Background: an optimization exercise with open tools, aiming at a short achievable clock period and few clock cycles. Do not read the settings as production practice. Only simulation tests tie the RTL to the original design; equivalence was not proved. Some runs may be left out. An edit can pass the tests and still lose a function that they never use. Power figures rest on the tool's default switching activity, not on a simulated workload.

`flow/config.mk`:
```
export PLATFORM = sky130hd
export DESIGN_NAME = mips_core
export DESIGN_NICKNAME = mips_core
export VERILOG_FILES = /design/flow/design.v
export SDC_FILE = /design/flow/constraint.sdc
export NUM_CORES = 4
export LEC_CHECK = 0
export CAP_MARGIN = 20
export CORE_MARGIN = 2
export CORE_UTILIZATION = 40
export PLACE_DENSITY = 0.6
export SLEW_MARGIN = 20
```
`flow/constraint.sdc`:
```
create_clock -name core_clock -period 6.0 [get_ports {clk}]
set_input_delay 1.2000 -clock core_clock [delete_from_list [all_inputs] [get_ports {clk}]]
set_output_delay 1.2000 -clock core_clock [all_outputs]
set_load 0.01 [all_outputs]
```
`flow/design.v`:
```
 `timescale 1ns / 1ps
module alu (
	input wire [31:0] a, b,   
	input wire [3:0] oper,   
	output reg [31:0] result   
	);
localparam
	PC_NEXT    = 0,
	PC_JUMP    = 1,
	PC_JR      = 2,
	PC_BEQ     = 4,
	PC_BNE     = 5;
localparam
	EXE_A_RS     = 0,
	EXE_A_SA     = 1,
	EXE_A_LINK   = 2,
	EXE_A_BRANCH = 3;
localparam
	EXE_B_RT     = 0,
	EXE_B_IMM    = 1,
	EXE_B_LINK   = 2,
	EXE_B_BRANCH = 3;
localparam
	EXE_ALU_ADD    = 0,
	EXE_ALU_SUB    = 1,
	EXE_ALU_SLT    = 2,
	EXE_ALU_LUI    = 3,
	EXE_ALU_AND    = 4,
	EXE_ALU_OR     = 5,
	EXE_ALU_SR     = 9;
localparam
	WB_ADDR_RD    = 0,
	WB_ADDR_RT    = 1,
	WB_ADDR_LINK  = 2;
localparam
	WB_DATA_ALU   = 0,
	WB_DATA_MEM   = 1;
localparam
	PC_RESET  = 32'h0000_0000;
localparam   
	INST_R          = 6'b000000,   
	R_FUNC_SRL      = 6'b000010,   
	R_FUNC_JR       = 6'b001000,
	R_FUNC_ADD      = 6'b100000,
	R_FUNC_SUB      = 6'b100010,
	R_FUNC_AND      = 6'b100100,
	R_FUNC_OR       = 6'b100101,
	R_FUNC_SLT      = 6'b101010,
	INST_J          = 6'b000010,
	INST_JAL        = 6'b000011,
	INST_BEQ        = 6'b000100,
	INST_BNE        = 6'b000101,
	INST_ADDI       = 6'b001000,
	INST_SLTI       = 6'b001010,
	INST_ANDI       = 6'b001100,
	INST_ORI        = 6'b001101,
	INST_LUI        = 6'b001111,
	INST_LW         = 6'b100011,
	INST_SW         = 6'b101011;
localparam
	GPR_ZERO = 0,
	GPR_AT = 1,
	GPR_V0 = 2,
	GPR_V1 = 3,
	GPR_A0 = 4,
	GPR_A1 = 5,
	GPR_A2 = 6,
	GPR_A3 = 7,
	GPR_T0 = 8,
	GPR_T1 = 9,
	GPR_T2 = 10,
	GPR_T3 = 11,
	GPR_T4 = 12,
	GPR_T5 = 13,
	GPR_T6 = 14,
	GPR_T7 = 15,
	GPR_S0 = 16,
	GPR_S1 = 17,
	GPR_S2 = 18,
	GPR_S3 = 19,
	GPR_S4 = 20,
	GPR_S5 = 21,
	GPR_S6 = 22,
	GPR_S7 = 23,
	GPR_T8 = 24,
	GPR_T9 = 25,
	GPR_K0 = 26,
	GPR_K1 = 27,
	GPR_GP = 28,
	GPR_SP = 29,
	GPR_FP = 30,
	GPR_RA = 31;
	always @(*) begin
		result = 0;
		case (oper)
			EXE_ALU_ADD: begin
				result = a + b;
			end
			EXE_ALU_SUB: begin
				result = a - b;
			end
			EXE_ALU_SLT: begin
				result = $signed(a) < $signed(b);
			end
			EXE_ALU_AND: begin
				result = a & b;
			end
			EXE_ALU_OR: begin
				result = a | b;
			end
			EXE_ALU_LUI: begin
				result = b << 16;
			end
			EXE_ALU_SR: begin
				result = b >> a[4:0];
			end
		endcase
	end
endmodule
 `timescale 1ns / 1ps
module regfile (
	input wire clk,   
	input wire [4:0] addr_a,
	output wire [31:0] data_a,
	input wire [4:0] addr_b,
	output wire [31:0] data_b,
	input wire en_w,
	input wire [4:0] addr_w,
	input wire [31:0] data_w
	);
	reg [31:0] regfile [1:31];   
	always @(negedge clk) begin
		if (en_w && addr_w != 0)
			regfile[addr_w] <= data_w;
	end
	assign data_a = (addr_a == 0) ? 0 : regfile[addr_a];
	assign data_b = (addr_b == 0) ? 0 : regfile[addr_b];
endmodule
 `timescale 1ns / 1ps
module controller ( 
	input wire clk,   
	input wire rst,   
	input wire [31:0] inst,   
	input wire is_jump_exe,   
	input wire [4:0] regw_addr_exe,   
	input wire wb_wen_exe,   
	input wire is_jump_mem,   
	input wire [4:0] regw_addr_mem,   
	input wire wb_wen_mem,   
	output reg [2:0] pc_src,   
	output reg imm_ext,   
	output reg [1:0] exe_a_src,   
	output reg [1:0] exe_b_src,   
	output reg [3:0] exe_alu_oper,   
	output reg mem_ren,   
	output reg mem_wen,   
	output reg [1:0] wb_addr_src,   
	output reg wb_data_src,   
	output reg wb_wen,   
	output reg unrecognized,   
	output reg if_rst,   
	output reg if_en,   
	input wire if_valid,   
	output reg id_rst,
	output reg id_en,
	input wire id_valid,
	output reg exe_rst,
	output reg exe_en,
	input wire exe_valid,
	output reg mem_rst,
	output reg mem_en,
	input wire mem_valid,
	output reg wb_rst,
	output reg wb_en,
	input wire wb_valid,
	output reg [1:0] forwards,
	output reg [1:0] forwardt,
	input wire mem_ren_exe,
	input wire mem_ren_mem,
	input wire predict_wrong
	);
localparam
	PC_NEXT    = 0,
	PC_JUMP    = 1,
	PC_JR      = 2,
	PC_BEQ     = 4,
	PC_BNE     = 5;
localparam
	EXE_A_RS     = 0,
	EXE_A_SA     = 1,
	EXE_A_LINK   = 2,
	EXE_A_BRANCH = 3;
localparam
	EXE_B_RT     = 0,
	EXE_B_IMM    = 1,
	EXE_B_LINK   = 2,
	EXE_B_BRANCH = 3;
localparam
	EXE_ALU_ADD    = 0,
	EXE_ALU_SUB    = 1,
	EXE_ALU_SLT    = 2,
	EXE_ALU_LUI    = 3,
	EXE_ALU_AND    = 4,
	EXE_ALU_OR     = 5,
	EXE_ALU_SR     = 9;
localparam
	WB_ADDR_RD    = 0,
	WB_ADDR_RT    = 1,
	WB_ADDR_LINK  = 2;
localparam
	WB_DATA_ALU   = 0,
	WB_DATA_MEM   = 1;
localparam
	PC_RESET  = 32'h0000_0000;
localparam   
	INST_R          = 6'b000000,   
	R_FUNC_SRL      = 6'b000010,   
	R_FUNC_JR       = 6'b001000,
	R_FUNC_ADD      = 6'b100000,
	R_FUNC_SUB      = 6'b100010,
	R_FUNC_AND      = 6'b100100,
	R_FUNC_OR       = 6'b100101,
	R_FUNC_SLT      = 6'b101010,
	INST_J          = 6'b000010,
	INST_JAL        = 6'b000011,
	INST_BEQ        = 6'b000100,
	INST_BNE        = 6'b000101,
	INST_ADDI       = 6'b001000,
	INST_SLTI       = 6'b001010,
	INST_ANDI       = 6'b001100,
	INST_ORI        = 6'b001101,
	INST_LUI        = 6'b001111,
	INST_LW         = 6'b100011,
	INST_SW         = 6'b101011;
localparam
	GPR_ZERO = 0,
	GPR_AT = 1,
	GPR_V0 = 2,
	GPR_V1 = 3,
	GPR_A0 = 4,
	GPR_A1 = 5,
	GPR_A2 = 6,
	GPR_A3 = 7,
	GPR_T0 = 8,
	GPR_T1 = 9,
	GPR_T2 = 10,
	GPR_T3 = 11,
	GPR_T4 = 12,
	GPR_T5 = 13,
	GPR_T6 = 14,
	GPR_T7 = 15,
	GPR_S0 = 16,
	GPR_S1 = 17,
	GPR_S2 = 18,
	GPR_S3 = 19,
	GPR_S4 = 20,
	GPR_S5 = 21,
	GPR_S6 = 22,
	GPR_S7 = 23,
	GPR_T8 = 24,
	GPR_T9 = 25,
	GPR_K0 = 26,
	GPR_K1 = 27,
	GPR_GP = 28,
	GPR_SP = 29,
	GPR_FP = 30,
	GPR_RA = 31;
	reg rs_used, rt_used;
	reg is_save;
	always @(*) begin
		pc_src = PC_NEXT;
		imm_ext = 0;
		exe_a_src = EXE_A_RS;
		exe_b_src = EXE_B_RT;
		exe_alu_oper = EXE_ALU_ADD;
		mem_ren = 0;
		mem_wen = 0;
		wb_addr_src = WB_ADDR_RD;
		wb_data_src = WB_DATA_ALU;
		wb_wen = 0;
		rs_used = 0;
		rt_used = 0;
		unrecognized = 0;
		is_save = 0;
		case (inst[31:26])
			INST_R: begin
				case (inst[5:0])
					R_FUNC_JR: begin
						pc_src = PC_JR;
						rs_used = 1;
					end
					R_FUNC_ADD: begin
						exe_alu_oper = EXE_ALU_ADD;
						wb_addr_src = WB_ADDR_RD;
						wb_data_src = WB_DATA_ALU;
						wb_wen = 1;
						rs_used = 1;
						rt_used = 1;
					end
					R_FUNC_SUB: begin
						exe_alu_oper = EXE_ALU_SUB;
						wb_addr_src = WB_ADDR_RD;
						wb_data_src = WB_DATA_ALU;
						wb_wen = 1;
						rs_used = 1;
						rt_used = 1;
					end
					R_FUNC_AND: begin
						exe_alu_oper = EXE_ALU_AND;
						wb_addr_src = WB_ADDR_RD;
						wb_data_src = WB_DATA_ALU;
						wb_wen = 1;
						rs_used = 1;
						rt_used = 1;
					end
					R_FUNC_OR: begin
						exe_alu_oper = EXE_ALU_OR;
						wb_addr_src = WB_ADDR_RD;
						wb_data_src = WB_DATA_ALU;
						wb_wen = 1;
						rs_used = 1;
						rt_used = 1;
					end
					R_FUNC_SLT: begin
						exe_alu_oper = EXE_ALU_SLT;
						wb_addr_src = WB_ADDR_RD;
						wb_data_src = WB_DATA_ALU;
						wb_wen = 1;
						rs_used = 1;
						rt_used = 1;
					end
					R_FUNC_SRL: begin
						exe_alu_oper = EXE_ALU_SR;
						exe_a_src = EXE_A_SA;
						wb_addr_src = WB_ADDR_RD;
						wb_data_src = WB_DATA_ALU;
						wb_wen = 1;
						rt_used = 1;
					end
					default: begin
						unrecognized = 1;
					end
				endcase
			end
			INST_J: begin
				pc_src = PC_JUMP;
			end
			INST_JAL: begin
				pc_src = PC_JUMP;
				exe_a_src = EXE_A_LINK;
				exe_b_src = EXE_B_LINK;
				exe_alu_oper = EXE_ALU_ADD;
				wb_addr_src = WB_ADDR_LINK;
				wb_data_src = WB_DATA_ALU;
				wb_wen = 1;
			end
			INST_BEQ: begin
				pc_src = PC_BEQ;
				exe_a_src = EXE_A_BRANCH;
				exe_b_src = EXE_A_BRANCH;
				exe_alu_oper = EXE_ALU_ADD;
				imm_ext = 1;
				rs_used = 1;
				rt_used = 1;
			end
			INST_BNE: begin
				pc_src = PC_BNE;
				exe_a_src = EXE_A_BRANCH;
				exe_b_src = EXE_A_BRANCH;
				exe_alu_oper = EXE_ALU_ADD;
				imm_ext = 1;
				rs_used = 1;
				rt_used = 1;
			end
			INST_ADDI: begin
				imm_ext = 1;
				exe_b_src = EXE_B_IMM;
				exe_alu_oper = EXE_ALU_ADD;
				wb_addr_src = WB_ADDR_RT;
				wb_data_src = WB_DATA_ALU;
				wb_wen = 1;
				rs_used = 1;
			end
			INST_ANDI: begin
				imm_ext = 0;
				exe_b_src = EXE_B_IMM;
				exe_alu_oper = EXE_ALU_AND;
				wb_addr_src = WB_ADDR_RT;
				wb_data_src = WB_DATA_ALU;
				wb_wen = 1;
				rs_used = 1;
			end
			INST_ORI: begin
				imm_ext = 0;
				exe_b_src = EXE_B_IMM;
				exe_alu_oper = EXE_ALU_OR;
				wb_addr_src = WB_ADDR_RT;
				wb_data_src = WB_DATA_ALU;
				wb_wen = 1;
				rs_used = 1;
			end
			INST_SLTI: begin
				imm_ext = 1;
				exe_b_src = EXE_B_IMM;
				exe_alu_oper = EXE_ALU_SLT;
				wb_addr_src = WB_ADDR_RT;
				wb_data_src = WB_DATA_ALU;
				wb_wen = 1;
				rs_used = 1;
			end
			INST_LW: begin
				imm_ext = 1;
				exe_a_src = EXE_A_RS;
				exe_b_src = EXE_B_IMM;
				exe_alu_oper = EXE_ALU_ADD;
				mem_ren = 1;
				wb_addr_src = WB_ADDR_RT;
				wb_data_src = WB_DATA_MEM;
				wb_wen = 1;
				rs_used = 1;
			end
			INST_SW: begin
				imm_ext = 1;
				exe_a_src = EXE_A_RS;
				exe_b_src = EXE_B_IMM;
				exe_alu_oper = EXE_ALU_ADD;
				mem_wen = 1;
				rs_used = 1;
				rt_used = 1;
				is_save = 1;
			end
			INST_LUI: begin
				imm_ext = 1;
				exe_alu_oper = EXE_ALU_LUI;
				wb_addr_src = WB_ADDR_RT;
				wb_data_src = WB_DATA_ALU;
				exe_b_src = EXE_B_IMM;
				wb_wen = 1;
				rt_used = 1;
			end
			default: begin
				unrecognized = 1;
			end
		endcase
	end
	reg reg_stall;
	reg branch_stall;
	wire [4:0] addr_rs, addr_rt;
	assign
		addr_rs = inst[25:21],
		addr_rt = inst[20:16];
	always @(*) begin
		reg_stall = 0;
		forwards = 0;
		forwardt = 0;
		if (rs_used && addr_rs != 0) begin
			if (regw_addr_exe == addr_rs && wb_wen_exe) begin
				if (mem_ren_exe == 1) begin
					reg_stall = 1;
				end
				else 
					forwards = 1;
			end
			else if (regw_addr_mem == addr_rs && wb_wen_mem) begin
				if (mem_ren_mem == 0)
					forwards = 2;
				else
					forwards = 3;
			end
		end
		if (rt_used && addr_rt != 0) begin
			if (regw_addr_exe == addr_rt && wb_wen_exe) begin
				if (mem_ren_exe == 1) begin
					reg_stall = 1;
				end
				else 
					forwardt = 1;
			end
			else if (regw_addr_mem == addr_rt && wb_wen_mem) begin
				if (mem_ren_mem == 0)
					forwardt = 2;
				else
					forwardt = 3;
			end
		end
	end
	always @(*) begin
		branch_stall = 0;
		if (pc_src == PC_JUMP || pc_src == PC_JR || is_jump_exe || is_jump_mem) 
			branch_stall = 1;
	end
	always @(*) begin
		if_rst = 0;
		if_en = 1;
		id_rst = 0;
		id_en = 1;
		exe_rst = 0;
		exe_en = 1;
		mem_rst = 0;
		mem_en = 1;
		wb_rst = 0;
		wb_en = 1;
		if (rst) begin
			if_rst = 1;
			id_rst = 1;
			exe_rst = 1;
			mem_rst = 1;
			wb_rst = 1;
		end
		else if (predict_wrong) begin
			id_rst = 1;
			exe_rst = 1;
			mem_rst = 1;
		end
		else if (reg_stall) begin
			if_en = 0;
			id_en = 0;
			exe_rst = 1;
		end
		else if (branch_stall) begin
			id_rst = 1;
		end
	end
endmodule
 `timescale 1ns / 1ps
module datapath (
	input wire clk,   
	output reg [31:0] inst_data_id,   
	output reg is_jump_exe,   
	output reg [4:0] regw_addr_exe,   
	output reg wb_wen_exe,   
	output reg is_jump_mem,   
	output reg [4:0] regw_addr_mem,   
	output reg wb_wen_mem,   
	input wire [2:0] pc_src_ctrl,   
	input wire imm_ext_ctrl,   
	input wire [1:0] exe_a_src_ctrl,   
	input wire [1:0] exe_b_src_ctrl,   
	input wire [3:0] exe_alu_oper_ctrl,   
	input wire mem_ren_ctrl,   
	input wire mem_wen_ctrl,   
	input wire [1:0] wb_addr_src_ctrl,   
	input wire wb_data_src_ctrl,   
	input wire wb_wen_ctrl,   
	input wire if_rst,   
	input wire if_en,   
	output reg if_valid,   
	output reg inst_ren,   
	output reg [31:0] inst_addr,   
	input wire [31:0] inst_data,   
	input wire id_rst,
	input wire id_en,
	output reg id_valid,
	input wire exe_rst,
	input wire exe_en,
	output reg exe_valid,
	input wire mem_rst,
	input wire mem_en,
	output reg mem_valid,
	output wire mem_ren,   
	output wire mem_wen,   
	output wire [31:0] mem_addr,   
	output wire [31:0] mem_dout,   
	input wire [31:0] mem_din,   
	input wire wb_rst,
	input wire wb_en,
	output reg wb_valid,
	input wire [1:0] forwards,
	input wire [1:0] forwardt,
	output reg mem_ren_exe,
	output reg mem_ren_mem,
	output reg predict_wrong
	);
localparam
	PC_NEXT    = 0,
	PC_JUMP    = 1,
	PC_JR      = 2,
	PC_BEQ     = 4,
	PC_BNE     = 5;
localparam
	EXE_A_RS     = 0,
	EXE_A_SA     = 1,
	EXE_A_LINK   = 2,
	EXE_A_BRANCH = 3;
localparam
	EXE_B_RT     = 0,
	EXE_B_IMM    = 1,
	EXE_B_LINK   = 2,
	EXE_B_BRANCH = 3;
localparam
	EXE_ALU_ADD    = 0,
	EXE_ALU_SUB    = 1,
	EXE_ALU_SLT    = 2,
	EXE_ALU_LUI    = 3,
	EXE_ALU_AND    = 4,
	EXE_ALU_OR     = 5,
	EXE_ALU_SR     = 9;
localparam
	WB_ADDR_RD    = 0,
	WB_ADDR_RT    = 1,
	WB_ADDR_LINK  = 2;
localparam
	WB_DATA_ALU   = 0,
	WB_DATA_MEM   = 1;
localparam
	PC_RESET  = 32'h0000_0000;
localparam   
	INST_R          = 6'b000000,   
	R_FUNC_SRL      = 6'b000010,   
	R_FUNC_JR       = 6'b001000,
	R_FUNC_ADD      = 6'b100000,
	R_FUNC_SUB      = 6'b100010,
	R_FUNC_AND      = 6'b100100,
	R_FUNC_OR       = 6'b100101,
	R_FUNC_SLT      = 6'b101010,
	INST_J          = 6'b000010,
	INST_JAL        = 6'b000011,
	INST_BEQ        = 6'b000100,
	INST_BNE        = 6'b000101,
	INST_ADDI       = 6'b001000,
	INST_SLTI       = 6'b001010,
	INST_ANDI       = 6'b001100,
	INST_ORI        = 6'b001101,
	INST_LUI        = 6'b001111,
	INST_LW         = 6'b100011,
	INST_SW         = 6'b101011;
localparam
	GPR_ZERO = 0,
	GPR_AT = 1,
	GPR_V0 = 2,
	GPR_V1 = 3,
	GPR_A0 = 4,
	GPR_A1 = 5,
	GPR_A2 = 6,
	GPR_A3 = 7,
	GPR_T0 = 8,
	GPR_T1 = 9,
	GPR_T2 = 10,
	GPR_T3 = 11,
	GPR_T4 = 12,
	GPR_T5 = 13,
	GPR_T6 = 14,
	GPR_T7 = 15,
	GPR_S0 = 16,
	GPR_S1 = 17,
	GPR_S2 = 18,
	GPR_S3 = 19,
	GPR_S4 = 20,
	GPR_S5 = 21,
	GPR_S6 = 22,
	GPR_S7 = 23,
	GPR_T8 = 24,
	GPR_T9 = 25,
	GPR_K0 = 26,
	GPR_K1 = 27,
	GPR_GP = 28,
	GPR_SP = 29,
	GPR_FP = 30,
	GPR_RA = 31;
	reg [2:0] pc_src_exe, pc_src_mem;
	reg [1:0] exe_a_src_exe, exe_b_src_exe;
	reg [3:0] exe_alu_oper_exe;
	reg mem_wen_exe, mem_wen_mem;
	reg wb_data_src_exe, wb_data_src_mem, wb_data_src_wb;
	reg [31:0] inst_addr_id, inst_addr_exe, inst_addr_mem, inst_addr_wb;
	wire [31:0] inst_addr_next;
	reg [31:0] inst_addr_next_id;
	reg [4:0] regw_addr_id;
	wire [4:0] addr_rs, addr_rt, addr_rd, data_sa;
	wire [31:0] data_rs, data_rt, data_imm;
	reg [31:0] inst_addr_next_exe;
	reg [31:0] inst_data_exe;
	reg [31:0] data_rs_exe, data_rt_exe, data_imm_exe;
	reg [4:0] data_sa_exe;
	reg [31:0] opa_exe, opb_exe;
	wire [31:0] alu_out_exe;
	wire rs_rt_equal_exe;
	reg is_branch_exe;
	reg [31:0] inst_addr_next_mem;
	reg [31:0] inst_data_mem;
	reg [31:0] data_rs_mem;
	reg [31:0] data_rt_mem;
	reg [31:0] alu_out_mem;
	reg [31:0] branch_target_mem;
	reg rs_rt_equal_mem;
	reg is_branch_mem;
	reg wb_wen_wb;
	reg [31:0] alu_out_wb;
	reg [31:0] mem_din_wb;
	reg [4:0] regw_addr_wb;
	reg [31:0] regw_data_wb;
	assign
		inst_addr_next = inst_addr + 4;
	always @(*) begin
		if_valid = ~if_rst & if_en;
		inst_ren = ~if_rst;
	end
	always @(posedge clk) begin
		if (if_rst) begin
			inst_addr <= 0;
		end
		else if (if_en) begin
			if (is_branch_mem)
				inst_addr <= branch_target_mem;
			else
				inst_addr <= inst_addr_next;
		end
	end
	always @(posedge clk) begin
		if (id_rst) begin
			id_valid <= 0;
			inst_addr_id <= 0;
			inst_data_id <= 0;
			inst_addr_next_id <= 0;
		end
		else if (id_en) begin
			id_valid <= if_valid;
			inst_addr_id <= inst_addr;
			inst_data_id <= inst_data;
			inst_addr_next_id <= inst_addr_next;
		end
	end
	assign
		addr_rs = inst_data_id[25:21],
		addr_rt = inst_data_id[20:16],
		addr_rd = inst_data_id[15:11],
		data_sa = inst_data_id[10:6],
		data_imm = imm_ext_ctrl ? {{16{inst_data_id[15]}}, inst_data_id[15:0]} : {16'b0, inst_data_id[15:0]};
	always @(*) begin
		regw_addr_id = inst_data_id[15:11];
		case (wb_addr_src_ctrl)
			WB_ADDR_RD: regw_addr_id = addr_rd;
			WB_ADDR_RT: regw_addr_id = addr_rt;
			WB_ADDR_LINK: regw_addr_id = 5'd31;
		endcase
	end
	regfile REGFILE (
		.clk(clk),
		.addr_a(addr_rs),
		.data_a(data_rs),
		.addr_b(addr_rt),
		.data_b(data_rt),
		.en_w(wb_wen_wb),
		.addr_w(regw_addr_wb),
		.data_w(regw_data_wb)
		);
	always @(posedge clk) begin
		if (exe_rst) begin
			exe_valid <= 0;
			inst_addr_exe <= 0;
			inst_data_exe <= 0;
			inst_addr_next_exe <= 0;
			regw_addr_exe <= 0;
			pc_src_exe <= 0;
			exe_a_src_exe <= 0;
			exe_b_src_exe <= 0;
			data_rs_exe <= 0;
			data_rt_exe <= 0;
			data_imm_exe <= 0;
			exe_alu_oper_exe <= 0;
			mem_ren_exe <= 0;
			mem_wen_exe <= 0;
			wb_data_src_exe <= 0;
			wb_wen_exe <= 0;
		end
		else if (exe_en) begin
			exe_valid <= id_valid;
			inst_addr_exe <= inst_addr_id;
			inst_data_exe <= inst_data_id;
			inst_addr_next_exe <= inst_addr_next_id;
			regw_addr_exe <= regw_addr_id;
			pc_src_exe <= pc_src_ctrl;
			exe_a_src_exe <= exe_a_src_ctrl;
			exe_b_src_exe <= exe_b_src_ctrl;
			data_sa_exe <= data_sa;
			if (forwards == 3)
				data_rs_exe <= mem_din;
			else if (forwards == 2)
				data_rs_exe <= alu_out_mem;
			else if (forwards == 1)
				data_rs_exe <= alu_out_exe;
			else
				data_rs_exe <= data_rs;
			if (forwardt == 3)
				data_rt_exe <= mem_din;
			else if (forwardt == 2)
				data_rt_exe <= alu_out_mem;
			else if (forwardt == 1)
				data_rt_exe <= alu_out_exe;
			else
				data_rt_exe <= data_rt;
			data_imm_exe <= data_imm;
			exe_alu_oper_exe <= exe_alu_oper_ctrl;
			mem_ren_exe <= mem_ren_ctrl;
			mem_wen_exe <= mem_wen_ctrl;
			wb_data_src_exe <= wb_data_src_ctrl;
			wb_wen_exe <= wb_wen_ctrl;
		end
	end
	always @(*) begin
		is_jump_exe = (pc_src_exe == PC_JUMP) || (pc_src_exe == PC_JR);
		is_branch_exe = (pc_src_exe != PC_NEXT);
	end
	assign
		rs_rt_equal_exe = (data_rs_exe == data_rt_exe);
	always @(*) begin
		opa_exe = data_rs_exe;
		opb_exe = data_rt_exe;
		case (exe_a_src_exe)
			EXE_A_RS: opa_exe = data_rs_exe;
			EXE_A_SA: opa_exe = {27'b0, data_sa_exe};
			EXE_A_LINK: opa_exe = 0;
			EXE_A_BRANCH: opa_exe = inst_addr_next_exe;
		endcase
		case (exe_b_src_exe)
			EXE_B_RT: opb_exe = data_rt_exe;
			EXE_B_IMM: opb_exe = data_imm_exe;
			EXE_B_LINK: opb_exe = inst_addr_next_exe;   
			EXE_B_BRANCH: opb_exe = {data_imm_exe[29:0],2'b00};
		endcase
	end
	alu ALU (
		.a(opa_exe),
		.b(opb_exe),
		.oper(exe_alu_oper_exe),
		.result(alu_out_exe)
		);
	always @(posedge clk) begin
		if (mem_rst) begin
			mem_valid <= 0;
			pc_src_mem <= 0;
			inst_addr_mem <= 0;
			inst_data_mem <= 0;
			inst_addr_next_mem <= 0;
			regw_addr_mem <= 0;
			data_rs_mem <= 0;
			data_rt_mem <= 0;
			alu_out_mem <= 0;
			mem_ren_mem <= 0;
			mem_wen_mem <= 0;
			wb_data_src_mem <= 0;
			wb_wen_mem <= 0;
			rs_rt_equal_mem <= 0;
		end
		else if (mem_en) begin
			mem_valid <= exe_valid;
			pc_src_mem <= pc_src_exe;
			inst_addr_mem <= inst_addr_exe;
			inst_data_mem <= inst_data_exe;
			inst_addr_next_mem <= inst_addr_next_exe;
			regw_addr_mem <= regw_addr_exe;
			data_rs_mem <= data_rs_exe;
			data_rt_mem <= data_rt_exe;
			alu_out_mem <= alu_out_exe;
			mem_ren_mem <= mem_ren_exe;
			mem_wen_mem <= mem_wen_exe;
			wb_data_src_mem <= wb_data_src_exe;
			wb_wen_mem <= wb_wen_exe;
			rs_rt_equal_mem <= rs_rt_equal_exe;
		end
	end
	always @(*) begin
		is_jump_mem = (pc_src_mem == PC_JUMP) || (pc_src_mem == PC_JR);
		is_branch_mem = (pc_src_mem != PC_NEXT);
	end
	always @(*) begin
		case (pc_src_mem)
			PC_JUMP: branch_target_mem = {inst_addr_exe[31:28],inst_data_mem[25:0],2'b00};
			PC_JR: branch_target_mem = data_rs_mem;
			PC_BEQ: branch_target_mem = rs_rt_equal_mem? alu_out_mem : inst_addr_next;
			PC_BNE: branch_target_mem = rs_rt_equal_mem? inst_addr_next : alu_out_mem;
			default: branch_target_mem = inst_addr_next_mem;   
		endcase
		if (pc_src_mem == PC_BEQ && rs_rt_equal_mem || pc_src_mem == PC_BNE && !rs_rt_equal_mem)
			predict_wrong = 1;
		else predict_wrong = 0;
	end
	assign
		mem_ren = mem_ren_mem,
		mem_wen = mem_wen_mem,
		mem_addr = alu_out_mem,
		mem_dout = data_rt_mem;
	always @(posedge clk) begin
		if (wb_rst) begin
			wb_valid <= 0;
			wb_wen_wb <= 0;
			wb_data_src_wb <= 0;
			regw_addr_wb <= 0;
			alu_out_wb <= 0;
			mem_din_wb <= 0;
			inst_addr_wb <= 0;
		end
		else if (wb_en) begin
			inst_addr_wb <= inst_addr_mem;
			wb_valid <= mem_valid;
			wb_wen_wb <= wb_wen_mem;
			wb_data_src_wb <= wb_data_src_mem;
			regw_addr_wb <= regw_addr_mem;
			alu_out_wb <= alu_out_mem;
			mem_din_wb <= mem_din;
		end
	end
	always @(*) begin
		regw_data_wb = alu_out_wb;
		case (wb_data_src_wb)
			WB_DATA_ALU: regw_data_wb = alu_out_wb;
			WB_DATA_MEM: regw_data_wb = mem_din_wb;
		endcase
	end
endmodule
 `timescale 1ns / 1ps
module mips_core (
	input wire clk,   
	input wire rst,   
	output wire [31:0] inst_addr,   
	input wire [31:0] inst_data,   
	output wire mem_wen,   
	output wire [31:0] mem_addr,   
	output wire [31:0] mem_dout,   
	input wire [31:0] mem_din   
	);
	wire [31:0] inst_data_ctrl;
	wire [2:0] pc_src_ctrl;
	wire imm_ext_ctrl;
	wire [1:0] exe_a_src_ctrl, exe_b_src_ctrl;
	wire [3:0] exe_alu_oper_ctrl;
	wire mem_ren_ctrl;
	wire mem_wen_ctrl;
	wire [1:0] wb_addr_src_ctrl;
	wire wb_data_src_ctrl;
	wire wb_wen_ctrl;
	wire is_jump_exe, is_jump_mem;
	wire [4:0] regw_addr_exe, regw_addr_mem;
	wire wb_wen_exe, wb_wen_mem;
	wire if_rst, if_en, if_valid;
	wire id_rst, id_en, id_valid;
	wire exe_rst, exe_en, exe_valid;
	wire mem_rst, mem_en, mem_valid;
	wire wb_rst, wb_en, wb_valid;
	wire [1:0] forwards;
	wire [1:0] forwardt;
	wire predict_wrong;
	wire mem_ren_exe, mem_ren_mem;
	controller CONTROLLER (
		.clk(clk),
		.rst(rst),
		.inst(inst_data_ctrl),
		.is_jump_exe(is_jump_exe),
		.regw_addr_exe(regw_addr_exe),
		.wb_wen_exe(wb_wen_exe),
		.is_jump_mem(is_jump_mem),
		.regw_addr_mem(regw_addr_mem),
		.wb_wen_mem(wb_wen_mem),
		.pc_src(pc_src_ctrl),
		.imm_ext(imm_ext_ctrl),
		.exe_a_src(exe_a_src_ctrl),
		.exe_b_src(exe_b_src_ctrl),
		.exe_alu_oper(exe_alu_oper_ctrl),
		.mem_ren(mem_ren_ctrl),
		.mem_wen(mem_wen_ctrl),
		.wb_addr_src(wb_addr_src_ctrl),
		.wb_data_src(wb_data_src_ctrl),
		.wb_wen(wb_wen_ctrl),
		.unrecognized(),
		.if_rst(if_rst),
		.if_en(if_en),
		.if_valid(if_valid),
		.id_rst(id_rst),
		.id_en(id_en),
		.id_valid(id_valid),
		.exe_rst(exe_rst),
		.exe_en(exe_en),
		.exe_valid(exe_valid),
		.mem_rst(mem_rst),
		.mem_en(mem_en),
		.mem_valid(mem_valid),
		.wb_rst(wb_rst),
		.wb_en(wb_en),
		.wb_valid(wb_valid),
		.forwards(forwards),
		.forwardt(forwardt),
		.mem_ren_exe(mem_ren_exe),
		.mem_ren_mem(mem_ren_mem),
		.predict_wrong(predict_wrong)
	);
	datapath DATAPATH (
		.clk(clk),
		.inst_data_id(inst_data_ctrl),
		.is_jump_exe(is_jump_exe),
		.regw_addr_exe(regw_addr_exe),
		.wb_wen_exe(wb_wen_exe),
		.is_jump_mem(is_jump_mem),
		.regw_addr_mem(regw_addr_mem),
		.wb_wen_mem(wb_wen_mem),
		.pc_src_ctrl(pc_src_ctrl),
		.imm_ext_ctrl(imm_ext_ctrl),
		.exe_a_src_ctrl(exe_a_src_ctrl),
		.exe_b_src_ctrl(exe_b_src_ctrl),
		.exe_alu_oper_ctrl(exe_alu_oper_ctrl),
		.mem_ren_ctrl(mem_ren_ctrl),
		.mem_wen_ctrl(mem_wen_ctrl),
		.wb_addr_src_ctrl(wb_addr_src_ctrl),
		.wb_data_src_ctrl(wb_data_src_ctrl),
		.wb_wen_ctrl(wb_wen_ctrl),
		.if_rst(if_rst),
		.if_en(if_en),
		.if_valid(if_valid),
		.inst_ren(),
		.inst_addr(inst_addr),
		.inst_data(inst_data),
		.id_rst(id_rst),
		.id_en(id_en),
		.id_valid(id_valid),
		.exe_rst(exe_rst),
		.exe_en(exe_en),
		.exe_valid(exe_valid),
		.mem_rst(mem_rst),
		.mem_en(mem_en),
		.mem_valid(mem_valid),
		.mem_ren(),
		.mem_wen(mem_wen),
		.mem_addr(mem_addr),
		.mem_dout(mem_dout),
		.mem_din(mem_din),
		.wb_rst(wb_rst),
		.wb_en(wb_en),
		.wb_valid(wb_valid),
		.forwards(forwards),
		.forwardt(forwardt),
		.mem_ren_exe(mem_ren_exe),
		.mem_ren_mem(mem_ren_mem),
		.predict_wrong(predict_wrong)
	);
endmodule
```
`flow/run.sh`:
```
#!/bin/bash
# synth_recipe.tcl (not shown) runs the flow's synth.tcl, then flattens the netlist and writes it again
# the make line also repeats each setting of config.mk as NAME=value (left out here)
make -C /OpenROAD-flow-scripts/flow DESIGN_CONFIG=/design/flow/config.mk WORK_HOME=/design/flow/orfs CLKGATE_MAP_FILE= SYNTH_SCRIPT=/design/flow/synth_recipe.tcl finish
```
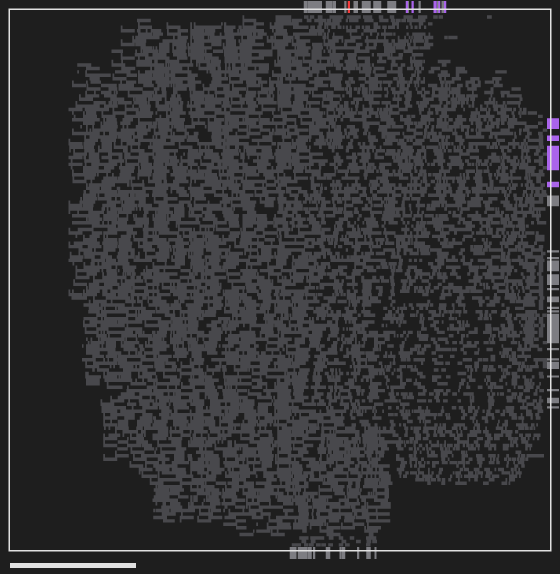
*Pin map, run 1*
Bar = 100 µm. Pins as bars across the die edge, other pins in grey.
legend:
  mem_wen:
    colour: red
    pins: 1
    direction: output
    edge: top
  inst_addr:
    colour: purple
    pins: 32
    direction: output
    edge: 26 right, 6 top
all pins by edge: 81 right, 56 top, 26 bottom

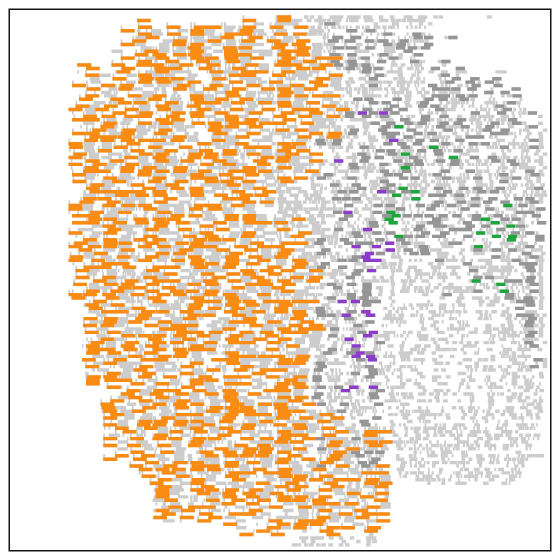
*Sequential cells grouped by signal name, run 1*
Other sequential cells in the stronger grey, the rest of the logic in the fainter grey.
legend:
  DATAPATH.inst_data_mem:
    colour: green
    placed_flops: 26
    where: right middle
  DATAPATH.REGFILE.regfile:
    colour: orange
    placed_flops: 992
  DATAPATH.data_rt_exe:
    colour: purple
    placed_flops: 32
not coloured: 430

==> results.yml, run 1 <==
outcome:
  status: "timing/DRC/antenna clean"
critical_path:
  worst_path_max_delay_cell: "dfxtp_1"
  rr_worst_depth: 14
  worstSetupStartpointType: "register"
  startpoint: "DATAPATH.exe_a_src_exe[1]"
  worst-path-stages: 14
  critical_path.max_fanout: 32
  r2r_end: "DATAPATH.data_rt_exe[29]"
layout:
  layout_commonest_cell: "inv_1"
  mostFrequentLayoutCells: "inv_1, edfxtp_1, mux4_2"
  utilization_pct: 48.1
  nets: 6414
grt:
  grt_max_degree: 114
  antenna_found_initial: 10
synth:
  syn_nets: 5333
  ys_seq_elements: 1480
  netlist_top_cells_area: "edfxtp_1, mux4_2, dfxtp_1"
  synth_edf_count: 997
  ys_top_cells_by_count: "edfxtp_1, mux4_2, dfxtp_1, nor2_1, nand2_1"
routing:
  firstDrtPassIters: 6
  via_count: 51800
timing:
  min_period_ns: 5.56
  setup_viol_count_final: 0
  timing.fmax_mhz: 180
  fin_hold_ws_ns: 0.425
  slew_violations: 0
  fin_crit_sh_pct: 92.7
pwr:
  powerDensity_nw_per_um2: 343
  power_leakage_nw: 33.2
placed_design:
  gp_congestion: 1.01
  place_ws_ns: 0.584
floorplanning:
  die-area_um2: 184000
  row_count: 155
clock_tree:
  clkTransAtPathRegs_ns: 0.06
Testbench counts for the RTL of run 1, summed over its fixed seeds: cycles 27,454.
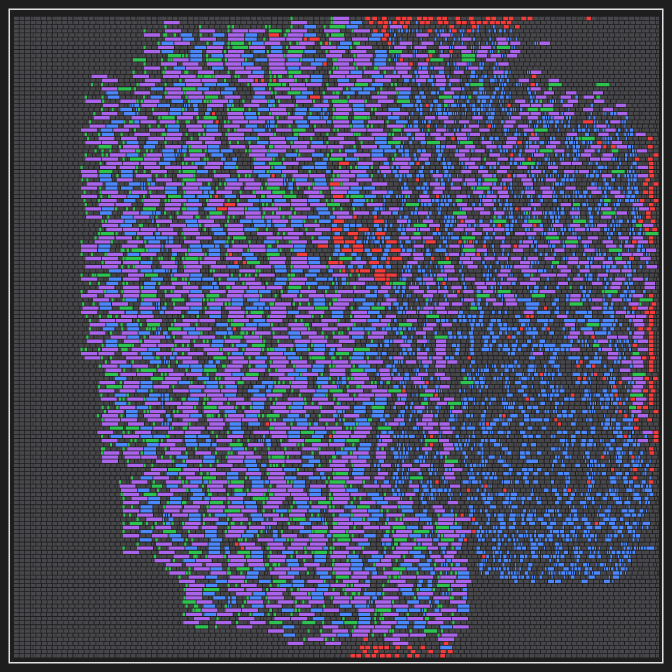
*Placement by cell class, run 1*
Fill, decap, tap and diode cells in grey.
legend:
  clock drivers and dummy loads:
    colour: green
    cells: 1286
    share_of_their_area: 11%
  remaining logic cells:
    colour: blue
    cells: 3287
    share_of_their_area: 37%
  registers:
    colour: purple
    cells: 1480
    share_of_their_area: 48%
  remaining buffers and delay cells:
    colour: red
    cells: 309
    share_of_their_area: 3.8%

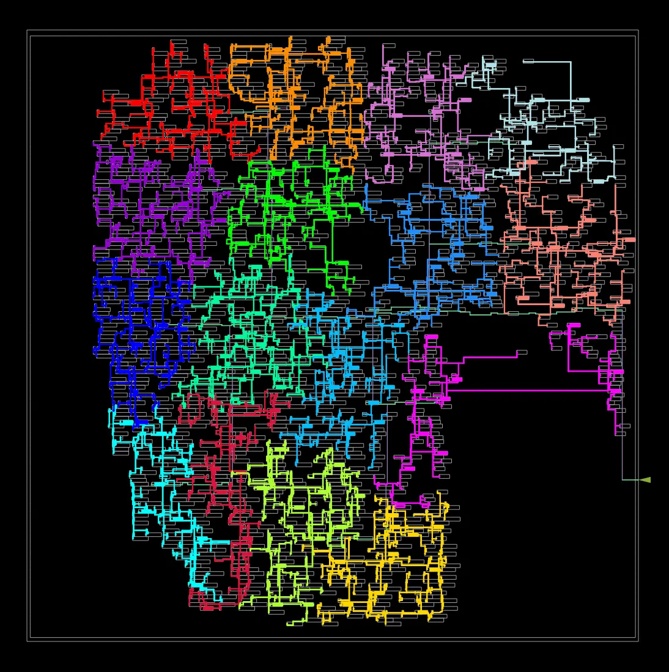
*Clock tree branches, run 1*
seq_cells: 1480
Root Driver: clkbuf_16
# clock sinks: 1480
cts bufs inserted: 162
H-tree depth: 4

-- run 1: cells by family after synthesis --
group	Yosys count	share of synthesized area, %
and+or+nand+nor	1206	8.21
AOI/OAI and AO/OA	843	7.73
muxes	893	22.9
adders and majority gates	116	2.03
DFF	1480	54.9
xor gates and xnor gates	104	1.26
buffers and inverters	509	2.95
-- run 1: worst register-to-register path, stage by stage (launching register included) --
cell	delay (ns)
dfxtp_1	0.69
and2_4	0.57
a22o_1	0.58
ha_1	0.40
inv_1	0.16
nand4_1	0.20
a2111oi_2	0.67
o31a_1	0.29
o21ai_0	0.33
nor4_1	0.48
a2111oi_0	0.13
nor3_1	0.46
buf_4	0.24
a2bb2oi_1	0.17
nor2_1	0.06
-- run 1: state kept, by name, summed over array words and instances, names as in the netlist, 16 cells and up --
register / count
DATAPATH.data_rs_mem: 32
DATAPATH.alu_out_mem: 32
DATAPATH.data_imm_exe: 16
DATAPATH.mem_din_wb: 32
DATAPATH.inst_addr: 32
DATAPATH.data_rt_mem: 32
DATAPATH.REGFILE.regfile: 992
DATAPATH.inst_data_id: 32
DATAPATH.data_rs_exe: 32
DATAPATH.alu_out_wb: 32
DATAPATH.inst_data_mem: 26
DATAPATH.inst_addr_next_exe: 32
DATAPATH.data_rt_exe: 32
DATAPATH.inst_addr_next_mem: 32
DATAPATH.inst_addr_next_id: 32
-- run 1: stage by stage --
stage               cells  instance area, µm²
detailed placement   7432               76900
CTS                  8717               86000
global placement     7432               76900
global route         8717               86000
floorplan            5151               72100
finish               8721               86000
-- run 1: routing by layer --
metal | vias up | track usage, % | part of all wire, % | routed length, µm
met5 | - | 0 | 0.0059 | 15
met4 | 2 | 16.1 | 5.5 | 14100
met3 | 522 | 6.65 | 8.2 | 21100
met2 | 2605 | 44.1 | 48 | 124000
met1 | 26500 | 33.5 | 38 | 97200
li1 | 22200 | - | - | -
-- run 1: where the power goes --
part | switching [mW] | total [mW] | leakage (nW) | internal, mW
Clock | 5.97 | 12.8 | 7.97 | 6.82
Combinational | 2.88 | 4.77 | 12.1 | 1.89
Sequential | 0.584 | 11.9 | 13.2 | 11.3
Total | 9.44 | 29.5 | 33.2 | 20.0
-- run 1: area by class of cell --
type	instances	area (µm²)
repair buffers	309	3160
clock inverters	1095	4710
clock buffers	191	4420
inverters	125	469
well taps	2355	2950
fillers	15900	92800
multi-input cells	3162	30700
flip-flops and latches	1480	39700
diodes	4	10.0
==> run 2: a larger rewrite; changed files in full <==
==> flow/design.v <==
 `timescale 1ns / 1ps
module alu (
	input wire [31:0] a, b,
	input wire [4:0] sa,
	input wire op_add, op_sub, op_and, op_or, op_slt, op_srl, op_pass,
	output wire [31:0] result
	);
	wire [31:0] bx = op_sub ? ~b : b;
	wire [31:0] sum = a + bx + {31'b0, op_sub};
	wire lt = (a[31] ^ b[31]) ? a[31] : sum[31];
	wire [31:0] shr = b >> sa;
	assign result = ({32{op_add}} & sum)
		| ({32{op_and}} & (a & b))
		| ({32{op_or}} & (a | b))
		| {31'b0, op_slt & lt}
		| ({32{op_srl}} & shr)
		| ({32{op_pass}} & b);
endmodule
 `timescale 1ns / 1ps
module regfile (
	input wire clk,
	input wire [4:0] addr_a,
	output wire [31:0] data_a,
	input wire [4:0] addr_b,
	output wire [31:0] data_b,
	input wire en_w,
	input wire [4:0] addr_w,
	input wire [31:0] data_w
	);
	reg [31:0] regfile [1:31];   
	always @(posedge clk) begin
		if (en_w && addr_w != 0)
			regfile[addr_w] <= data_w;
	end
	assign data_a = (addr_a == 0) ? 32'b0 : regfile[addr_a];
	assign data_b = (addr_b == 0) ? 32'b0 : regfile[addr_b];
endmodule
 `timescale 1ns / 1ps
module controller (
	input wire [31:0] inst,
	output reg rs_used,       
	output reg rt_used,       
	output reg b_is_rt,       
	output reg [2:0] b_imm,   
	output reg wen,           
	output reg [4:0] dst,     
	output reg is_load,
	output reg is_store,
	output reg is_branch,
	output reg is_beq,
	output reg is_jr,
	output reg op_add,        
	output reg op_sub,        
	output reg op_and,
	output reg op_or,
	output reg op_slt,
	output reg op_srl,
	output reg op_pass       
	);
localparam
	PC_NEXT    = 0,
	PC_JUMP    = 1,
	PC_JR      = 2,
	PC_BEQ     = 4,
	PC_BNE     = 5;
localparam
	EXE_A_RS     = 0,
	EXE_A_SA     = 1,
	EXE_A_LINK   = 2,
	EXE_A_BRANCH = 3;
localparam
	EXE_B_RT     = 0,
	EXE_B_IMM    = 1,
	EXE_B_LINK   = 2,
	EXE_B_BRANCH = 3;
localparam
	EXE_ALU_ADD    = 0,
	EXE_ALU_SUB    = 1,
	EXE_ALU_SLT    = 2,
	EXE_ALU_LUI    = 3,
	EXE_ALU_AND    = 4,
	EXE_ALU_OR     = 5,
	EXE_ALU_SR     = 9;
localparam
	WB_ADDR_RD    = 0,
	WB_ADDR_RT    = 1,
	WB_ADDR_LINK  = 2;
localparam
	WB_DATA_ALU   = 0,
	WB_DATA_MEM   = 1;
localparam
	PC_RESET  = 32'h0000_0000;
localparam   
	INST_R          = 6'b000000,   
	R_FUNC_SRL      = 6'b000010,   
	R_FUNC_JR       = 6'b001000,
	R_FUNC_ADD      = 6'b100000,
	R_FUNC_SUB      = 6'b100010,
	R_FUNC_AND      = 6'b100100,
	R_FUNC_OR       = 6'b100101,
	R_FUNC_SLT      = 6'b101010,
	INST_J          = 6'b000010,
	INST_JAL        = 6'b000011,
	INST_BEQ        = 6'b000100,
	INST_BNE        = 6'b000101,
	INST_ADDI       = 6'b001000,
	INST_SLTI       = 6'b001010,
	INST_ANDI       = 6'b001100,
	INST_ORI        = 6'b001101,
	INST_LUI        = 6'b001111,
	INST_LW         = 6'b100011,
	INST_SW         = 6'b101011;
localparam
	GPR_ZERO = 0,
	GPR_AT = 1,
	GPR_V0 = 2,
	GPR_V1 = 3,
	GPR_A0 = 4,
	GPR_A1 = 5,
	GPR_A2 = 6,
	GPR_A3 = 7,
	GPR_T0 = 8,
	GPR_T1 = 9,
	GPR_T2 = 10,
	GPR_T3 = 11,
	GPR_T4 = 12,
	GPR_T5 = 13,
	GPR_T6 = 14,
	GPR_T7 = 15,
	GPR_S0 = 16,
	GPR_S1 = 17,
	GPR_S2 = 18,
	GPR_S3 = 19,
	GPR_S4 = 20,
	GPR_S5 = 21,
	GPR_S6 = 22,
	GPR_S7 = 23,
	GPR_T8 = 24,
	GPR_T9 = 25,
	GPR_K0 = 26,
	GPR_K1 = 27,
	GPR_GP = 28,
	GPR_SP = 29,
	GPR_FP = 30,
	GPR_RA = 31;
	always @(*) begin
		rs_used = 0; rt_used = 0; b_is_rt = 0; b_imm = 0;
		wen = 0; dst = inst[15:11];
		is_load = 0; is_store = 0; is_branch = 0; is_beq = 0; is_jr = 0;
		op_add = 0; op_sub = 0; op_and = 0; op_or = 0; op_slt = 0; op_srl = 0; op_pass = 0;
		case (inst[31:26])
			INST_R: begin
				case (inst[5:0])
					R_FUNC_JR: begin is_jr = 1; rs_used = 1; end
					R_FUNC_ADD: begin op_add = 1; wen = 1; rs_used = 1; rt_used = 1; b_is_rt = 1; end
					R_FUNC_SUB: begin op_add = 1; op_sub = 1; wen = 1; rs_used = 1; rt_used = 1; b_is_rt = 1; end
					R_FUNC_AND: begin op_and = 1; wen = 1; rs_used = 1; rt_used = 1; b_is_rt = 1; end
					R_FUNC_OR:  begin op_or = 1; wen = 1; rs_used = 1; rt_used = 1; b_is_rt = 1; end
					R_FUNC_SLT: begin op_slt = 1; op_sub = 1; wen = 1; rs_used = 1; rt_used = 1; b_is_rt = 1; end
					R_FUNC_SRL: begin op_srl = 1; wen = 1; rt_used = 1; b_is_rt = 1; end
					default: ;
				endcase
			end
			INST_JAL: begin op_pass = 1; b_imm = 3; wen = 1; dst = 5'd31; end
			INST_BEQ: begin is_branch = 1; is_beq = 1; rs_used = 1; rt_used = 1; b_is_rt = 1; end
			INST_BNE: begin is_branch = 1; rs_used = 1; rt_used = 1; b_is_rt = 1; end
			INST_ADDI: begin op_add = 1; b_imm = 0; wen = 1; dst = inst[20:16]; rs_used = 1; end
			INST_SLTI: begin op_slt = 1; op_sub = 1; b_imm = 0; wen = 1; dst = inst[20:16]; rs_used = 1; end
			INST_ANDI: begin op_and = 1; b_imm = 1; wen = 1; dst = inst[20:16]; rs_used = 1; end
			INST_ORI:  begin op_or = 1; b_imm = 1; wen = 1; dst = inst[20:16]; rs_used = 1; end
			INST_LUI:  begin op_pass = 1; b_imm = 2; wen = 1; dst = inst[20:16]; end
			INST_LW:   begin op_add = 1; b_imm = 0; is_load = 1; wen = 1; dst = inst[20:16]; rs_used = 1; end
			INST_SW:   begin op_add = 1; b_imm = 0; is_store = 1; rs_used = 1; rt_used = 1; end
			default: ;
		endcase
		if (dst == 5'd0)
			wen = 0;
	end
endmodule
 `timescale 1ns / 1ps
module datapath (
	input wire clk,
	input wire rst,
	output wire [31:0] inst_addr,
	input wire [31:0] inst_data,
	output wire mem_wen,
	output wire [31:0] mem_addr,
	output wire [31:0] mem_dout,
	input wire [31:0] mem_din
	);
localparam
	PC_NEXT    = 0,
	PC_JUMP    = 1,
	PC_JR      = 2,
	PC_BEQ     = 4,
	PC_BNE     = 5;
localparam
	EXE_A_RS     = 0,
	EXE_A_SA     = 1,
	EXE_A_LINK   = 2,
	EXE_A_BRANCH = 3;
localparam
	EXE_B_RT     = 0,
	EXE_B_IMM    = 1,
	EXE_B_LINK   = 2,
	EXE_B_BRANCH = 3;
localparam
	EXE_ALU_ADD    = 0,
	EXE_ALU_SUB    = 1,
	EXE_ALU_SLT    = 2,
	EXE_ALU_LUI    = 3,
	EXE_ALU_AND    = 4,
	EXE_ALU_OR     = 5,
	EXE_ALU_SR     = 9;
localparam
	WB_ADDR_RD    = 0,
	WB_ADDR_RT    = 1,
	WB_ADDR_LINK  = 2;
localparam
	WB_DATA_ALU   = 0,
	WB_DATA_MEM   = 1;
localparam
	PC_RESET  = 32'h0000_0000;
localparam   
	INST_R          = 6'b000000,   
	R_FUNC_SRL      = 6'b000010,   
	R_FUNC_JR       = 6'b001000,
	R_FUNC_ADD      = 6'b100000,
	R_FUNC_SUB      = 6'b100010,
	R_FUNC_AND      = 6'b100100,
	R_FUNC_OR       = 6'b100101,
	R_FUNC_SLT      = 6'b101010,
	INST_J          = 6'b000010,
	INST_JAL        = 6'b000011,
	INST_BEQ        = 6'b000100,
	INST_BNE        = 6'b000101,
	INST_ADDI       = 6'b001000,
	INST_SLTI       = 6'b001010,
	INST_ANDI       = 6'b001100,
	INST_ORI        = 6'b001101,
	INST_LUI        = 6'b001111,
	INST_LW         = 6'b100011,
	INST_SW         = 6'b101011;
localparam
	GPR_ZERO = 0,
	GPR_AT = 1,
	GPR_V0 = 2,
	GPR_V1 = 3,
	GPR_A0 = 4,
	GPR_A1 = 5,
	GPR_A2 = 6,
	GPR_A3 = 7,
	GPR_T0 = 8,
	GPR_T1 = 9,
	GPR_T2 = 10,
	GPR_T3 = 11,
	GPR_T4 = 12,
	GPR_T5 = 13,
	GPR_T6 = 14,
	GPR_T7 = 15,
	GPR_S0 = 16,
	GPR_S1 = 17,
	GPR_S2 = 18,
	GPR_S3 = 19,
	GPR_S4 = 20,
	GPR_S5 = 21,
	GPR_S6 = 22,
	GPR_S7 = 23,
	GPR_T8 = 24,
	GPR_T9 = 25,
	GPR_K0 = 26,
	GPR_K1 = 27,
	GPR_GP = 28,
	GPR_SP = 29,
	GPR_FP = 30,
	GPR_RA = 31;
	reg [31:0] pc;
	wire [31:0] pc4 = pc + 32'd4;
	wire [5:0] if_op = inst_data[31:26];
	wire if_jump = (if_op == INST_J) || (if_op == INST_JAL);
	wire if_rs_eq_rt = (inst_data[25:21] == inst_data[20:16]);
	wire if_pred = ((if_op == INST_BEQ) && if_rs_eq_rt) || ((if_op == INST_BNE) && !if_rs_eq_rt);
	wire [31:0] jump_target = {4'b0000, inst_data[25:0], 2'b00};
	wire [16:0] bt_lo = {1'b0, pc4[17:2]} + {1'b0, inst_data[15:0]};
	wire [13:0] pc4_hi_inc = pc4[31:18] + 14'd1;
	wire [13:0] pc4_hi_dec = pc4[31:18] - 14'd1;
	wire [13:0] bt_hi = (bt_lo[16] == inst_data[15]) ? pc4[31:18] : (bt_lo[16] ? pc4_hi_inc : pc4_hi_dec);
	wire [31:0] branch_target = {bt_hi, bt_lo[15:0], pc4[1:0]};
	reg id_valid;
	reg [31:0] id_inst;
	reg [31:0] id_pc4;
	reg [31:0] id_alt;    
	reg id_pred;
	wire d_rs_used, d_rt_used, d_b_is_rt, d_wen, d_load, d_store, d_branch, d_beq, d_jr;
	wire [2:0] d_b_imm;
	wire [4:0] d_dst;
	wire d_add, d_sub, d_and, d_or, d_slt, d_srl, d_pass;
	controller CONTROLLER (
		.inst(id_inst),
		.rs_used(d_rs_used), .rt_used(d_rt_used), .b_is_rt(d_b_is_rt), .b_imm(d_b_imm),
		.wen(d_wen), .dst(d_dst),
		.is_load(d_load), .is_store(d_store), .is_branch(d_branch), .is_beq(d_beq), .is_jr(d_jr),
		.op_add(d_add), .op_sub(d_sub), .op_and(d_and), .op_or(d_or), .op_slt(d_slt),
		.op_srl(d_srl), .op_pass(d_pass)
	);
	wire [4:0] rs = id_inst[25:21];
	wire [4:0] rt = id_inst[20:16];
	reg ex_wen, ex_load, ex_store, ex_branch, ex_beq, ex_pred;
	reg [4:0] ex_dst;
	reg mem_wen_r, mem_load, mem_store;
	reg [4:0] mem_dst;
	reg [31:0] mem_res;
	reg [31:0] mem_sd;
	wire [31:0] rf_rs, rf_rt;
	wire [31:0] mem_wdata = mem_load ? mem_din : mem_res;
	regfile REGFILE (
		.clk(clk),
		.addr_a(rs), .data_a(rf_rs),
		.addr_b(rt), .data_b(rf_rt),
		.en_w(mem_wen_r), .addr_w(mem_dst), .data_w(mem_wdata)
	);
	wire rs_ex_hit = ex_wen && (ex_dst == rs);
	wire rt_ex_hit = ex_wen && (ex_dst == rt);
	wire rs_mem_hit = mem_wen_r && (mem_dst == rs);
	wire rt_mem_hit = mem_wen_r && (mem_dst == rt);
	wire [31:0] fwd_rs = rs_mem_hit ? mem_wdata : rf_rs;
	wire [31:0] fwd_rt = rt_mem_hit ? mem_wdata : rf_rt;
	wire stall = id_valid && (
		(d_rs_used && rs_ex_hit && (ex_load || d_jr)) ||
		(d_rt_used && rt_ex_hit && ex_load));
	reg [31:0] ex_a, ex_b, ex_sd, ex_alt;
	reg [4:0] ex_sa;
	reg ex_byp_a, ex_byp_b, ex_byp_sd;
	reg ex_add, ex_sub, ex_and, ex_or, ex_slt, ex_srl, ex_pass;
	wire [31:0] opa = ex_byp_a ? mem_res : ex_a;
	wire [31:0] opb = ex_byp_b ? mem_res : ex_b;
	wire [31:0] sd = ex_byp_sd ? mem_res : ex_sd;
	wire [31:0] alu_out;
	alu ALU (
		.a(opa), .b(opb), .sa(ex_sa),
		.op_add(ex_add), .op_sub(ex_sub), .op_and(ex_and), .op_or(ex_or),
		.op_slt(ex_slt), .op_srl(ex_srl), .op_pass(ex_pass),
		.result(alu_out)
	);
	wire ex_eq = (opa == opb);
	wire ex_taken = ex_beq ? ex_eq : !ex_eq;
	wire mispredict = ex_branch && (ex_taken != ex_pred);
	wire jr_redirect = id_valid && d_jr && !stall && !mispredict;
	always @(posedge clk) begin
		if (rst)
			pc <= PC_RESET;
		else if (mispredict)
			pc <= ex_alt;
		else if (stall)
			pc <= pc;
		else if (jr_redirect)
			pc <= fwd_rs;
		else if (if_jump)
			pc <= jump_target;
		else if (if_pred)
			pc <= branch_target;
		else
			pc <= pc4;
	end
	assign inst_addr = pc;
	always @(posedge clk) begin
		if (rst || mispredict || (jr_redirect))
			id_valid <= 0;
		else if (!stall)
			id_valid <= 1;
	end
	always @(posedge clk) begin
		if (!stall) begin
			id_inst <= inst_data;
			id_pc4 <= pc4;
			id_alt <= if_pred ? pc4 : branch_target;
			id_pred <= if_pred;
		end
	end
	wire id_go = id_valid && !stall && !mispredict;
	always @(posedge clk) begin
		if (rst || !id_go) begin
			ex_wen <= 0;
			ex_load <= 0;
			ex_store <= 0;
			ex_branch <= 0;
		end
		else begin
			ex_wen <= d_wen;
			ex_load <= d_load;
			ex_store <= d_store;
			ex_branch <= d_branch;
		end
	end
	always @(posedge clk) begin
		ex_dst <= d_dst;
		ex_beq <= d_beq;
		ex_pred <= id_pred;
		ex_alt <= id_alt;
		ex_sa <= id_inst[10:6];
		ex_add <= d_add;
		ex_sub <= d_sub;
		ex_and <= d_and;
		ex_or <= d_or;
		ex_slt <= d_slt;
		ex_srl <= d_srl;
		ex_pass <= d_pass;
		ex_a <= fwd_rs;
		ex_byp_a <= rs_ex_hit;
		ex_sd <= fwd_rt;
		ex_byp_sd <= rt_ex_hit;
		if (d_b_is_rt) begin
			ex_b <= fwd_rt;
			ex_byp_b <= rt_ex_hit;
		end
		else begin
			ex_byp_b <= 0;
			case (d_b_imm)
				3'd0: ex_b <= {{16{id_inst[15]}}, id_inst[15:0]};
				3'd1: ex_b <= {16'b0, id_inst[15:0]};
				3'd2: ex_b <= {id_inst[15:0], 16'b0};
				default: ex_b <= id_pc4;
			endcase
		end
	end
	always @(posedge clk) begin
		if (rst) begin
			mem_wen_r <= 0;
			mem_load <= 0;
			mem_store <= 0;
		end
		else begin
			mem_wen_r <= ex_wen;
			mem_load <= ex_load;
			mem_store <= ex_store;
		end
	end
	always @(posedge clk) begin
		mem_dst <= ex_dst;
		mem_res <= alu_out;
		mem_sd <= sd;
	end
	assign
		mem_wen = mem_store,
		mem_addr = mem_res,
		mem_dout = mem_sd;
endmodule
 `timescale 1ns / 1ps
module mips_core (
	input wire clk,   
	input wire rst,   
	output wire [31:0] inst_addr,   
	input wire [31:0] inst_data,   
	output wire mem_wen,   
	output wire [31:0] mem_addr,   
	output wire [31:0] mem_dout,   
	input wire [31:0] mem_din   
	);
	datapath DATAPATH (
		.clk(clk),
		.rst(rst),
		.inst_addr(inst_addr),
		.inst_data(inst_data),
		.mem_wen(mem_wen),
		.mem_addr(mem_addr),
		.mem_dout(mem_dout),
		.mem_din(mem_din)
	);
endmodule
==> run 2 against run 1 <==
Effect of this change:
- critical path depth up 10
- sequential power decreased by 11%
- clock-buffer cell count is 17 lower
- cell count fell by 21%
==> results.yml, run 2 <==
synth:
  syn_nets: 4608
  ys_seq_elements: 1356
  ys_top_cells_by_count: "edfxtp_1, mux4_2, dfxtp_1, mux2i_1, nor2_1"
  netlist_top_cells_area: "edfxtp_1, mux4_2, dfxtp_1"
pwr:
  swShare_pct: 25.1
  p_clk_share_pct: 40.8
  power_frac_seq_pct: 47.6
  powerDensity_nw_per_um2: 293
  pg_clk_mw: 9.12
  p_comb_mw: 2.59
  largestPowerGroup: "sequential cells"
  p_int_mw: 16.7
  p_sw_mw: 5.62
  powerSeq_mw: 10.6
layout:
  top_register: "DATAPATH.REGFILE.regfile"
  mostFrequentLayoutCells: "edfxtp_1, mux4_2, mux2i_1"
  design_area_um2: 76300
  layout_commonest_cell: "edfxtp_1"
  utilization_pct: 46.2
  seqCellArea_um2: 38100
  final_cells: 6912
  multiInputGateArea_um2: 26900
  fillerInstances: 14400
  nets: 4793
grt:
  antenna_found_initial: 2
  gr-usage-met2_pct: 42.0
  grt_max_degree: 102
  busiest_layer: "met2"
  grt_use_met1_pct: 33.9
  gr-usage-met3_pct: 5.04
timing:
  slew_violations: 0
  timing.fmax_mhz: 180
  fin_crit_sh_pct: 92.8
  min_period_ns: 5.57
  setup_viol_count_final: 0
min_path:
  holdPathEnd: "DATAPATH.ex_alt[27]"
clock_tree:
  cts_tree: "done"
  cts_buffer_depth: 3
  htreeDepth: 4
critical_path:
  r2r_end: "DATAPATH.pc[31]"
  worstSetupStartpointType: "register"
  critical_path.max_fanout: 8
  rr_worst_depth: 24
placed_design:
  placed_area_um2: 71400
  gp_congestion: 0.933
routing:
  wirelength_met1_um: 85700
  firstDrtPassIters: 5
floorplanning:
  die_w_um: 412
  die-area_um2: 170000
outcome:
  status: "timing/DRC/antenna clean"
Testbench counts for the RTL of run 2, summed over its fixed seeds: cycles 22,628.
==> run 2: cell types whose count changed in the layout (fill, tap and decap cells not counted), moves of 38 or more <==
cell	change
edfxtp_1	+90
and2_1	-139
xnor2_1	+50
nand2_1	-39
a21oi_1	-45
o31ai_1	-38
buf_4	+54
nor2b_1	-83
and3_1	-53
inv_1	-979
a211oi_1	+71
nor2_1	-99
dfxtp_1	-218
==> run 2: final cells by class <==
type | instances | area share, %
tap | 2189 | 3.59
inverter | 154 | 0.761
clock buffer | 174 | 5.04
multi-input combinational | 2601 | 35.3
sequential | 1356 | 49.9
timing repair buffer | 342 | 4.15
clock inverter | 94 | 1.23
antenna | 2 | 0.00656
==> run 2: metrics by stage <==
step | setup slack [ns] | power (mW) | hold slack (ns)
finish | 0.431 | 22.3 | 0.332
floorplan | 0.829 | 12.3 | 0.323
global route | 0.00996 | 23.0 | 0.345
CTS | 0.139 | 22.4 | 0.339
global placement | -0.454 | 13.4 | 0.324
detailed placement | -0.457 | 13.4 | 0.327
==> run 2: cell families after synthesis <==
family / share of synthesized area, %
flops: 57.1
mux: 23.9
compound gates: 7.00
simple gates: 4.92
buf+inv: 2.95
xor+xnor: 1.75
fa+ha+maj: 2.40
==> run 2: worst max-delay path, cell delays in order (launching register included) <==
cell and delay, ns:
dfxtp_1 0.47, ha_1 0.24, nand3_1 0.18, nor3_2 0.34, buf_4 0.23, nand2_1 0.08, xor2_1 0.23, inv_1 0.10
ha_1 0.43, nand4_1 0.19, o21ai_2 0.25, inv_1 0.07, buf_4 0.18, ha_1 0.32, a21oi_1 0.09, o21ai_0 0.30
nor2b_1 0.23, nor4_1 0.08, buf_4 0.16, o41ai_2 0.36, mux2_2 0.38, nor2_1 0.12, xnor2_1 0.09, a221oi_2 0.26
nor3_1 0.07
==> run 2: how the worst max path moves through the flow <==
stage	from	to	slack (ns)	cells past startpoint
final	DATAPATH.pc[2]	DATAPATH.pc[31]	0.43	24
after global routing	DATAPATH.pc[2]	DATAPATH.pc[29]	0.01	25
after CTS	DATAPATH.pc[2]	DATAPATH.pc[31]	0.14	24
after detailed placement	inst_data[0]	DATAPATH.pc[31]	-0.46	23
after global placement	inst_data[0]	DATAPATH.pc[31]	-0.45	23
after floorplan	inst_data[0]	DATAPATH.pc[29]	0.83	19
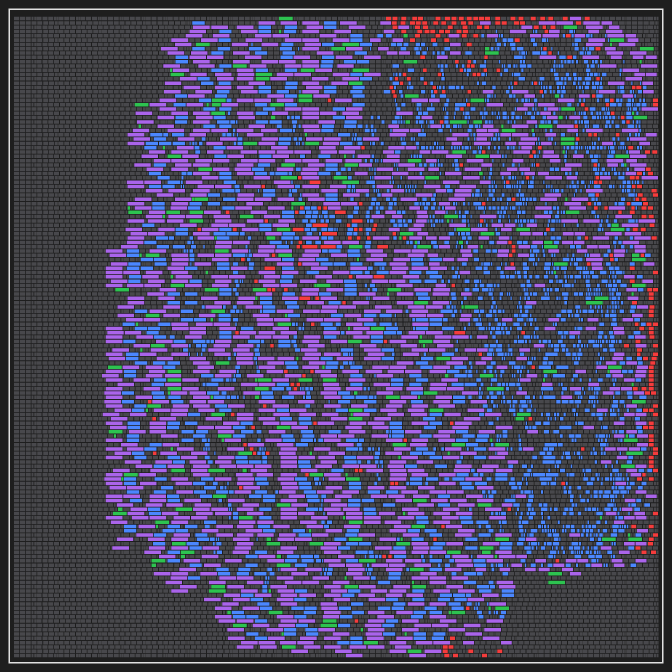
*Placement by cell class, run 2*
Fill, decap, tap and diode cells in grey.
legend:
  remaining buffers and delay cells:
    colour: red
    cells: 342
    share_of_their_area: 4.3%
  registers:
    colour: purple
    cells: 1356
    share_of_their_area: 52%
  clock drivers and dummy loads:
    colour: green
    cells: 268
    share_of_their_area: 6.5%
  remaining logic cells:
    colour: blue
    cells: 2755
    share_of_their_area: 37%

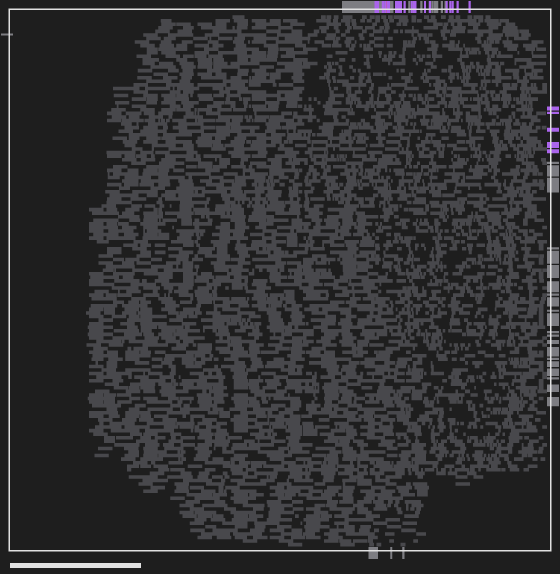
*Pin map, run 2*
Bar = 100 µm. Pins as bars across the die edge, other pins in grey.
legend:
  inst_addr:
    colour: purple
    pins: 32
    direction: output
    edge: 22 top, 10 right
  mem_wen:
    colour: red
    pins: 1
    direction: output
    edge: top

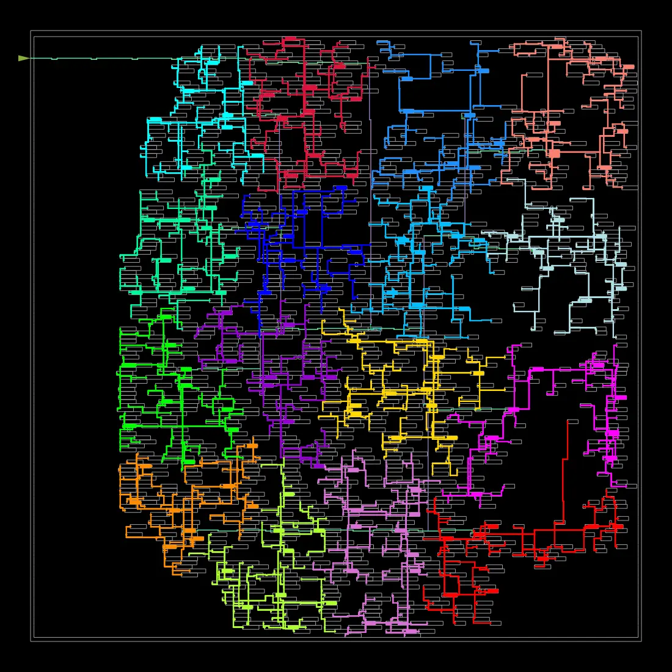
*Clock tree branches, run 2*
cts bufs inserted: 146
seq_cells: 1356
# clock sinks: 1356

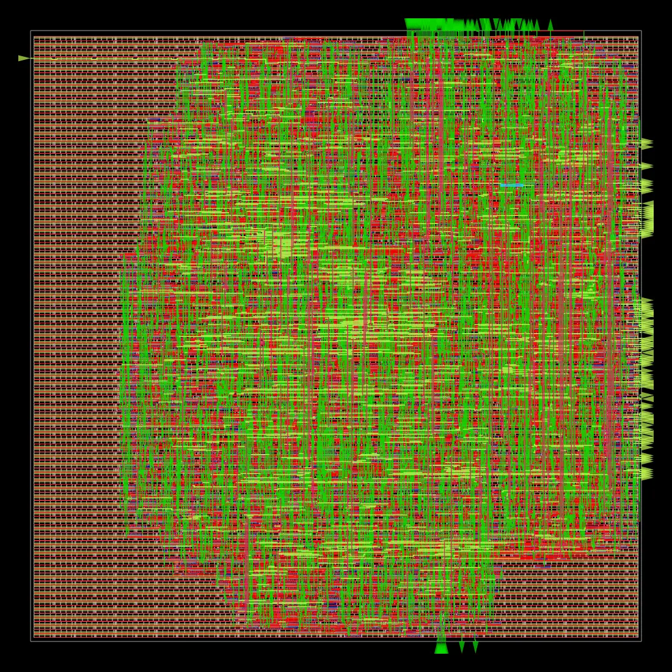
*Wires after detailed routing, run 2*
Detailed Route WL: 222000 µm
metal2 WL: 106000 µm
top sig layer: met5
metal3 WL: 18200 µm
Vias: 42500

--- run 3 (diff from run 2) ---
--- a/flow/design.v
+++ b/flow/design.v
@@ -1,13 +1,13 @@
  `timescale 1ns / 1ps
 module alu (
-	input wire [31:0] a, b,
+	input wire [31:0] a, b,   
 	input wire [4:0] sa,
 	input wire op_add, op_sub, op_and, op_or, op_slt, op_srl, op_pass,
 	output wire [31:0] result
 	);
-	wire [31:0] bx = op_sub ? ~b : b;
-	wire [31:0] sum = a + bx + {31'b0, op_sub};
-	wire lt = (a[31] ^ b[31]) ? a[31] : sum[31];
+	wire [31:0] sum;
+	prefix_add #(32) ADDER (.a(a), .b(b), .cin(op_sub), .sum(sum), .cout());
+	wire lt = (a[31] ^ ~b[31]) ? a[31] : sum[31];
 	wire [31:0] shr = b >> sa;
 	assign result = ({32{op_add}} & sum)
 		| ({32{op_and}} & (a & b))
@@ -16,6 +16,36 @@
 		| ({32{op_srl}} & shr)
 		| ({32{op_pass}} & b);
 endmodule
+module prefix_add #(parameter W = 32) (
+	input wire [W-1:0] a, b,
+	input wire cin,
+	output wire [W-1:0] sum,
+	output wire cout
+	);
+	localparam N = W + 1;   
+	localparam L = (N <= 2) ? 1 : (N <= 4) ? 2 : (N <= 8) ? 3 : (N <= 16) ? 4 : (N <= 32) ? 5 : 6;
+	wire [N-1:0] g [0:L];
+	wire [N-1:0] p [0:L];
+	assign g[0] = {a & b, cin};
+	assign p[0] = {a ^ b, 1'b0};
+	genvar k, i;
+	generate
+		for (k = 0; k < L; k = k + 1) begin : level
+			for (i = 0; i < N; i = i + 1) begin : col
+				if (((i >> k) & 1) == 1) begin : merge
+					assign g[k+1][i] = g[k][i] | (p[k][i] & g[k][((i >> k) << k) - 1]);
+					assign p[k+1][i] = p[k][i] & p[k][((i >> k) << k) - 1];
+				end
+				else begin : pass
+					assign g[k+1][i] = g[k][i];
+					assign p[k+1][i] = p[k][i];
+				end
+			end
+		end
+	endgenerate
+	assign sum = p[0][N-1:1] ^ g[L][N-2:0];
+	assign cout = g[L][N-1];
+endmodule
  `timescale 1ns / 1ps
 module regfile (
 	input wire clk,
@@ -275,22 +305,15 @@
 	GPR_FP = 30,
 	GPR_RA = 31;
 	reg [31:0] pc;
-	wire [31:0] pc4 = pc + 32'd4;
+	wire [29:0] pc4_w;
+	prefix_add #(30) PC_INC (.a(pc[31:2]), .b(30'd0), .cin(1'b1), .sum(pc4_w), .cout());
+	wire [31:0] pc4 = {pc4_w, pc[1:0]};
 	wire [5:0] if_op = inst_data[31:26];
 	wire if_jump = (if_op == INST_J) || (if_op == INST_JAL);
-	wire if_rs_eq_rt = (inst_data[25:21] == inst_data[20:16]);
-	wire if_pred = ((if_op == INST_BEQ) && if_rs_eq_rt) || ((if_op == INST_BNE) && !if_rs_eq_rt);
 	wire [31:0] jump_target = {4'b0000, inst_data[25:0], 2'b00};
-	wire [16:0] bt_lo = {1'b0, pc4[17:2]} + {1'b0, inst_data[15:0]};
-	wire [13:0] pc4_hi_inc = pc4[31:18] + 14'd1;
-	wire [13:0] pc4_hi_dec = pc4[31:18] - 14'd1;
-	wire [13:0] bt_hi = (bt_lo[16] == inst_data[15]) ? pc4[31:18] : (bt_lo[16] ? pc4_hi_inc : pc4_hi_dec);
-	wire [31:0] branch_target = {bt_hi, bt_lo[15:0], pc4[1:0]};
 	reg id_valid;
 	reg [31:0] id_inst;
 	reg [31:0] id_pc4;
-	reg [31:0] id_alt;    
-	reg id_pred;
 	wire d_rs_used, d_rt_used, d_b_is_rt, d_wen, d_load, d_store, d_branch, d_beq, d_jr;
 	wire [2:0] d_b_imm;
 	wire [4:0] d_dst;
@@ -305,11 +328,22 @@
 	);
 	wire [4:0] rs = id_inst[25:21];
 	wire [4:0] rt = id_inst[20:16];
-	reg ex_wen, ex_load, ex_store, ex_branch, ex_beq, ex_pred;
+	wire id_rs_eq_rt = (rs == rt);
+	wire id_pred = d_branch && (d_beq == id_rs_eq_rt);
+	wire [15:0] bt_lo;
+	wire bt_c;
+	prefix_add #(16) BT_ADD (.a(id_pc4[17:2]), .b(id_inst[15:0]), .cin(1'b0), .sum(bt_lo), .cout(bt_c));
+	wire [13:0] pc_hi_inc, pc_hi_dec;
+	prefix_add #(14) HI_INC (.a(id_pc4[31:18]), .b(14'd0), .cin(1'b1), .sum(pc_hi_inc), .cout());
+	prefix_add #(14) HI_DEC (.a(id_pc4[31:18]), .b(14'h3FFF), .cin(1'b0), .sum(pc_hi_dec), .cout());
+	wire [13:0] bt_hi = (bt_c == id_inst[15]) ? id_pc4[31:18] : (bt_c ? pc_hi_inc : pc_hi_dec);
+	wire [31:0] branch_target = {bt_hi, bt_lo, id_pc4[1:0]};
+	reg ex_wen, ex_load, ex_store, ex_branch;
 	reg [4:0] ex_dst;
 	reg mem_wen_r, mem_load, mem_store;
 	reg [4:0] mem_dst;
 	reg [31:0] mem_res;
+	reg [31:0] mem_res_n;   
 	reg [31:0] mem_sd;
 	wire [31:0] rf_rs, rf_rt;
 	wire [31:0] mem_wdata = mem_load ? mem_din : mem_res;
@@ -330,11 +364,11 @@
 		(d_rt_used && rt_ex_hit && ex_load));
 	reg [31:0] ex_a, ex_b, ex_sd, ex_alt;
 	reg [4:0] ex_sa;
-	reg ex_byp_a, ex_byp_b, ex_byp_sd;
+	reg ex_byp_a, ex_byp_b, ex_byp_bn, ex_byp_sd, ex_mis_eq;
 	reg ex_add, ex_sub, ex_and, ex_or, ex_slt, ex_srl, ex_pass;
-	wire [31:0] opa = ex_byp_a ? mem_res : ex_a;
-	wire [31:0] opb = ex_byp_b ? mem_res : ex_b;
-	wire [31:0] sd = ex_byp_sd ? mem_res : ex_sd;
+	wire [31:0] opa = ex_a | ({32{ex_byp_a}} & mem_res);
+	wire [31:0] opb = ex_b | ({32{ex_byp_b}} & mem_res) | ({32{ex_byp_bn}} & mem_res_n);
+	wire [31:0] sd = ex_sd | ({32{ex_byp_sd}} & mem_res);
 	wire [31:0] alu_out;
 	alu ALU (
 		.a(opa), .b(opb), .sa(ex_sa),
@@ -343,28 +377,21 @@
 		.result(alu_out)
 	);
 	wire ex_eq = (opa == opb);
-	wire ex_taken = ex_beq ? ex_eq : !ex_eq;
-	wire mispredict = ex_branch && (ex_taken != ex_pred);
+	wire mispredict = ex_branch && (ex_eq == ex_mis_eq);
 	wire jr_redirect = id_valid && d_jr && !stall && !mispredict;
+	wire br_redirect = id_valid && id_pred && !stall && !mispredict;
+	wire [31:0] pc_seq = jr_redirect ? fwd_rs : br_redirect ? branch_target : if_jump ? jump_target : pc4;
 	always @(posedge clk) begin
 		if (rst)
 			pc <= PC_RESET;
 		else if (mispredict)
 			pc <= ex_alt;
-		else if (stall)
-			pc <= pc;
-		else if (jr_redirect)
-			pc <= fwd_rs;
-		else if (if_jump)
-			pc <= jump_target;
-		else if (if_pred)
-			pc <= branch_target;
-		else
-			pc <= pc4;
+		else if (!stall)
+			pc <= pc_seq;
 	end
 	assign inst_addr = pc;
 	always @(posedge clk) begin
-		if (rst || mispredict || (jr_redirect))
+		if (rst || mispredict || jr_redirect || br_redirect)
 			id_valid <= 0;
 		else if (!stall)
 			id_valid <= 1;
@@ -373,8 +400,6 @@
 		if (!stall) begin
 			id_inst <= inst_data;
 			id_pc4 <= pc4;
-			id_alt <= if_pred ? pc4 : branch_target;
-			id_pred <= if_pred;
 		end
 	end
 	wire id_go = id_valid && !stall && !mispredict;
@@ -394,9 +419,7 @@
 	end
 	always @(posedge clk) begin
 		ex_dst <= d_dst;
-		ex_beq <= d_beq;
-		ex_pred <= id_pred;
-		ex_alt <= id_alt;
+		ex_alt <= id_pred ? id_pc4 : branch_target;
 		ex_sa <= id_inst[10:6];
 		ex_add <= d_add;
 		ex_sub <= d_sub;
@@ -405,18 +428,21 @@
 		ex_slt <= d_slt;
 		ex_srl <= d_srl;
 		ex_pass <= d_pass;
-		ex_a <= fwd_rs;
+		ex_mis_eq <= d_beq ? !id_pred : id_pred;
+		ex_a <= rs_ex_hit ? 32'b0 : fwd_rs;
 		ex_byp_a <= rs_ex_hit;
-		ex_sd <= fwd_rt;
+		ex_sd <= rt_ex_hit ? 32'b0 : fwd_rt;
 		ex_byp_sd <= rt_ex_hit;
 		if (d_b_is_rt) begin
-			ex_b <= fwd_rt;
-			ex_byp_b <= rt_ex_hit;
+			ex_b <= rt_ex_hit ? 32'b0 : (d_sub ? ~fwd_rt : fwd_rt);
+			ex_byp_b <= rt_ex_hit && !d_sub;
+			ex_byp_bn <= rt_ex_hit && d_sub;
 		end
 		else begin
 			ex_byp_b <= 0;
+			ex_byp_bn <= 0;
 			case (d_b_imm)
-				3'd0: ex_b <= {{16{id_inst[15]}}, id_inst[15:0]};
+				3'd0: ex_b <= d_sub ? ~{{16{id_inst[15]}}, id_inst[15:0]} : {{16{id_inst[15]}}, id_inst[15:0]};
 				3'd1: ex_b <= {16'b0, id_inst[15:0]};
 				3'd2: ex_b <= {id_inst[15:0], 16'b0};
 				default: ex_b <= id_pc4;
@@ -438,6 +464,7 @@
 	always @(posedge clk) begin
 		mem_dst <= ex_dst;
 		mem_res <= alu_out;
+		mem_res_n <= ~alu_out;
 		mem_sd <= sd;
 	end
 	assign
--- a/flow/config.mk
+++ b/flow/config.mk
@@ -9,4 +9,5 @@
 export CORE_MARGIN = 2
 export CORE_UTILIZATION = 40
 export PLACE_DENSITY = 0.6
+export SETUP_SLACK_MARGIN = 3.0
 export SLEW_MARGIN = 20
==> run 3 against run 2 <==
Effect of this change:
- via count is 5.0% higher
- critical endpoint is now DATAPATH.pc[28]
- still clean
- synthesized area is 0.79% lower
- core utilization rose by 2.5 points
- cell count is 2.4% higher
- critical path type unchanged
- first-iteration DRC count increased by 12%
- fmax increased by 46%
- wire length increased by 7.3%
- synthesized cell count increased by 0.29%
- sequential share of layout area shrank 2.6 points
==> results.yml, run 3 <==
outcome:
  status: "timing/DRC/antenna clean"
pwr:
  largestPowerGroup: "sequential cells"
  powerDensity_nw_per_um2: 286
  p_clk_share_pct: 40.0
  swShare_pct: 25.7
  p_comb_mw: 3.18
  power_frac_seq_pct: 46.0
  power_mw: 22.9
  p_int_mw: 17.0
  powerSeq_mw: 10.5
  pg_clk_mw: 9.15
  p_sw_mw: 5.88
critical_path:
  worst_path_max_delay_cell: "or4_4"
  crit_family: "simple AND/OR/NAND/NOR gates"
  critical_path.max_fanout: 7
  critPathMaxStageDelay_ns: 0.58
  crit_chain: "clkbuf_16 -> a221o_2 -> ha_4 -> nor4_4 -> nand4_1 -> or3_4 -> a31o_4 -> buf_6 -> or4_4 -> nor2_2 -> o21ai_1 -> a311oi_1"
  crit_buf_inv: 2
timing:
  timing.fmax_mhz: 263
  setup_viol_count_final: 0
  setup_ws_ns: 2.19
  fin_crit_sh_pct: 63.5
  min_period_ns: 3.81
  slew_violations: 0
routing:
  ant_nets: 0
  via_count: 44700
  firstDrtPassIters: 6
layout:
  mostFrequentLayoutCells: "edfxtp_1, mux4_2, buf_4"
  seqCellArea_um2: 37900
  nets: 4932
  fillerInstances: 14000
  utilization_pct: 48.7
  top_register: "DATAPATH.REGFILE.regfile"
synth:
  netlist_top_cells_area: "edfxtp_1, mux4_2, dfxtp_1"
  ys_seq_elements: 1357
  synth_xor_area_share_pct: 1.88
  synthMuxAreaShare_pct: 22.5
  synth_top_family_by_area: "multiplexers"
  synth_compound_area_share_pct: 8.50
  syn_nets: 4594
  synth-simple-area-share_pct: 5.18
  synth-adder-area-share_pct: 1.99
  ys_top_cells_by_count: "edfxtp_1, mux4_2, dfxtp_1, nor2_1, nand2_1"
grt:
  grt_max_degree: 76
  antenna_found_initial: 4
  grt_pass1_vias: 43500
floorplanning:
  die_w_um: 410
  die-area_um2: 168000
  row_count: 149
placed_design:
  gp_congestion: 0.987
  place_ws_ns: 1.35
clock_tree:
  htreeDepth: 4
  cts_buffer_depth: 3
Testbench counts for the RTL of run 3, summed over its fixed seeds: cycles 23,869.
-- run 3: changes by cell type after synthesis, sizes merged, moves of 16 or more --
cell / previous run / this run
mux2i: 263 / 224
a22oi: 18 / 55
mux4: 566 / 542
buf: 141 / 123
a221o: 3 / 48
ha: 123 / 89
dfxtp: 269 / 301
edfxtp: 1087 / 1056
clkbuf: 164 / 210
o21ai: 189 / 111
a21oi: 213 / 180
a2bb2oi: 0 / 16
a21o: 21 / 85
inv: 154 / 122
-- run 3: layout make-up --
cell class / instances / area share [%]
Sequential cell: 1357 / 47.3
Timing Repair Buffer: 519 / 6.66
Inverter: 124 / 0.586
Tap cell: 2189 / 3.42
Antenna cell: 3 / 0.00938
Clock inverter: 74 / 0.972
Multi-Input combinational cell: 2619 / 36.0
Clock buffer: 191 / 4.97
-- run 3: per-stage QoR --
step / instance area (µm²) / instances
CTS: 78500 / 6985
detailed placement: 70800 / 6579
global route: 80000 / 7073
finish: 80000 / 7076
global placement: 70800 / 6578
floorplan: 66400 / 4429
-- run 3: final timing paths --
path                      start             endpoint  slack [ns]  depth (start not counted)
max reg2reg   DATAPATH.ex_byp_b      DATAPATH.pc[28]        2.19                         12
max           DATAPATH.ex_byp_b      DATAPATH.pc[28]        2.19                         12
min          DATAPATH.ex_dst[1]  DATAPATH.mem_dst[1]        0.40                          0
min reg2reg  DATAPATH.ex_dst[1]  DATAPATH.mem_dst[1]        0.40                          0
-- run 3: metal layers --
layer / track usage (%) / vias to the layer above / routed length, µm
li1: - / 18400 / -
met3: 4.99 / 503 / 20700
met4: 14.4 / 2 / 14200
met1: 36.3 / 23400 / 91300
met5: 0 / - / 44
met2: 44.3 / 2378 / 112000
-- run 3: worst register-to-register path: stages, from the launching register on --
cell	delay, ns
dfxtp_4	0.41
clkbuf_16	0.18
a221o_2	0.43
ha_4	0.27
nor4_4	0.31
nand4_1	0.26
or3_4	0.41
a31o_4	0.27
buf_6	0.12
or4_4	0.58
nor2_2	0.13
o21ai_1	0.08
a311oi_1	0.26
-- run 3: what timing repair did --
action | CTS | global route
resized for setup | 393 | 162
cloned | 13 | 5
setup endpoints to repair | 408 | 312
pin swaps | 80 | 92
setup buffers | 128 | 83
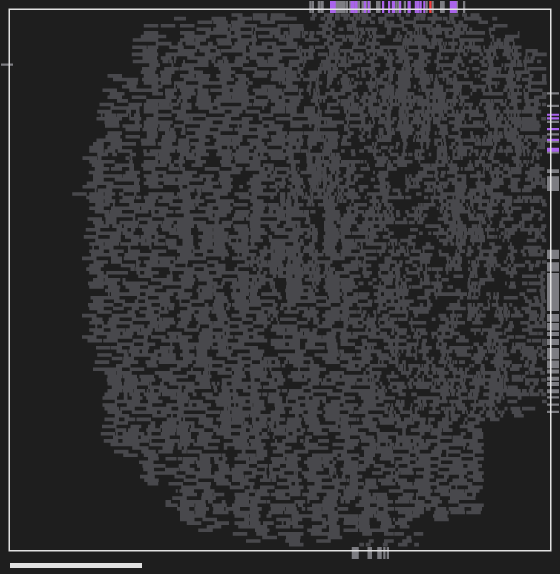
*Pin map, run 3*
Bar = 100 µm. Pins as bars across the die edge, other pins in grey.
legend:
  mem_wen:
    colour: red
    pins: 1
    direction: output
    edge: top
  inst_addr:
    colour: purple
    pins: 32
    direction: output
    edge: 26 top, 6 right
all pins by edge: 87 right, 62 top, 13 bottom, 1 left

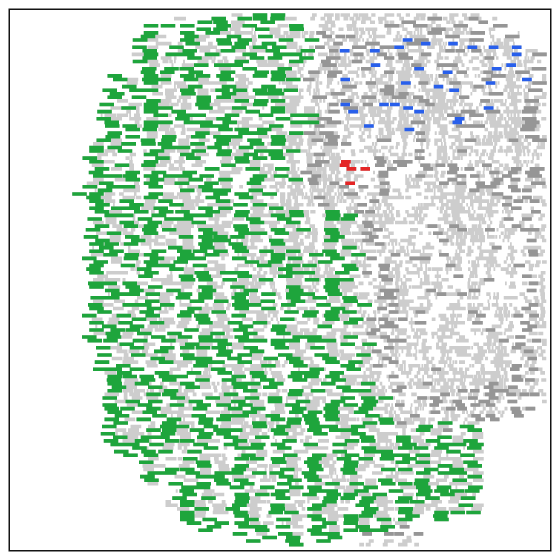
*Sequential cells grouped by signal name, run 3*
Other sequential cells in the stronger grey, the rest of the logic in the fainter grey.
legend:
  DATAPATH.ex_alt:
    colour: blue
    placed_flops: 32
    where: top right
  DATAPATH.REGFILE.regfile:
    colour: green
    placed_flops: 992
  DATAPATH.ex_dst:
    colour: red
    placed_flops: 5
not coloured: 328

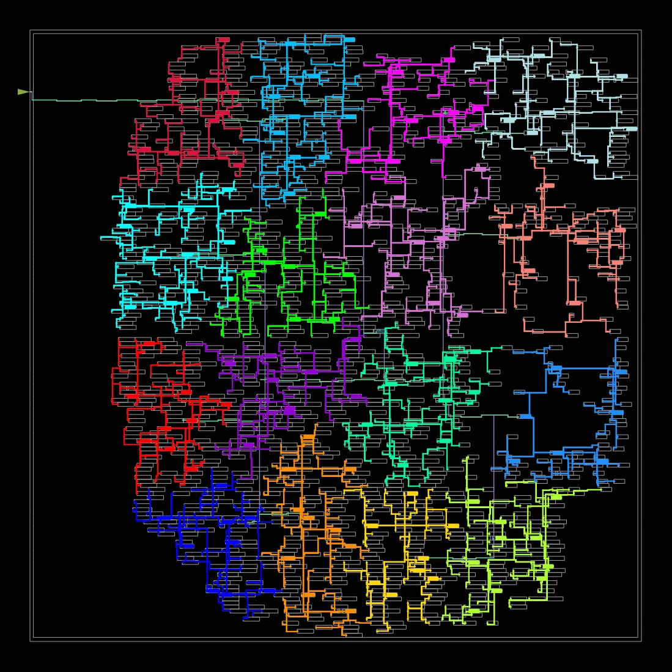
*Clock tree branches, run 3*
# clock sinks: 1357
seq_cells: 1357

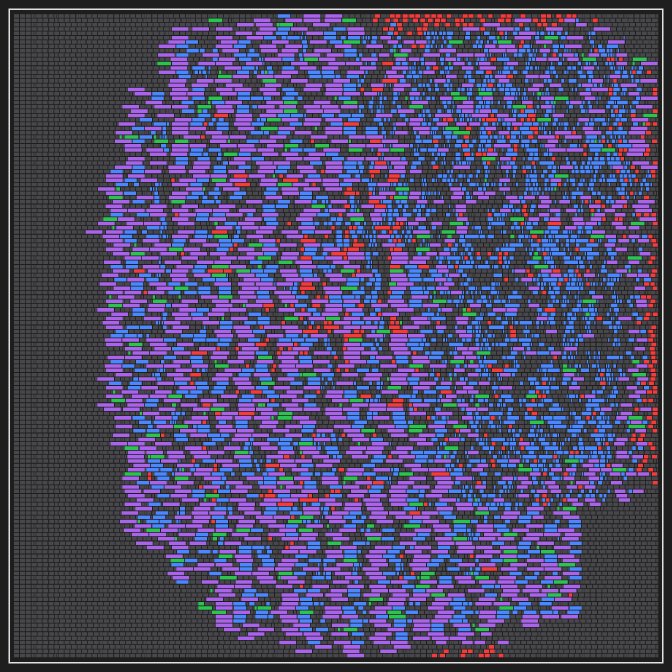
*Placement by cell class, run 3*
Fill, decap, tap and diode cells in grey.
legend:
  remaining buffers and delay cells:
    colour: red
    cells: 519
    share_of_their_area: 6.9%
  registers:
    colour: purple
    cells: 1357
    share_of_their_area: 49%
  clock drivers and dummy loads:
    colour: green
    cells: 265
    share_of_their_area: 6.2%
  remaining logic cells:
    colour: blue
    cells: 2743
    share_of_their_area: 38%

--- run 4 (diff from run 3) ---
--- a/flow/design.v
+++ b/flow/design.v
@@ -311,9 +311,18 @@
 	wire [5:0] if_op = inst_data[31:26];
 	wire if_jump = (if_op == INST_J) || (if_op == INST_JAL);
 	wire [31:0] jump_target = {4'b0000, inst_data[25:0], 2'b00};
+	wire if_rs_eq_rt = (inst_data[25:21] == inst_data[20:16]);
+	wire if_pred = ((if_op == INST_BEQ) && if_rs_eq_rt) || ((if_op == INST_BNE) && !if_rs_eq_rt);
+	wire [9:0] fast_lo;
+	wire fast_c;
+	prefix_add #(10) FAST_ADD (.a(pc[11:2]), .b(inst_data[9:0]), .cin(1'b1), .sum(fast_lo), .cout(fast_c));
+	wire fast_ok = fast_c ? (inst_data[15:10] == 6'h3F) : (inst_data[15:10] == 6'h00);
+	wire if_fast = if_pred && fast_ok;
+	wire [31:0] fast_target = {pc[31:12], fast_lo, pc[1:0]};
 	reg id_valid;
 	reg [31:0] id_inst;
 	reg [31:0] id_pc4;
+	reg id_pred;   
 	wire d_rs_used, d_rt_used, d_b_is_rt, d_wen, d_load, d_store, d_branch, d_beq, d_jr;
 	wire [2:0] d_b_imm;
 	wire [4:0] d_dst;
@@ -328,8 +337,6 @@
 	);
 	wire [4:0] rs = id_inst[25:21];
 	wire [4:0] rt = id_inst[20:16];
-	wire id_rs_eq_rt = (rs == rt);
-	wire id_pred = d_branch && (d_beq == id_rs_eq_rt);
 	wire [15:0] bt_lo;
 	wire bt_c;
 	prefix_add #(16) BT_ADD (.a(id_pc4[17:2]), .b(id_inst[15:0]), .cin(1'b0), .sum(bt_lo), .cout(bt_c));
@@ -376,11 +383,13 @@
 		.op_slt(ex_slt), .op_srl(ex_srl), .op_pass(ex_pass),
 		.result(alu_out)
 	);
-	wire ex_eq = (opa == opb);
+	wire eq_regs = (ex_a == ex_b);
+	wire eq_mem_b = (mem_res == ex_b);
+	wire eq_a_mem = (ex_a == mem_res);
+	wire ex_eq = ex_byp_a ? (ex_byp_b || eq_mem_b) : (ex_byp_b ? eq_a_mem : eq_regs);
 	wire mispredict = ex_branch && (ex_eq == ex_mis_eq);
 	wire jr_redirect = id_valid && d_jr && !stall && !mispredict;
-	wire br_redirect = id_valid && id_pred && !stall && !mispredict;
-	wire [31:0] pc_seq = jr_redirect ? fwd_rs : br_redirect ? branch_target : if_jump ? jump_target : pc4;
+	wire [31:0] pc_seq = jr_redirect ? fwd_rs : if_jump ? jump_target : if_fast ? fast_target : pc4;
 	always @(posedge clk) begin
 		if (rst)
 			pc <= PC_RESET;
@@ -391,7 +400,7 @@
 	end
 	assign inst_addr = pc;
 	always @(posedge clk) begin
-		if (rst || mispredict || jr_redirect || br_redirect)
+		if (rst || mispredict || jr_redirect)
 			id_valid <= 0;
 		else if (!stall)
 			id_valid <= 1;
@@ -400,6 +409,7 @@
 		if (!stall) begin
 			id_inst <= inst_data;
 			id_pc4 <= pc4;
+			id_pred <= if_fast;
 		end
 	end
 	wire id_go = id_valid && !stall && !mispredict;
==> run 4 against run 3 <==
Effect of this change:
- clock power increased by 0.9%
- non-clock buffer count decreased by 12
- register-to-register slack got worse by 0.23 ns
- synthesized cell count increased by 2.7%
- highest routed layer unchanged
- final area increased by 0.99%
- flip-flop and latch count increased by 1
- worst hold slack about the same
- sequential share of layout area decreased by 0.33 points
- synthesized area increased by 1.4%
- cell count increased by 2.0%
- first-iteration DRC count increased by 14%
- worst setup slack got worse by 0.23 ns
==> results.yml, run 4 <==
routing:
  wirelength_met1_um: 92300
  ant_nets: 0
  viasPerCell: 6.37
  met3WireLength_um: 23400
  highest_layer: "met5"
  firstDrtPassIters: 8
critical_path:
  rrSetupSlack_ns: 1.97
  rr_worst_depth: 18
  crit_chain: "a221o_1 -> fa_2 -> a211oi_2 -> o21bai_2 -> a41oi_2 -> o31a_1 -> nor4_4 -> buf_4 -> o21a_1 -> o211ai_1 -> nand2_1 -> a31o_2 -> fa_2 -> nor2b_2 -> a211oi_2 -> o21ai_1 -> nor3_2 -> buf_4"
  critPathMaxStageDelay_ns: 0.40
  crit_family: "compound AO/OA/AOI/OAI gates"
  worstSetupStartpointType: "register"
  worst_path_max_delay_cell: "a221o_1"
  reg2reg_from: "DATAPATH.ex_byp_b"
  critical_path.max_fanout: 6
  r2r_end: "DATAPATH.mem_res_n[0]"
  crit_buf_inv: 2
clock_tree:
  ctsHoldBuffers: 0
  htreeDepth: 4
  cts_buffer_depth: 3
synth:
  netlist_top_cells_area: "edfxtp_1, mux4_2, dfxtp_1"
  synthesis.area_um2: 67000
  syn_nets: 4725
  ys_seq_elements: 1358
  synth_edf_count: 1057
  ys_top_cells_by_count: "edfxtp_1, mux4_2, dfxtp_1, nor2_1, nand2_1"
timing:
  timing.fmax_mhz: 248
  min_period_ns: 4.03
  slew_violations: 0
  fin_tns_setup_ns: 0
  setup_ws_ns: 1.97
  setup_viol_count_final: 0
  fin_crit_sh_pct: 67.2
grt:
  grt_max_degree: 72
  overflow: 0
  antenna_found_initial: 4
  grt_pass1_vias: 44300
placed_design:
  dp_cells: 6730
  gp_congestion: 0.990
  placed_area_um2: 71700
  place_ws_ns: 1.39
floorplanning:
  row_count: 150
  core-area_um2: 167000
  die_w_um: 413
  die-area_um2: 171000
pwr:
  ir_worst_vdd_mv: 0.223
  power_mw: 22.9
  powerDensity_nw_per_um2: 283
min_path:
  hp-start: "DATAPATH.ex_dst[4]"
  min_path_cells: 0
  holdPathEnd: "DATAPATH.mem_dst[4]"
layout:
  top_register: "DATAPATH.REGFILE.regfile"
  utilization_pct: 48.4
  nets: 5065
  mostFrequentLayoutCells: "edfxtp_1, mux4_2, nor2_1"
  design_area_um2: 80800
  area_growth_pct: 20.6
  layout_commonest_cell: "edfxtp_1"
  final_cells: 7216
outcome:
  status: "timing/DRC/antenna clean"
Testbench counts for the RTL of run 4, summed over its fixed seeds: cycles 22,628.
==> run 4: worst max path at each step <==
stage,slack [ns],depth (start not counted),end,from
after floorplan,2.28,18,DATAPATH.mem_res[31],DATAPATH.ex_byp_b
after global placement,1.44,15,DATAPATH.mem_res[31],DATAPATH.ex_byp_b
after detailed placement,1.39,16,DATAPATH.mem_res[31],DATAPATH.ex_byp_b
after CTS,2.14,17,DATAPATH.mem_res[31],DATAPATH.ex_byp_b
after global routing,1.89,18,DATAPATH.mem_res_n[0],DATAPATH.ex_byp_b
final,1.97,18,DATAPATH.mem_res_n[0],DATAPATH.ex_byp_b
==> run 4: cell families (layout without fill, tap and decap cells) <==
family	after synthesis	in the layout	synth area share, %
AOI/OAI and AO/OA	859	861	8.76
xor gates and xnor gates	207	207	2.71
adders and majority gates	112	112	2.24
buffers and inverters	437	898	2.85
DFF	1358	1358	56.4
muxes	788	788	21.6
other	0	1	0
and+or+nand+nor	786	787	5.50
==> run 4: layout make-up <==
type | instances | area (µm²)
Antenna cell | 1 | 2.50
Clock inverter | 79 | 832
Clock buffer | 196 | 4010
Inverter | 116 | 458
Fill cell | 13900 | 86000
Tap cell | 2204 | 2760
Timing Repair Buffer | 507 | 5480
Sequential cell | 1358 | 38000
Multi-Input combinational cell | 2755 | 29300
==> run 4: report_power, final <==
group          switching, mW  internal, mW
Combinational           1.72          1.33
Clock                   3.96          5.27
Sequential             0.278          10.3
Total                   5.97          16.9
==> run 4: routing by layer <==
metal	up-vias	GRT usage, %
met4	2	14.3
met3	538	5.23
li1	18900	-
met1	23800	37.1
met2	2743	41.9
met5	-	0
==> run 4: timing repair <==
action | in CTS | in global routing
endpoints found under the setup margin | 356 | 233
pin swaps | 51 | 45
resized for setup | 412 | 144
cloned | 11 | 7
buffers inserted | 139 | 53
==> run 4: worst register-to-register path, cell delays in order, from the launching register on <==
cell      delay (ns)
dfxtp_4         0.39
a221o_1         0.40
fa_2            0.37
a211oi_2        0.23
o21bai_2        0.12
a41oi_2         0.17
o31a_1          0.32
nor4_4          0.09
buf_4           0.16
o21a_1          0.22
o211ai_1        0.22
nand2_1         0.11
a31o_2          0.22
fa_2            0.34
nor2b_2         0.15
a211oi_2        0.04
o21ai_1         0.14
nor3_2          0.08
buf_4           0.15
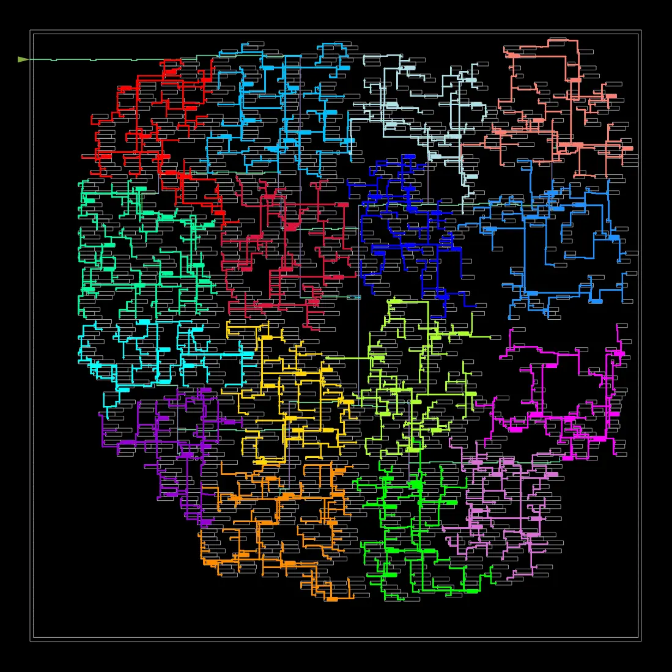
*Clock tree branches, run 4*
cts bufs inserted: 149
# clock sinks: 1358

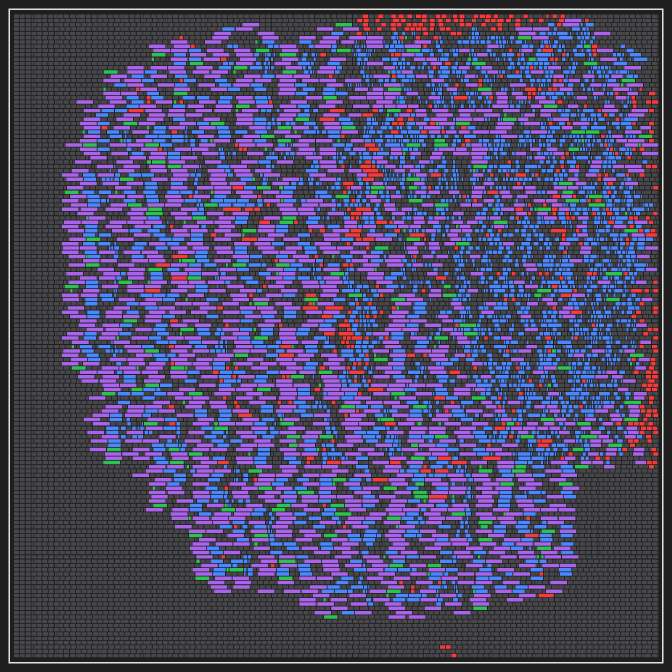
*Placement by cell class, run 4*
Fill, decap, tap and diode cells in grey.
legend:
  remaining buffers and delay cells:
    colour: red
    cells: 507
    share_of_their_area: 7.0%
  remaining logic cells:
    colour: blue
    cells: 2871
    share_of_their_area: 38%
  registers:
    colour: purple
    cells: 1358
    share_of_their_area: 49%
  clock drivers and dummy loads:
    colour: green
    cells: 275
    share_of_their_area: 6.2%

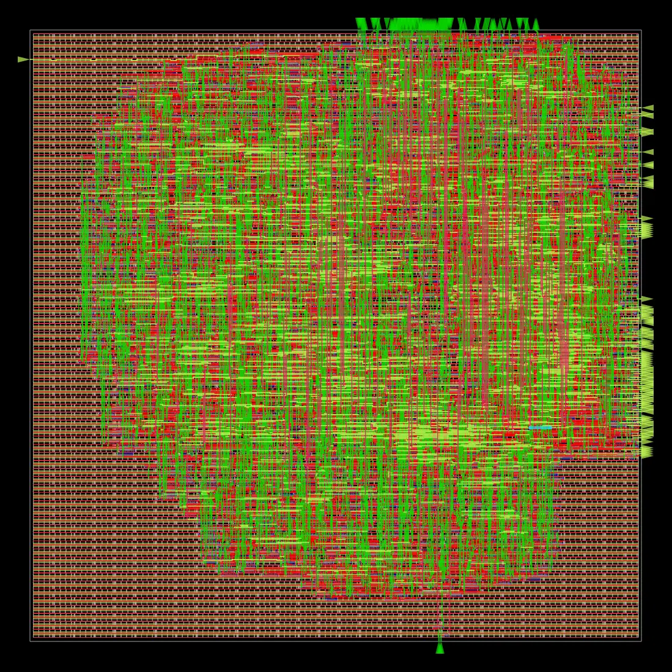
*Wires after detailed routing, run 4*
Detailed Route WL: 238000 µm
metal2 WL: 108000 µm
Vias: 46000
post-DR wirelength/cell: 33.0 µm

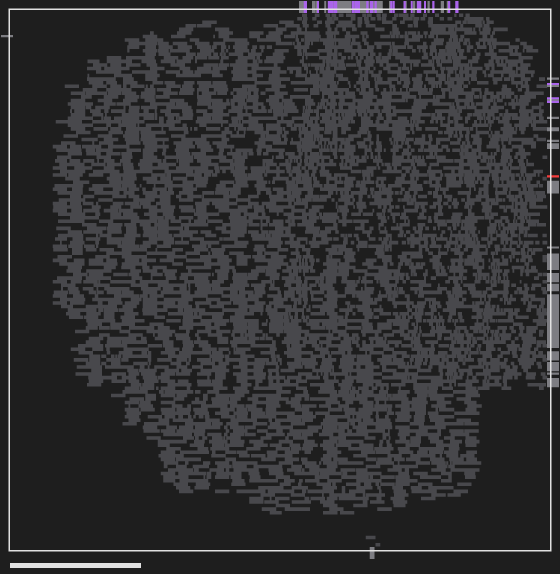
*Pin map, run 4*
Bar = 100 µm. Pins as bars across the die edge, other pins in grey.
legend:
  inst_addr:
    colour: purple
    pins: 32
    direction: output
    edge: 29 top, 3 right
  mem_wen:
    colour: red
    pins: 1
    direction: output
    edge: right

--- run 5 (diff from run 4) ---
--- a/flow/design.v
+++ b/flow/design.v
@@ -2,11 +2,22 @@
 module alu (
 	input wire [31:0] a, b,   
 	input wire [4:0] sa,
+	input wire [31:0] a_reg, b_reg,   
+	input wire [31:0] res, res_n,     
+	input wire sel_rr,   
+	input wire sel_mr,   
+	input wire sel_rm,   
+	input wire sel_rn,   
 	input wire op_add, op_sub, op_and, op_or, op_slt, op_srl, op_pass,
 	output wire [31:0] result
 	);
-	wire [31:0] sum;
-	prefix_add #(32) ADDER (.a(a), .b(b), .cin(op_sub), .sum(sum), .cout());
+	wire [31:0] sum_rr, sum_mr, sum_rm, sum_rn;
+	prefix_add #(32) ADD_RR (.a(a_reg), .b(b_reg), .cin(op_sub), .sum(sum_rr), .cout());
+	prefix_add #(32) ADD_MR (.a(res), .b(b_reg), .cin(op_sub), .sum(sum_mr), .cout());
+	prefix_add #(32) ADD_RM (.a(a_reg), .b(res), .cin(1'b0), .sum(sum_rm), .cout());
+	prefix_add #(32) ADD_RN (.a(a_reg), .b(res_n), .cin(1'b1), .sum(sum_rn), .cout());
+	wire [31:0] sum = ({32{sel_rr}} & sum_rr) | ({32{sel_mr}} & sum_mr)
+		| ({32{sel_rm}} & sum_rm) | ({32{sel_rn}} & sum_rn);
 	wire lt = (a[31] ^ ~b[31]) ? a[31] : sum[31];
 	wire [31:0] shr = b >> sa;
 	assign result = ({32{op_add}} & sum)
@@ -319,10 +330,13 @@
 	wire fast_ok = fast_c ? (inst_data[15:10] == 6'h3F) : (inst_data[15:10] == 6'h00);
 	wire if_fast = if_pred && fast_ok;
 	wire [31:0] fast_target = {pc[31:12], fast_lo, pc[1:0]};
+	wire [29:0] bt_w;
+	prefix_add #(30) BT_ADD (.a(pc[31:2]), .b({{14{inst_data[15]}}, inst_data[15:0]}), .cin(1'b1), .sum(bt_w), .cout());
 	reg id_valid;
 	reg [31:0] id_inst;
 	reg [31:0] id_pc4;
 	reg id_pred;   
+	reg [31:0] id_target;
 	wire d_rs_used, d_rt_used, d_b_is_rt, d_wen, d_load, d_store, d_branch, d_beq, d_jr;
 	wire [2:0] d_b_imm;
 	wire [4:0] d_dst;
@@ -337,14 +351,6 @@
 	);
 	wire [4:0] rs = id_inst[25:21];
 	wire [4:0] rt = id_inst[20:16];
-	wire [15:0] bt_lo;
-	wire bt_c;
-	prefix_add #(16) BT_ADD (.a(id_pc4[17:2]), .b(id_inst[15:0]), .cin(1'b0), .sum(bt_lo), .cout(bt_c));
-	wire [13:0] pc_hi_inc, pc_hi_dec;
-	prefix_add #(14) HI_INC (.a(id_pc4[31:18]), .b(14'd0), .cin(1'b1), .sum(pc_hi_inc), .cout());
-	prefix_add #(14) HI_DEC (.a(id_pc4[31:18]), .b(14'h3FFF), .cin(1'b0), .sum(pc_hi_dec), .cout());
-	wire [13:0] bt_hi = (bt_c == id_inst[15]) ? id_pc4[31:18] : (bt_c ? pc_hi_inc : pc_hi_dec);
-	wire [31:0] branch_target = {bt_hi, bt_lo, id_pc4[1:0]};
 	reg ex_wen, ex_load, ex_store, ex_branch;
 	reg [4:0] ex_dst;
 	reg mem_wen_r, mem_load, mem_store;
@@ -368,8 +374,10 @@
 	wire [31:0] fwd_rt = rt_mem_hit ? mem_wdata : rf_rt;
 	wire stall = id_valid && (
 		(d_rs_used && rs_ex_hit && (ex_load || d_jr)) ||
-		(d_rt_used && rt_ex_hit && ex_load));
-	reg [31:0] ex_a, ex_b, ex_sd, ex_alt;
+		(d_rt_used && rt_ex_hit && ex_load) ||
+		(d_rs_used && d_b_is_rt && !d_branch && rs_ex_hit && rt_ex_hit));
+	reg [31:0] ex_a, ex_b, ex_sd, ex_pc4, ex_target;
+	reg ex_pred;
 	reg [4:0] ex_sa;
 	reg ex_byp_a, ex_byp_b, ex_byp_bn, ex_byp_sd, ex_mis_eq;
 	reg ex_add, ex_sub, ex_and, ex_or, ex_slt, ex_srl, ex_pass;
@@ -379,6 +387,9 @@
 	wire [31:0] alu_out;
 	alu ALU (
 		.a(opa), .b(opb), .sa(ex_sa),
+		.a_reg(ex_a), .b_reg(ex_b), .res(mem_res), .res_n(mem_res_n),
+		.sel_rr(!ex_byp_a && !ex_byp_b && !ex_byp_bn), .sel_mr(ex_byp_a),
+		.sel_rm(ex_byp_b), .sel_rn(ex_byp_bn),
 		.op_add(ex_add), .op_sub(ex_sub), .op_and(ex_and), .op_or(ex_or),
 		.op_slt(ex_slt), .op_srl(ex_srl), .op_pass(ex_pass),
 		.result(alu_out)
@@ -390,13 +401,13 @@
 	wire mispredict = ex_branch && (ex_eq == ex_mis_eq);
 	wire jr_redirect = id_valid && d_jr && !stall && !mispredict;
 	wire [31:0] pc_seq = jr_redirect ? fwd_rs : if_jump ? jump_target : if_fast ? fast_target : pc4;
+	wire [31:0] ex_alt = ex_pred ? ex_pc4 : ex_target;
+	wire [31:0] pc_keep = rst ? PC_RESET : (stall ? pc : pc_seq);
 	always @(posedge clk) begin
-		if (rst)
-			pc <= PC_RESET;
-		else if (mispredict)
+		if (mispredict && !rst)
 			pc <= ex_alt;
-		else if (!stall)
-			pc <= pc_seq;
+		else
+			pc <= pc_keep;
 	end
 	assign inst_addr = pc;
 	always @(posedge clk) begin
@@ -410,6 +421,7 @@
 			id_inst <= inst_data;
 			id_pc4 <= pc4;
 			id_pred <= if_fast;
+			id_target <= {bt_w, pc[1:0]};
 		end
 	end
 	wire id_go = id_valid && !stall && !mispredict;
@@ -429,7 +441,9 @@
 	end
 	always @(posedge clk) begin
 		ex_dst <= d_dst;
-		ex_alt <= id_pred ? id_pc4 : branch_target;
+		ex_pred <= id_pred;
+		ex_pc4 <= id_pc4;
+		ex_target <= id_target;
 		ex_sa <= id_inst[10:6];
 		ex_add <= d_add;
 		ex_sub <= d_sub;
==> run 5 against run 4 <==
Effect of this change:
- flip-flop and latch count up 61
- critical path depth down 7
- sequential share of layout area down 2.5 points
==> results.yml, run 5 <==
outcome:
  status: "timing/DRC/antenna clean"
grt:
  antenna_found_initial: 4
  overflow: 0
  grt_pass1_vias: 49300
critical_path:
  crit_family: "compound AO/OA/AOI/OAI gates"
  worstSetupStartpointType: "register"
  critical_path.max_fanout: 5
pwr:
  ir_worst_vdd_mv: 0.362
  power_mw: 24.8
clock_tree:
  cts_buffer_depth: 3
timing:
  slew_violations: 0
  setup_viol_count_final: 0
  fin_tns_setup_ns: 0
  setup_ws_ns: 2.62
synth:
  ys_top_cells_by_count: "edfxtp_1, mux4_2, nor2_1, dfxtp_1, a21oi_1"
  synth_edf_count: 1119
  ys_seq_elements: 1419
placed_design:
  placed_area_um2: 77200
layout:
  top_register: "DATAPATH.REGFILE.regfile"
  utilization_pct: 50.1
  mostFrequentLayoutCells: "edfxtp_1, mux4_2, buf_4"
  design_area_um2: 89500
  area_growth_pct: 24.2
  final_cells: 7970
floorplanning:
  row_count: 155
  die-area_um2: 184000
  core-area_um2: 179000
routing:
  viasPerCell: 6.32
Testbench counts for the RTL of run 5, summed over its fixed seeds: cycles 22,675.
run 5: cell types whose count changed in the layout (fill, tap and decap cells not counted), moves of 30 or more:
| cell | change |
|---|---|
| a21oi_1 | +44 |
| buf_4 | +130 |
| clkdlybuf4s50_1 | -41 |
| dlygate4sd2_1 | +35 |
| edfxtp_1 | +62 |
| ha_1 | +36 |
| nand2_1 | -30 |
| nor2_1 | +46 |
| nor2b_1 | +31 |
| xnor2_1 | +36 |
run 5: cell families after synthesis:
group                    Yosys count  share of synthesized area [%]
multiplexers                     840                           21.3
AND/OR/NAND/NOR                  842                           5.47
AO/OA/AOI/OAI                   1009                           9.37
flip-flops                      1419                           55.0
adder cells (fa/ha/maj)          180                           3.36
XOR/XNOR                         249                           3.03
buffers and inverters            424                           2.46
run 5: power by group:
part / internal (mW) / switching [mW] / total [mW]
sequential: 10.8 / 0.337 / 11.2
clock: 5.48 / 4.21 / 9.69
combinational: 1.73 / 2.22 / 3.95
run 5: timing repair:
| item | 4_1_cts | 5_1_grt |
|---|---|---|
| pin swaps | 126 | 111 |
| setup endpoints to repair | 440 | 472 |
| setup buffers | 219 | 122 |
| gates cloned | 25 | 14 |
| gates resized for setup | 653 | 222 |
run 5: area by class of cell:
cell class	count	area, µm²	area share (%)
Inverter	95	379	0.424
Sequential cell	1419	39800	44.5
Antenna cell	7	17.5	0.0196
Timing Repair Buffer	684	7330	8.19
Tap cell	2355	2950	3.29
Clock inverter	88	952	1.06
Multi-Input combinational cell	3125	33900	37.9
Clock buffer	193	4120	4.60
Timing Repair inverter	4	27.5	0.0308
run 5: path summary, 6_finish.rpt:
path	to	startpoint	slack, ns	depth (start not counted)
setup reg to reg	DATAPATH.mem_res[23]	DATAPATH.ex_a[11]	2.62	11
hold / removal	DATAPATH.ex_target[12]	DATAPATH.id_target[12]	0.34	0
setup / recovery	DATAPATH.mem_res[23]	DATAPATH.ex_a[11]	2.62	11
hold reg to reg	DATAPATH.ex_target[12]	DATAPATH.id_target[12]	0.34	0
run 5: routing by layer:
layer,GRT usage [%],part of all wire (%),wire (µm),vias up
met5,0,0.013,34,-
met4,18.7,7.9,21300,4
met3,5.51,8.4,22500,729
met2,45.8,47,127000,2793
met1,34.7,36,97800,25900
li1,-,-,-,20900
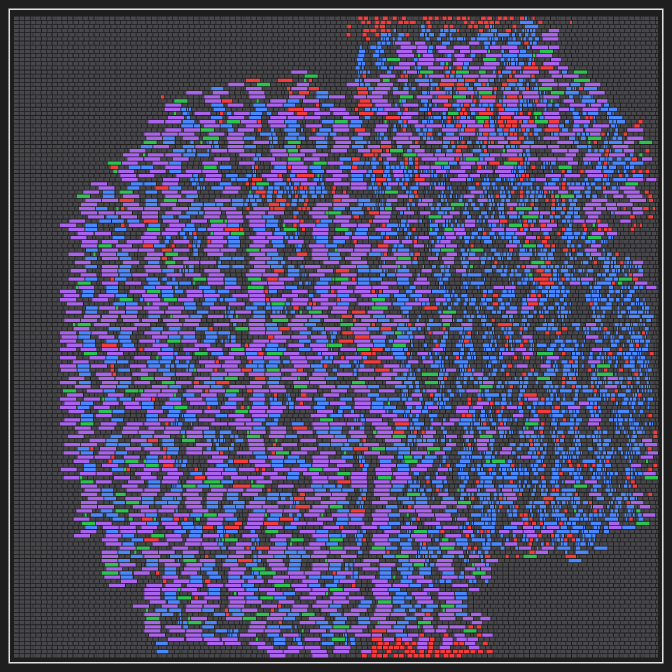
*Placement by cell class, run 5*
Fill, decap, tap and diode cells in grey.
legend:
  registers:
    colour: purple
    cells: 1419
    share_of_their_area: 46%
  remaining logic cells:
    colour: blue
    cells: 3224
    share_of_their_area: 40%
  clock drivers and dummy loads:
    colour: green
    cells: 281
    share_of_their_area: 5.9%
  remaining buffers and delay cells:
    colour: red
    cells: 684
    share_of_their_area: 8.5%

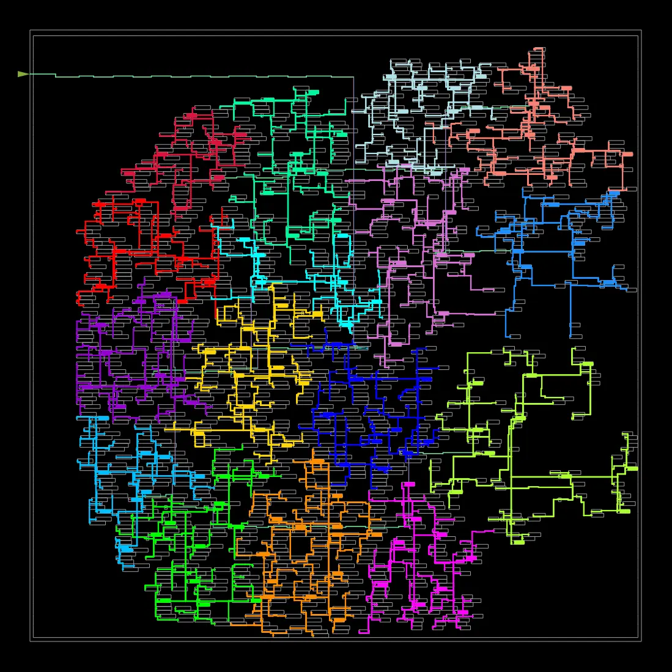
*Clock tree branches, run 5*
# clock sinks: 1419
cts bufs inserted: 155
seq_cells: 1419

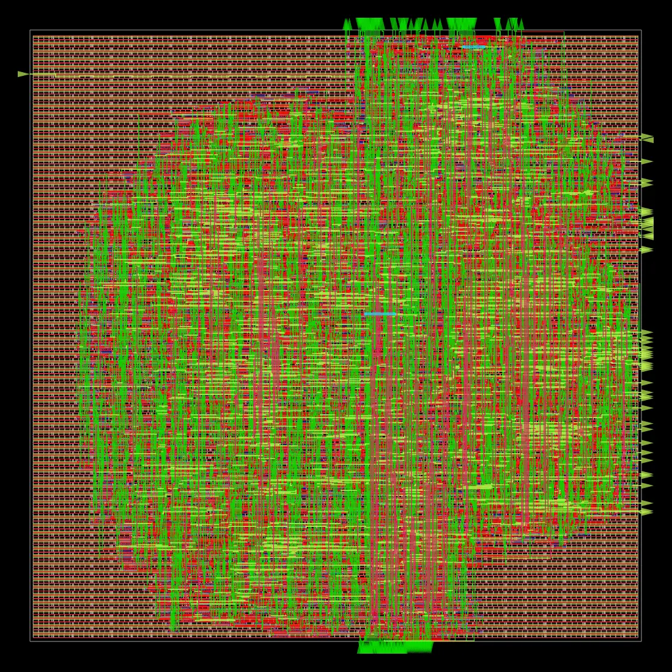
*Wires after detailed routing, run 5*
metal3 WL: 22500 µm
Detailed Route WL: 268000 µm
Vias: 50300
metal2 WL: 127000 µm
DRT met1 WL: 97800 µm

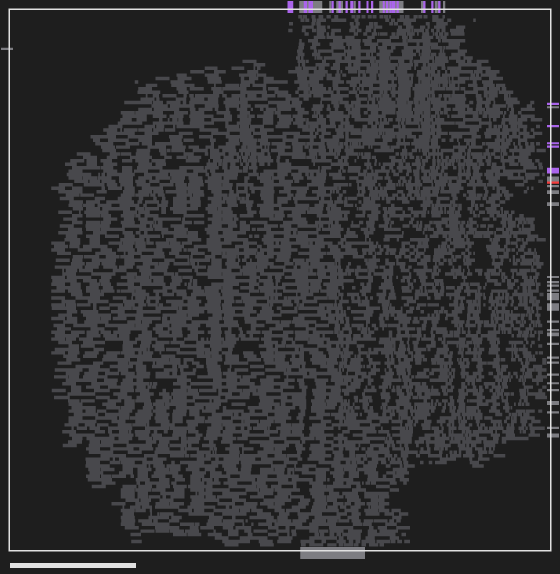
*Pin map, run 5*
Bar = 100 µm. Pins as bars across the die edge, other pins in grey.
legend:
  mem_wen:
    colour: red
    pins: 1
    direction: output
    edge: right
  inst_addr:
    colour: purple
    pins: 32
    direction: output
    edge: 25 top, 7 right
all pins by edge: 62 top, 55 bottom, 45 right, 1 left

==> run 6: too many edits to list; what changed since run 5 <==
flow/design.v: 520 -> 537 lines; modules unchanged: 3
  alu: edited, 28 -> 28 lines
  prefix_add: edited, 30 -> 32 lines
  datapath: edited, 277 -> 292 lines
==> module prefix_add as of run 6 <==
module prefix_add #(parameter W = 32) (
	input wire [W-1:0] a, b,
	input wire cin,
	output wire [W-1:0] sum,
	output wire cout,
	output wire cmsb   
	);
	localparam N = W + 1;   
	localparam L = (N <= 2) ? 1 : (N <= 4) ? 2 : (N <= 8) ? 3 : (N <= 16) ? 4 : (N <= 32) ? 5 : 6;
	wire [N-1:0] g [0:L];
	wire [N-1:0] p [0:L];
	assign g[0] = {a & b, cin};
	assign p[0] = {a ^ b, 1'b0};
	genvar k, i;
	generate
		for (k = 0; k < L; k = k + 1) begin : level
			for (i = 0; i < N; i = i + 1) begin : col
				if (((i >> k) & 1) == 1) begin : merge
					assign g[k+1][i] = g[k][i] | (p[k][i] & g[k][((i >> k) << k) - 1]);
					assign p[k+1][i] = p[k][i] & p[k][((i >> k) << k) - 1];
				end
				else begin : pass
					assign g[k+1][i] = g[k][i];
					assign p[k+1][i] = p[k][i];
				end
			end
		end
	endgenerate
	assign sum = p[0][N-1:1] ^ g[L][N-2:0];
	assign cout = g[L][N-1];
	assign cmsb = g[L][N-2];
endmodule
==> run 6 against run 5 <==
Effect of this change:
- worst hold slack worse by 0.020 ns
- clock power is 7% higher
- total power is 6.4% higher
- core utilization is 0.48 points higher
- fmax is 5.3% higher
- flip-flop and latch count is 72 higher
- largest cell class unchanged
- largest power group unchanged
==> results.yml, run 6 <==
layout:
  area_growth_pct: 25.6
pwr:
  power_frac_seq_pct: 44.5
  swShare_pct: 27.0
  largestPowerGroup: "sequential cells"
  p_sw_mw: 7.13
  p_clk_share_pct: 39.5
  powerSeq_mw: 11.7
  p_int_mw: 19.3
synth:
  synth-simple-area-share_pct: 5.66
  synth-adder-area-share_pct: 3.28
  synthMuxAreaShare_pct: 21.2
  synth_xor_area_share_pct: 2.80
  ys_seq_elements: 1491
routing:
  met3WireLength_um: 26500
  viasPerCell: 6.31
  wirelength_met1_um: 101000
  via_count: 52000
critical_path:
  critical_path.max_fanout: 5
grt:
  grt_use_met1_pct: 35.6
  grt_pass1_vias: 49500
  antenna_found_initial: 12
  overflow: 0
  gr-usage-met2_pct: 43.9
floorplanning:
  die-area_um2: 188000
clock_tree:
  cts_buffer_depth: 3
outcome:
  status: "timing/DRC/antenna clean"
timing:
  fin_tns_setup_ns: 0
  setup_viol_count_final: 0
Testbench counts for the RTL of run 6, summed over its fixed seeds: cycles 23,076.
run 6: final timing paths:
kind	from	end	slack, ns	cells after the start
min reg2reg	DATAPATH.ex_pc4[25]	DATAPATH.mis_pc4[25]	0.32	0
max	DATAPATH.id_inst[31]	DATAPATH.id_pc4[25]	2.79	14
min	DATAPATH.ex_pc4[25]	DATAPATH.mis_pc4[25]	0.32	0
max reg2reg	DATAPATH.id_inst[31]	DATAPATH.id_pc4[25]	2.79	14
run 6: metrics by stage:
step	worst slack, ns	area, µm²	total power [mW]	util, %	hold slack (ns)
floorplan	1.94	74000	13.9	-	0.310
global placement	1.54	78700	15.2	43.0	0.310
detailed placement	1.54	78800	15.2	43.0	0.312
CTS	2.82	88400	25.9	48.3	0.324
global route	2.73	92600	27.1	50.6	0.328
finish	2.79	92600	26.4	50.6	0.321
run 6: final cells by class:
type	count	area, µm²	share of cell area [%]
sequential	1491	41300	44.6
tap	2464	3080	3.33
clock buffer	214	4450	4.80
clock inverter	93	1070	1.15
timing repair buffer	749	8170	8.83
inverter	95	370	0.400
antenna	9	22.5	0.0243
multi-input combinational	3126	34100	36.9
timing repair inverter	1	7.51	0.00811
run 6: cell families (layout without fill, tap and decap cells):
group	after synthesis	after routing
other	1	10
adders and majority gates	180	180
DFF	1491	1491
muxes	855	855
AOI/OAI and AO/OA	990	990
xor gates and xnor gates	236	236
buffers and inverters	410	1152
and+or+nand+nor	862	864
run 6: what timing repair did:
item | CTS | global route
endpoints found under the hold margin | 0 | 0
cloned | 13 | 40
pin swaps | 60 | 158
setup endpoints to repair | 461 | 327
setup buffers | 193 | 205
resized for setup | 519 | 375
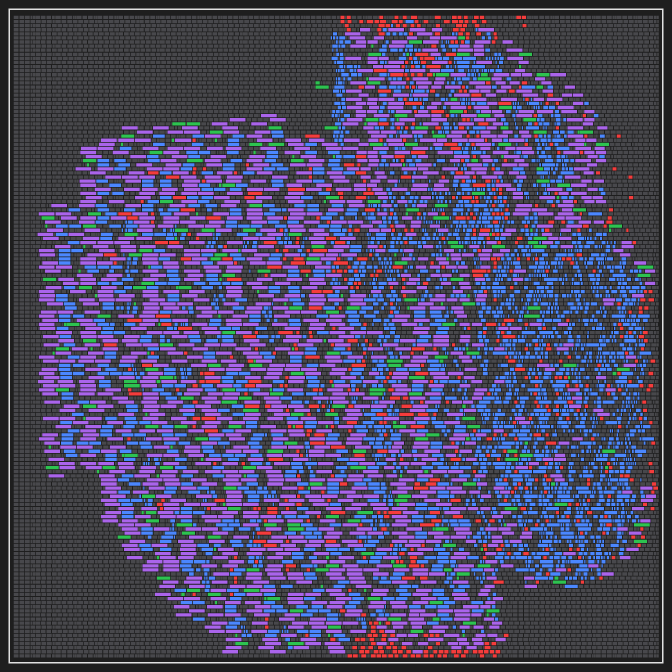
*Placement by cell class, run 6*
Fill, decap, tap and diode cells in grey.
legend:
  clock drivers and dummy loads:
    colour: green
    cells: 307
    share_of_their_area: 6.2%
  remaining buffers and delay cells:
    colour: red
    cells: 749
    share_of_their_area: 9.1%
  remaining logic cells:
    colour: blue
    cells: 3222
    share_of_their_area: 39%
  registers:
    colour: purple
    cells: 1491
    share_of_their_area: 46%

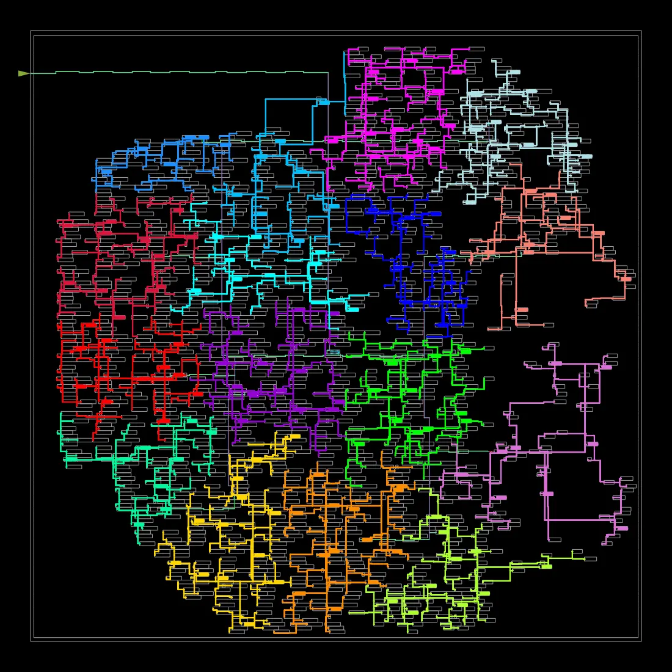
*Clock tree branches, run 6*
# clock sinks: 1491
cts bufs inserted: 166
seq_cells: 1491

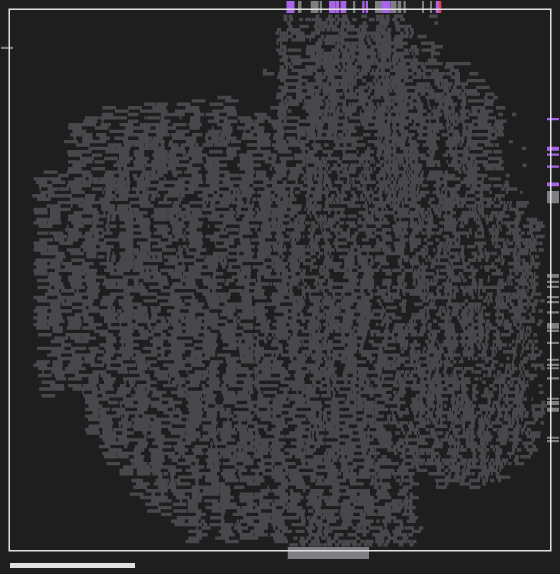
*Pin map, run 6*
Bar = 100 µm. Pins as bars across the die edge, other pins in grey.
legend:
  mem_wen:
    colour: red
    pins: 1
    direction: output
    edge: top
  inst_addr:
    colour: purple
    pins: 32
    direction: output
    edge: 25 top, 7 right
all pins by edge: 70 bottom, 55 top, 37 right, 1 left

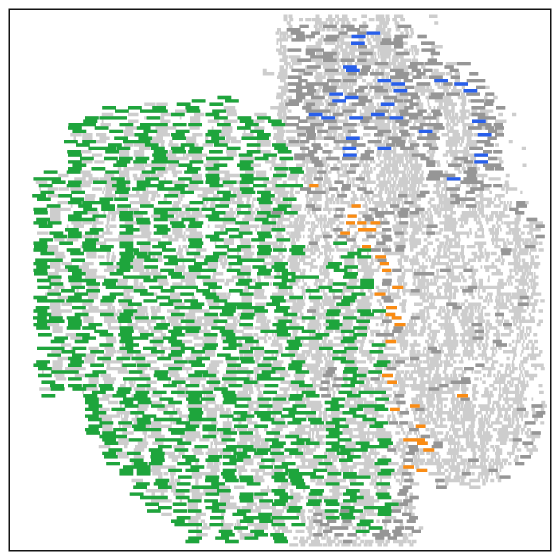
*Sequential cells grouped by signal name, run 6*
Other sequential cells in the stronger grey, the rest of the logic in the fainter grey.
legend:
  DATAPATH.ex_a:
    colour: orange
    placed_flops: 32
  DATAPATH.REGFILE.regfile:
    colour: green
    placed_flops: 992
  DATAPATH.id_pc4:
    colour: blue
    placed_flops: 30
not coloured: 437


==> screenshots <==
Sequential cells grouped by signal name.
Other sequential cells in the stronger grey, the rest of the logic in the fainter grey.
Plate I
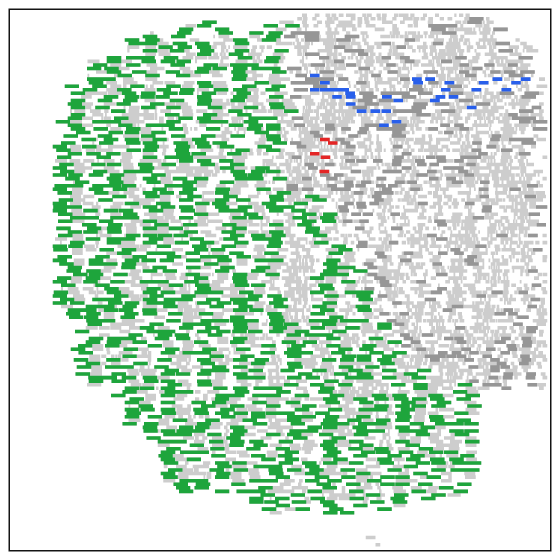
Plate II
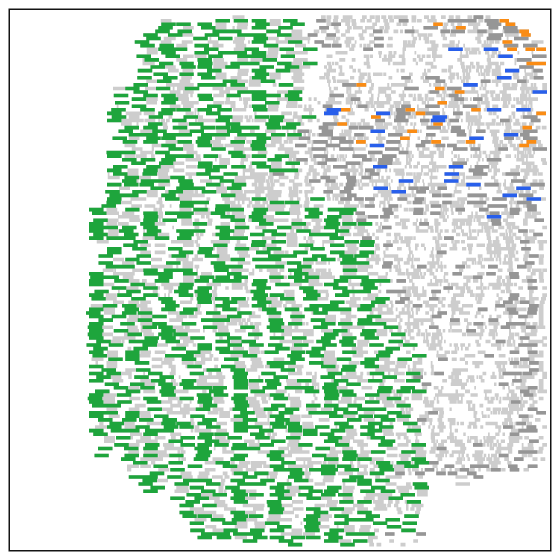
Plate III
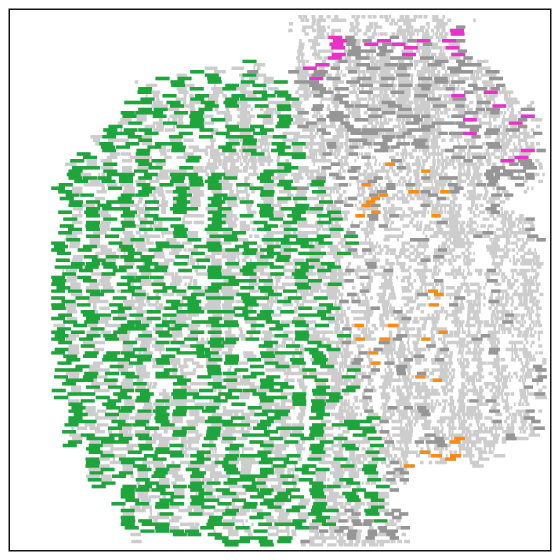
run 5: Plate III
run 4: Plate I
run 2: Plate II


==> layout pictures side by side <==
Wires after detailed routing.
panel A
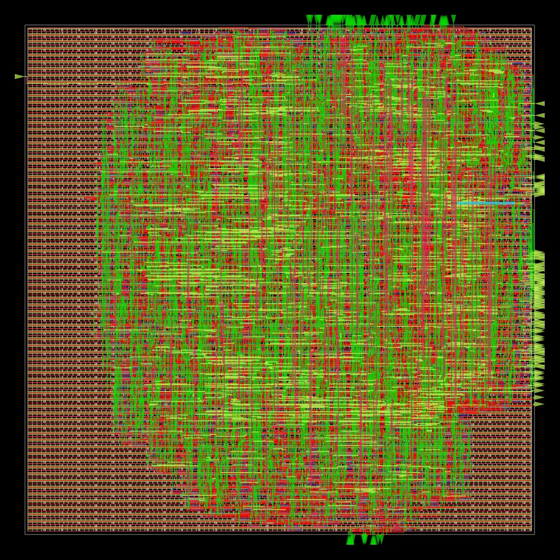
panel B
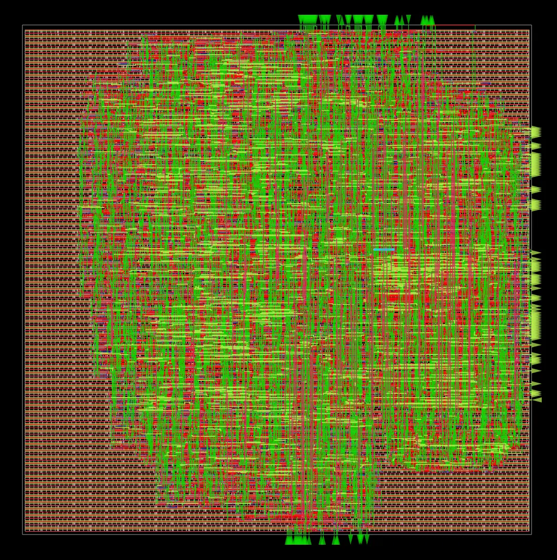
panel C
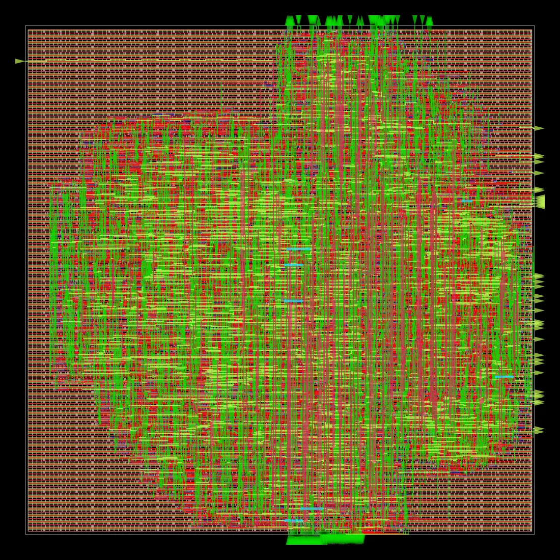
run 6 -> panel C
run 3 -> panel A
run 1 -> panel B

## afterwards: timing with drivers on the ports
Ports are ideal in the flow. The routed layouts listed here were re-timed in OpenROAD. Step 1 (the two cells are an assumption about what drives the block):
set clk [get_ports {clk}]
set_driving_cell -lib_cell sky130_fd_sc_hd__clkbuf_16 $clk
set_driving_cell -lib_cell sky130_fd_sc_hd__buf_2 [delete_from_list [all_inputs] $clk]
Step 2 moves the port delays by t, midway between the first and last clock arrival at a register: inputs arrive t later, outputs are due t later. That takes back most of the time a late clock gives input paths. a / b / c = no drivers / after step 1 / after step 2; a / b = the first two.
run	t, ns	setup slack, ns	hold slack, ns	worst setup path after step 2	cell pins on the clock port's net
run 2	0.882	0.431 / 0.431 / -0.198	0.332 / 0.332 / 0.332	input to register	1
run 3	0.890	2.192 / 2.192 / 1.815	0.400 / 0.400 / 0.400	input to register	1
run 4	0.877	1.965 / 1.965 / 1.965	0.399 / 0.399 / 0.399	register to register	1
run 5	0.913	2.616 / 2.616 / 1.918	0.342 / 0.342 / 0.342	input to register	1
run 6	0.897	2.786 / 2.786 / 2.096	0.321 / 0.321 / 0.321	input to register	1
Met with ideal ports but missed after step 2: setup timing in run 2. For run 5, which loses most, drivers alone change the setup slack by 0.000 ns; drivers and shift together by -0.698 ns.
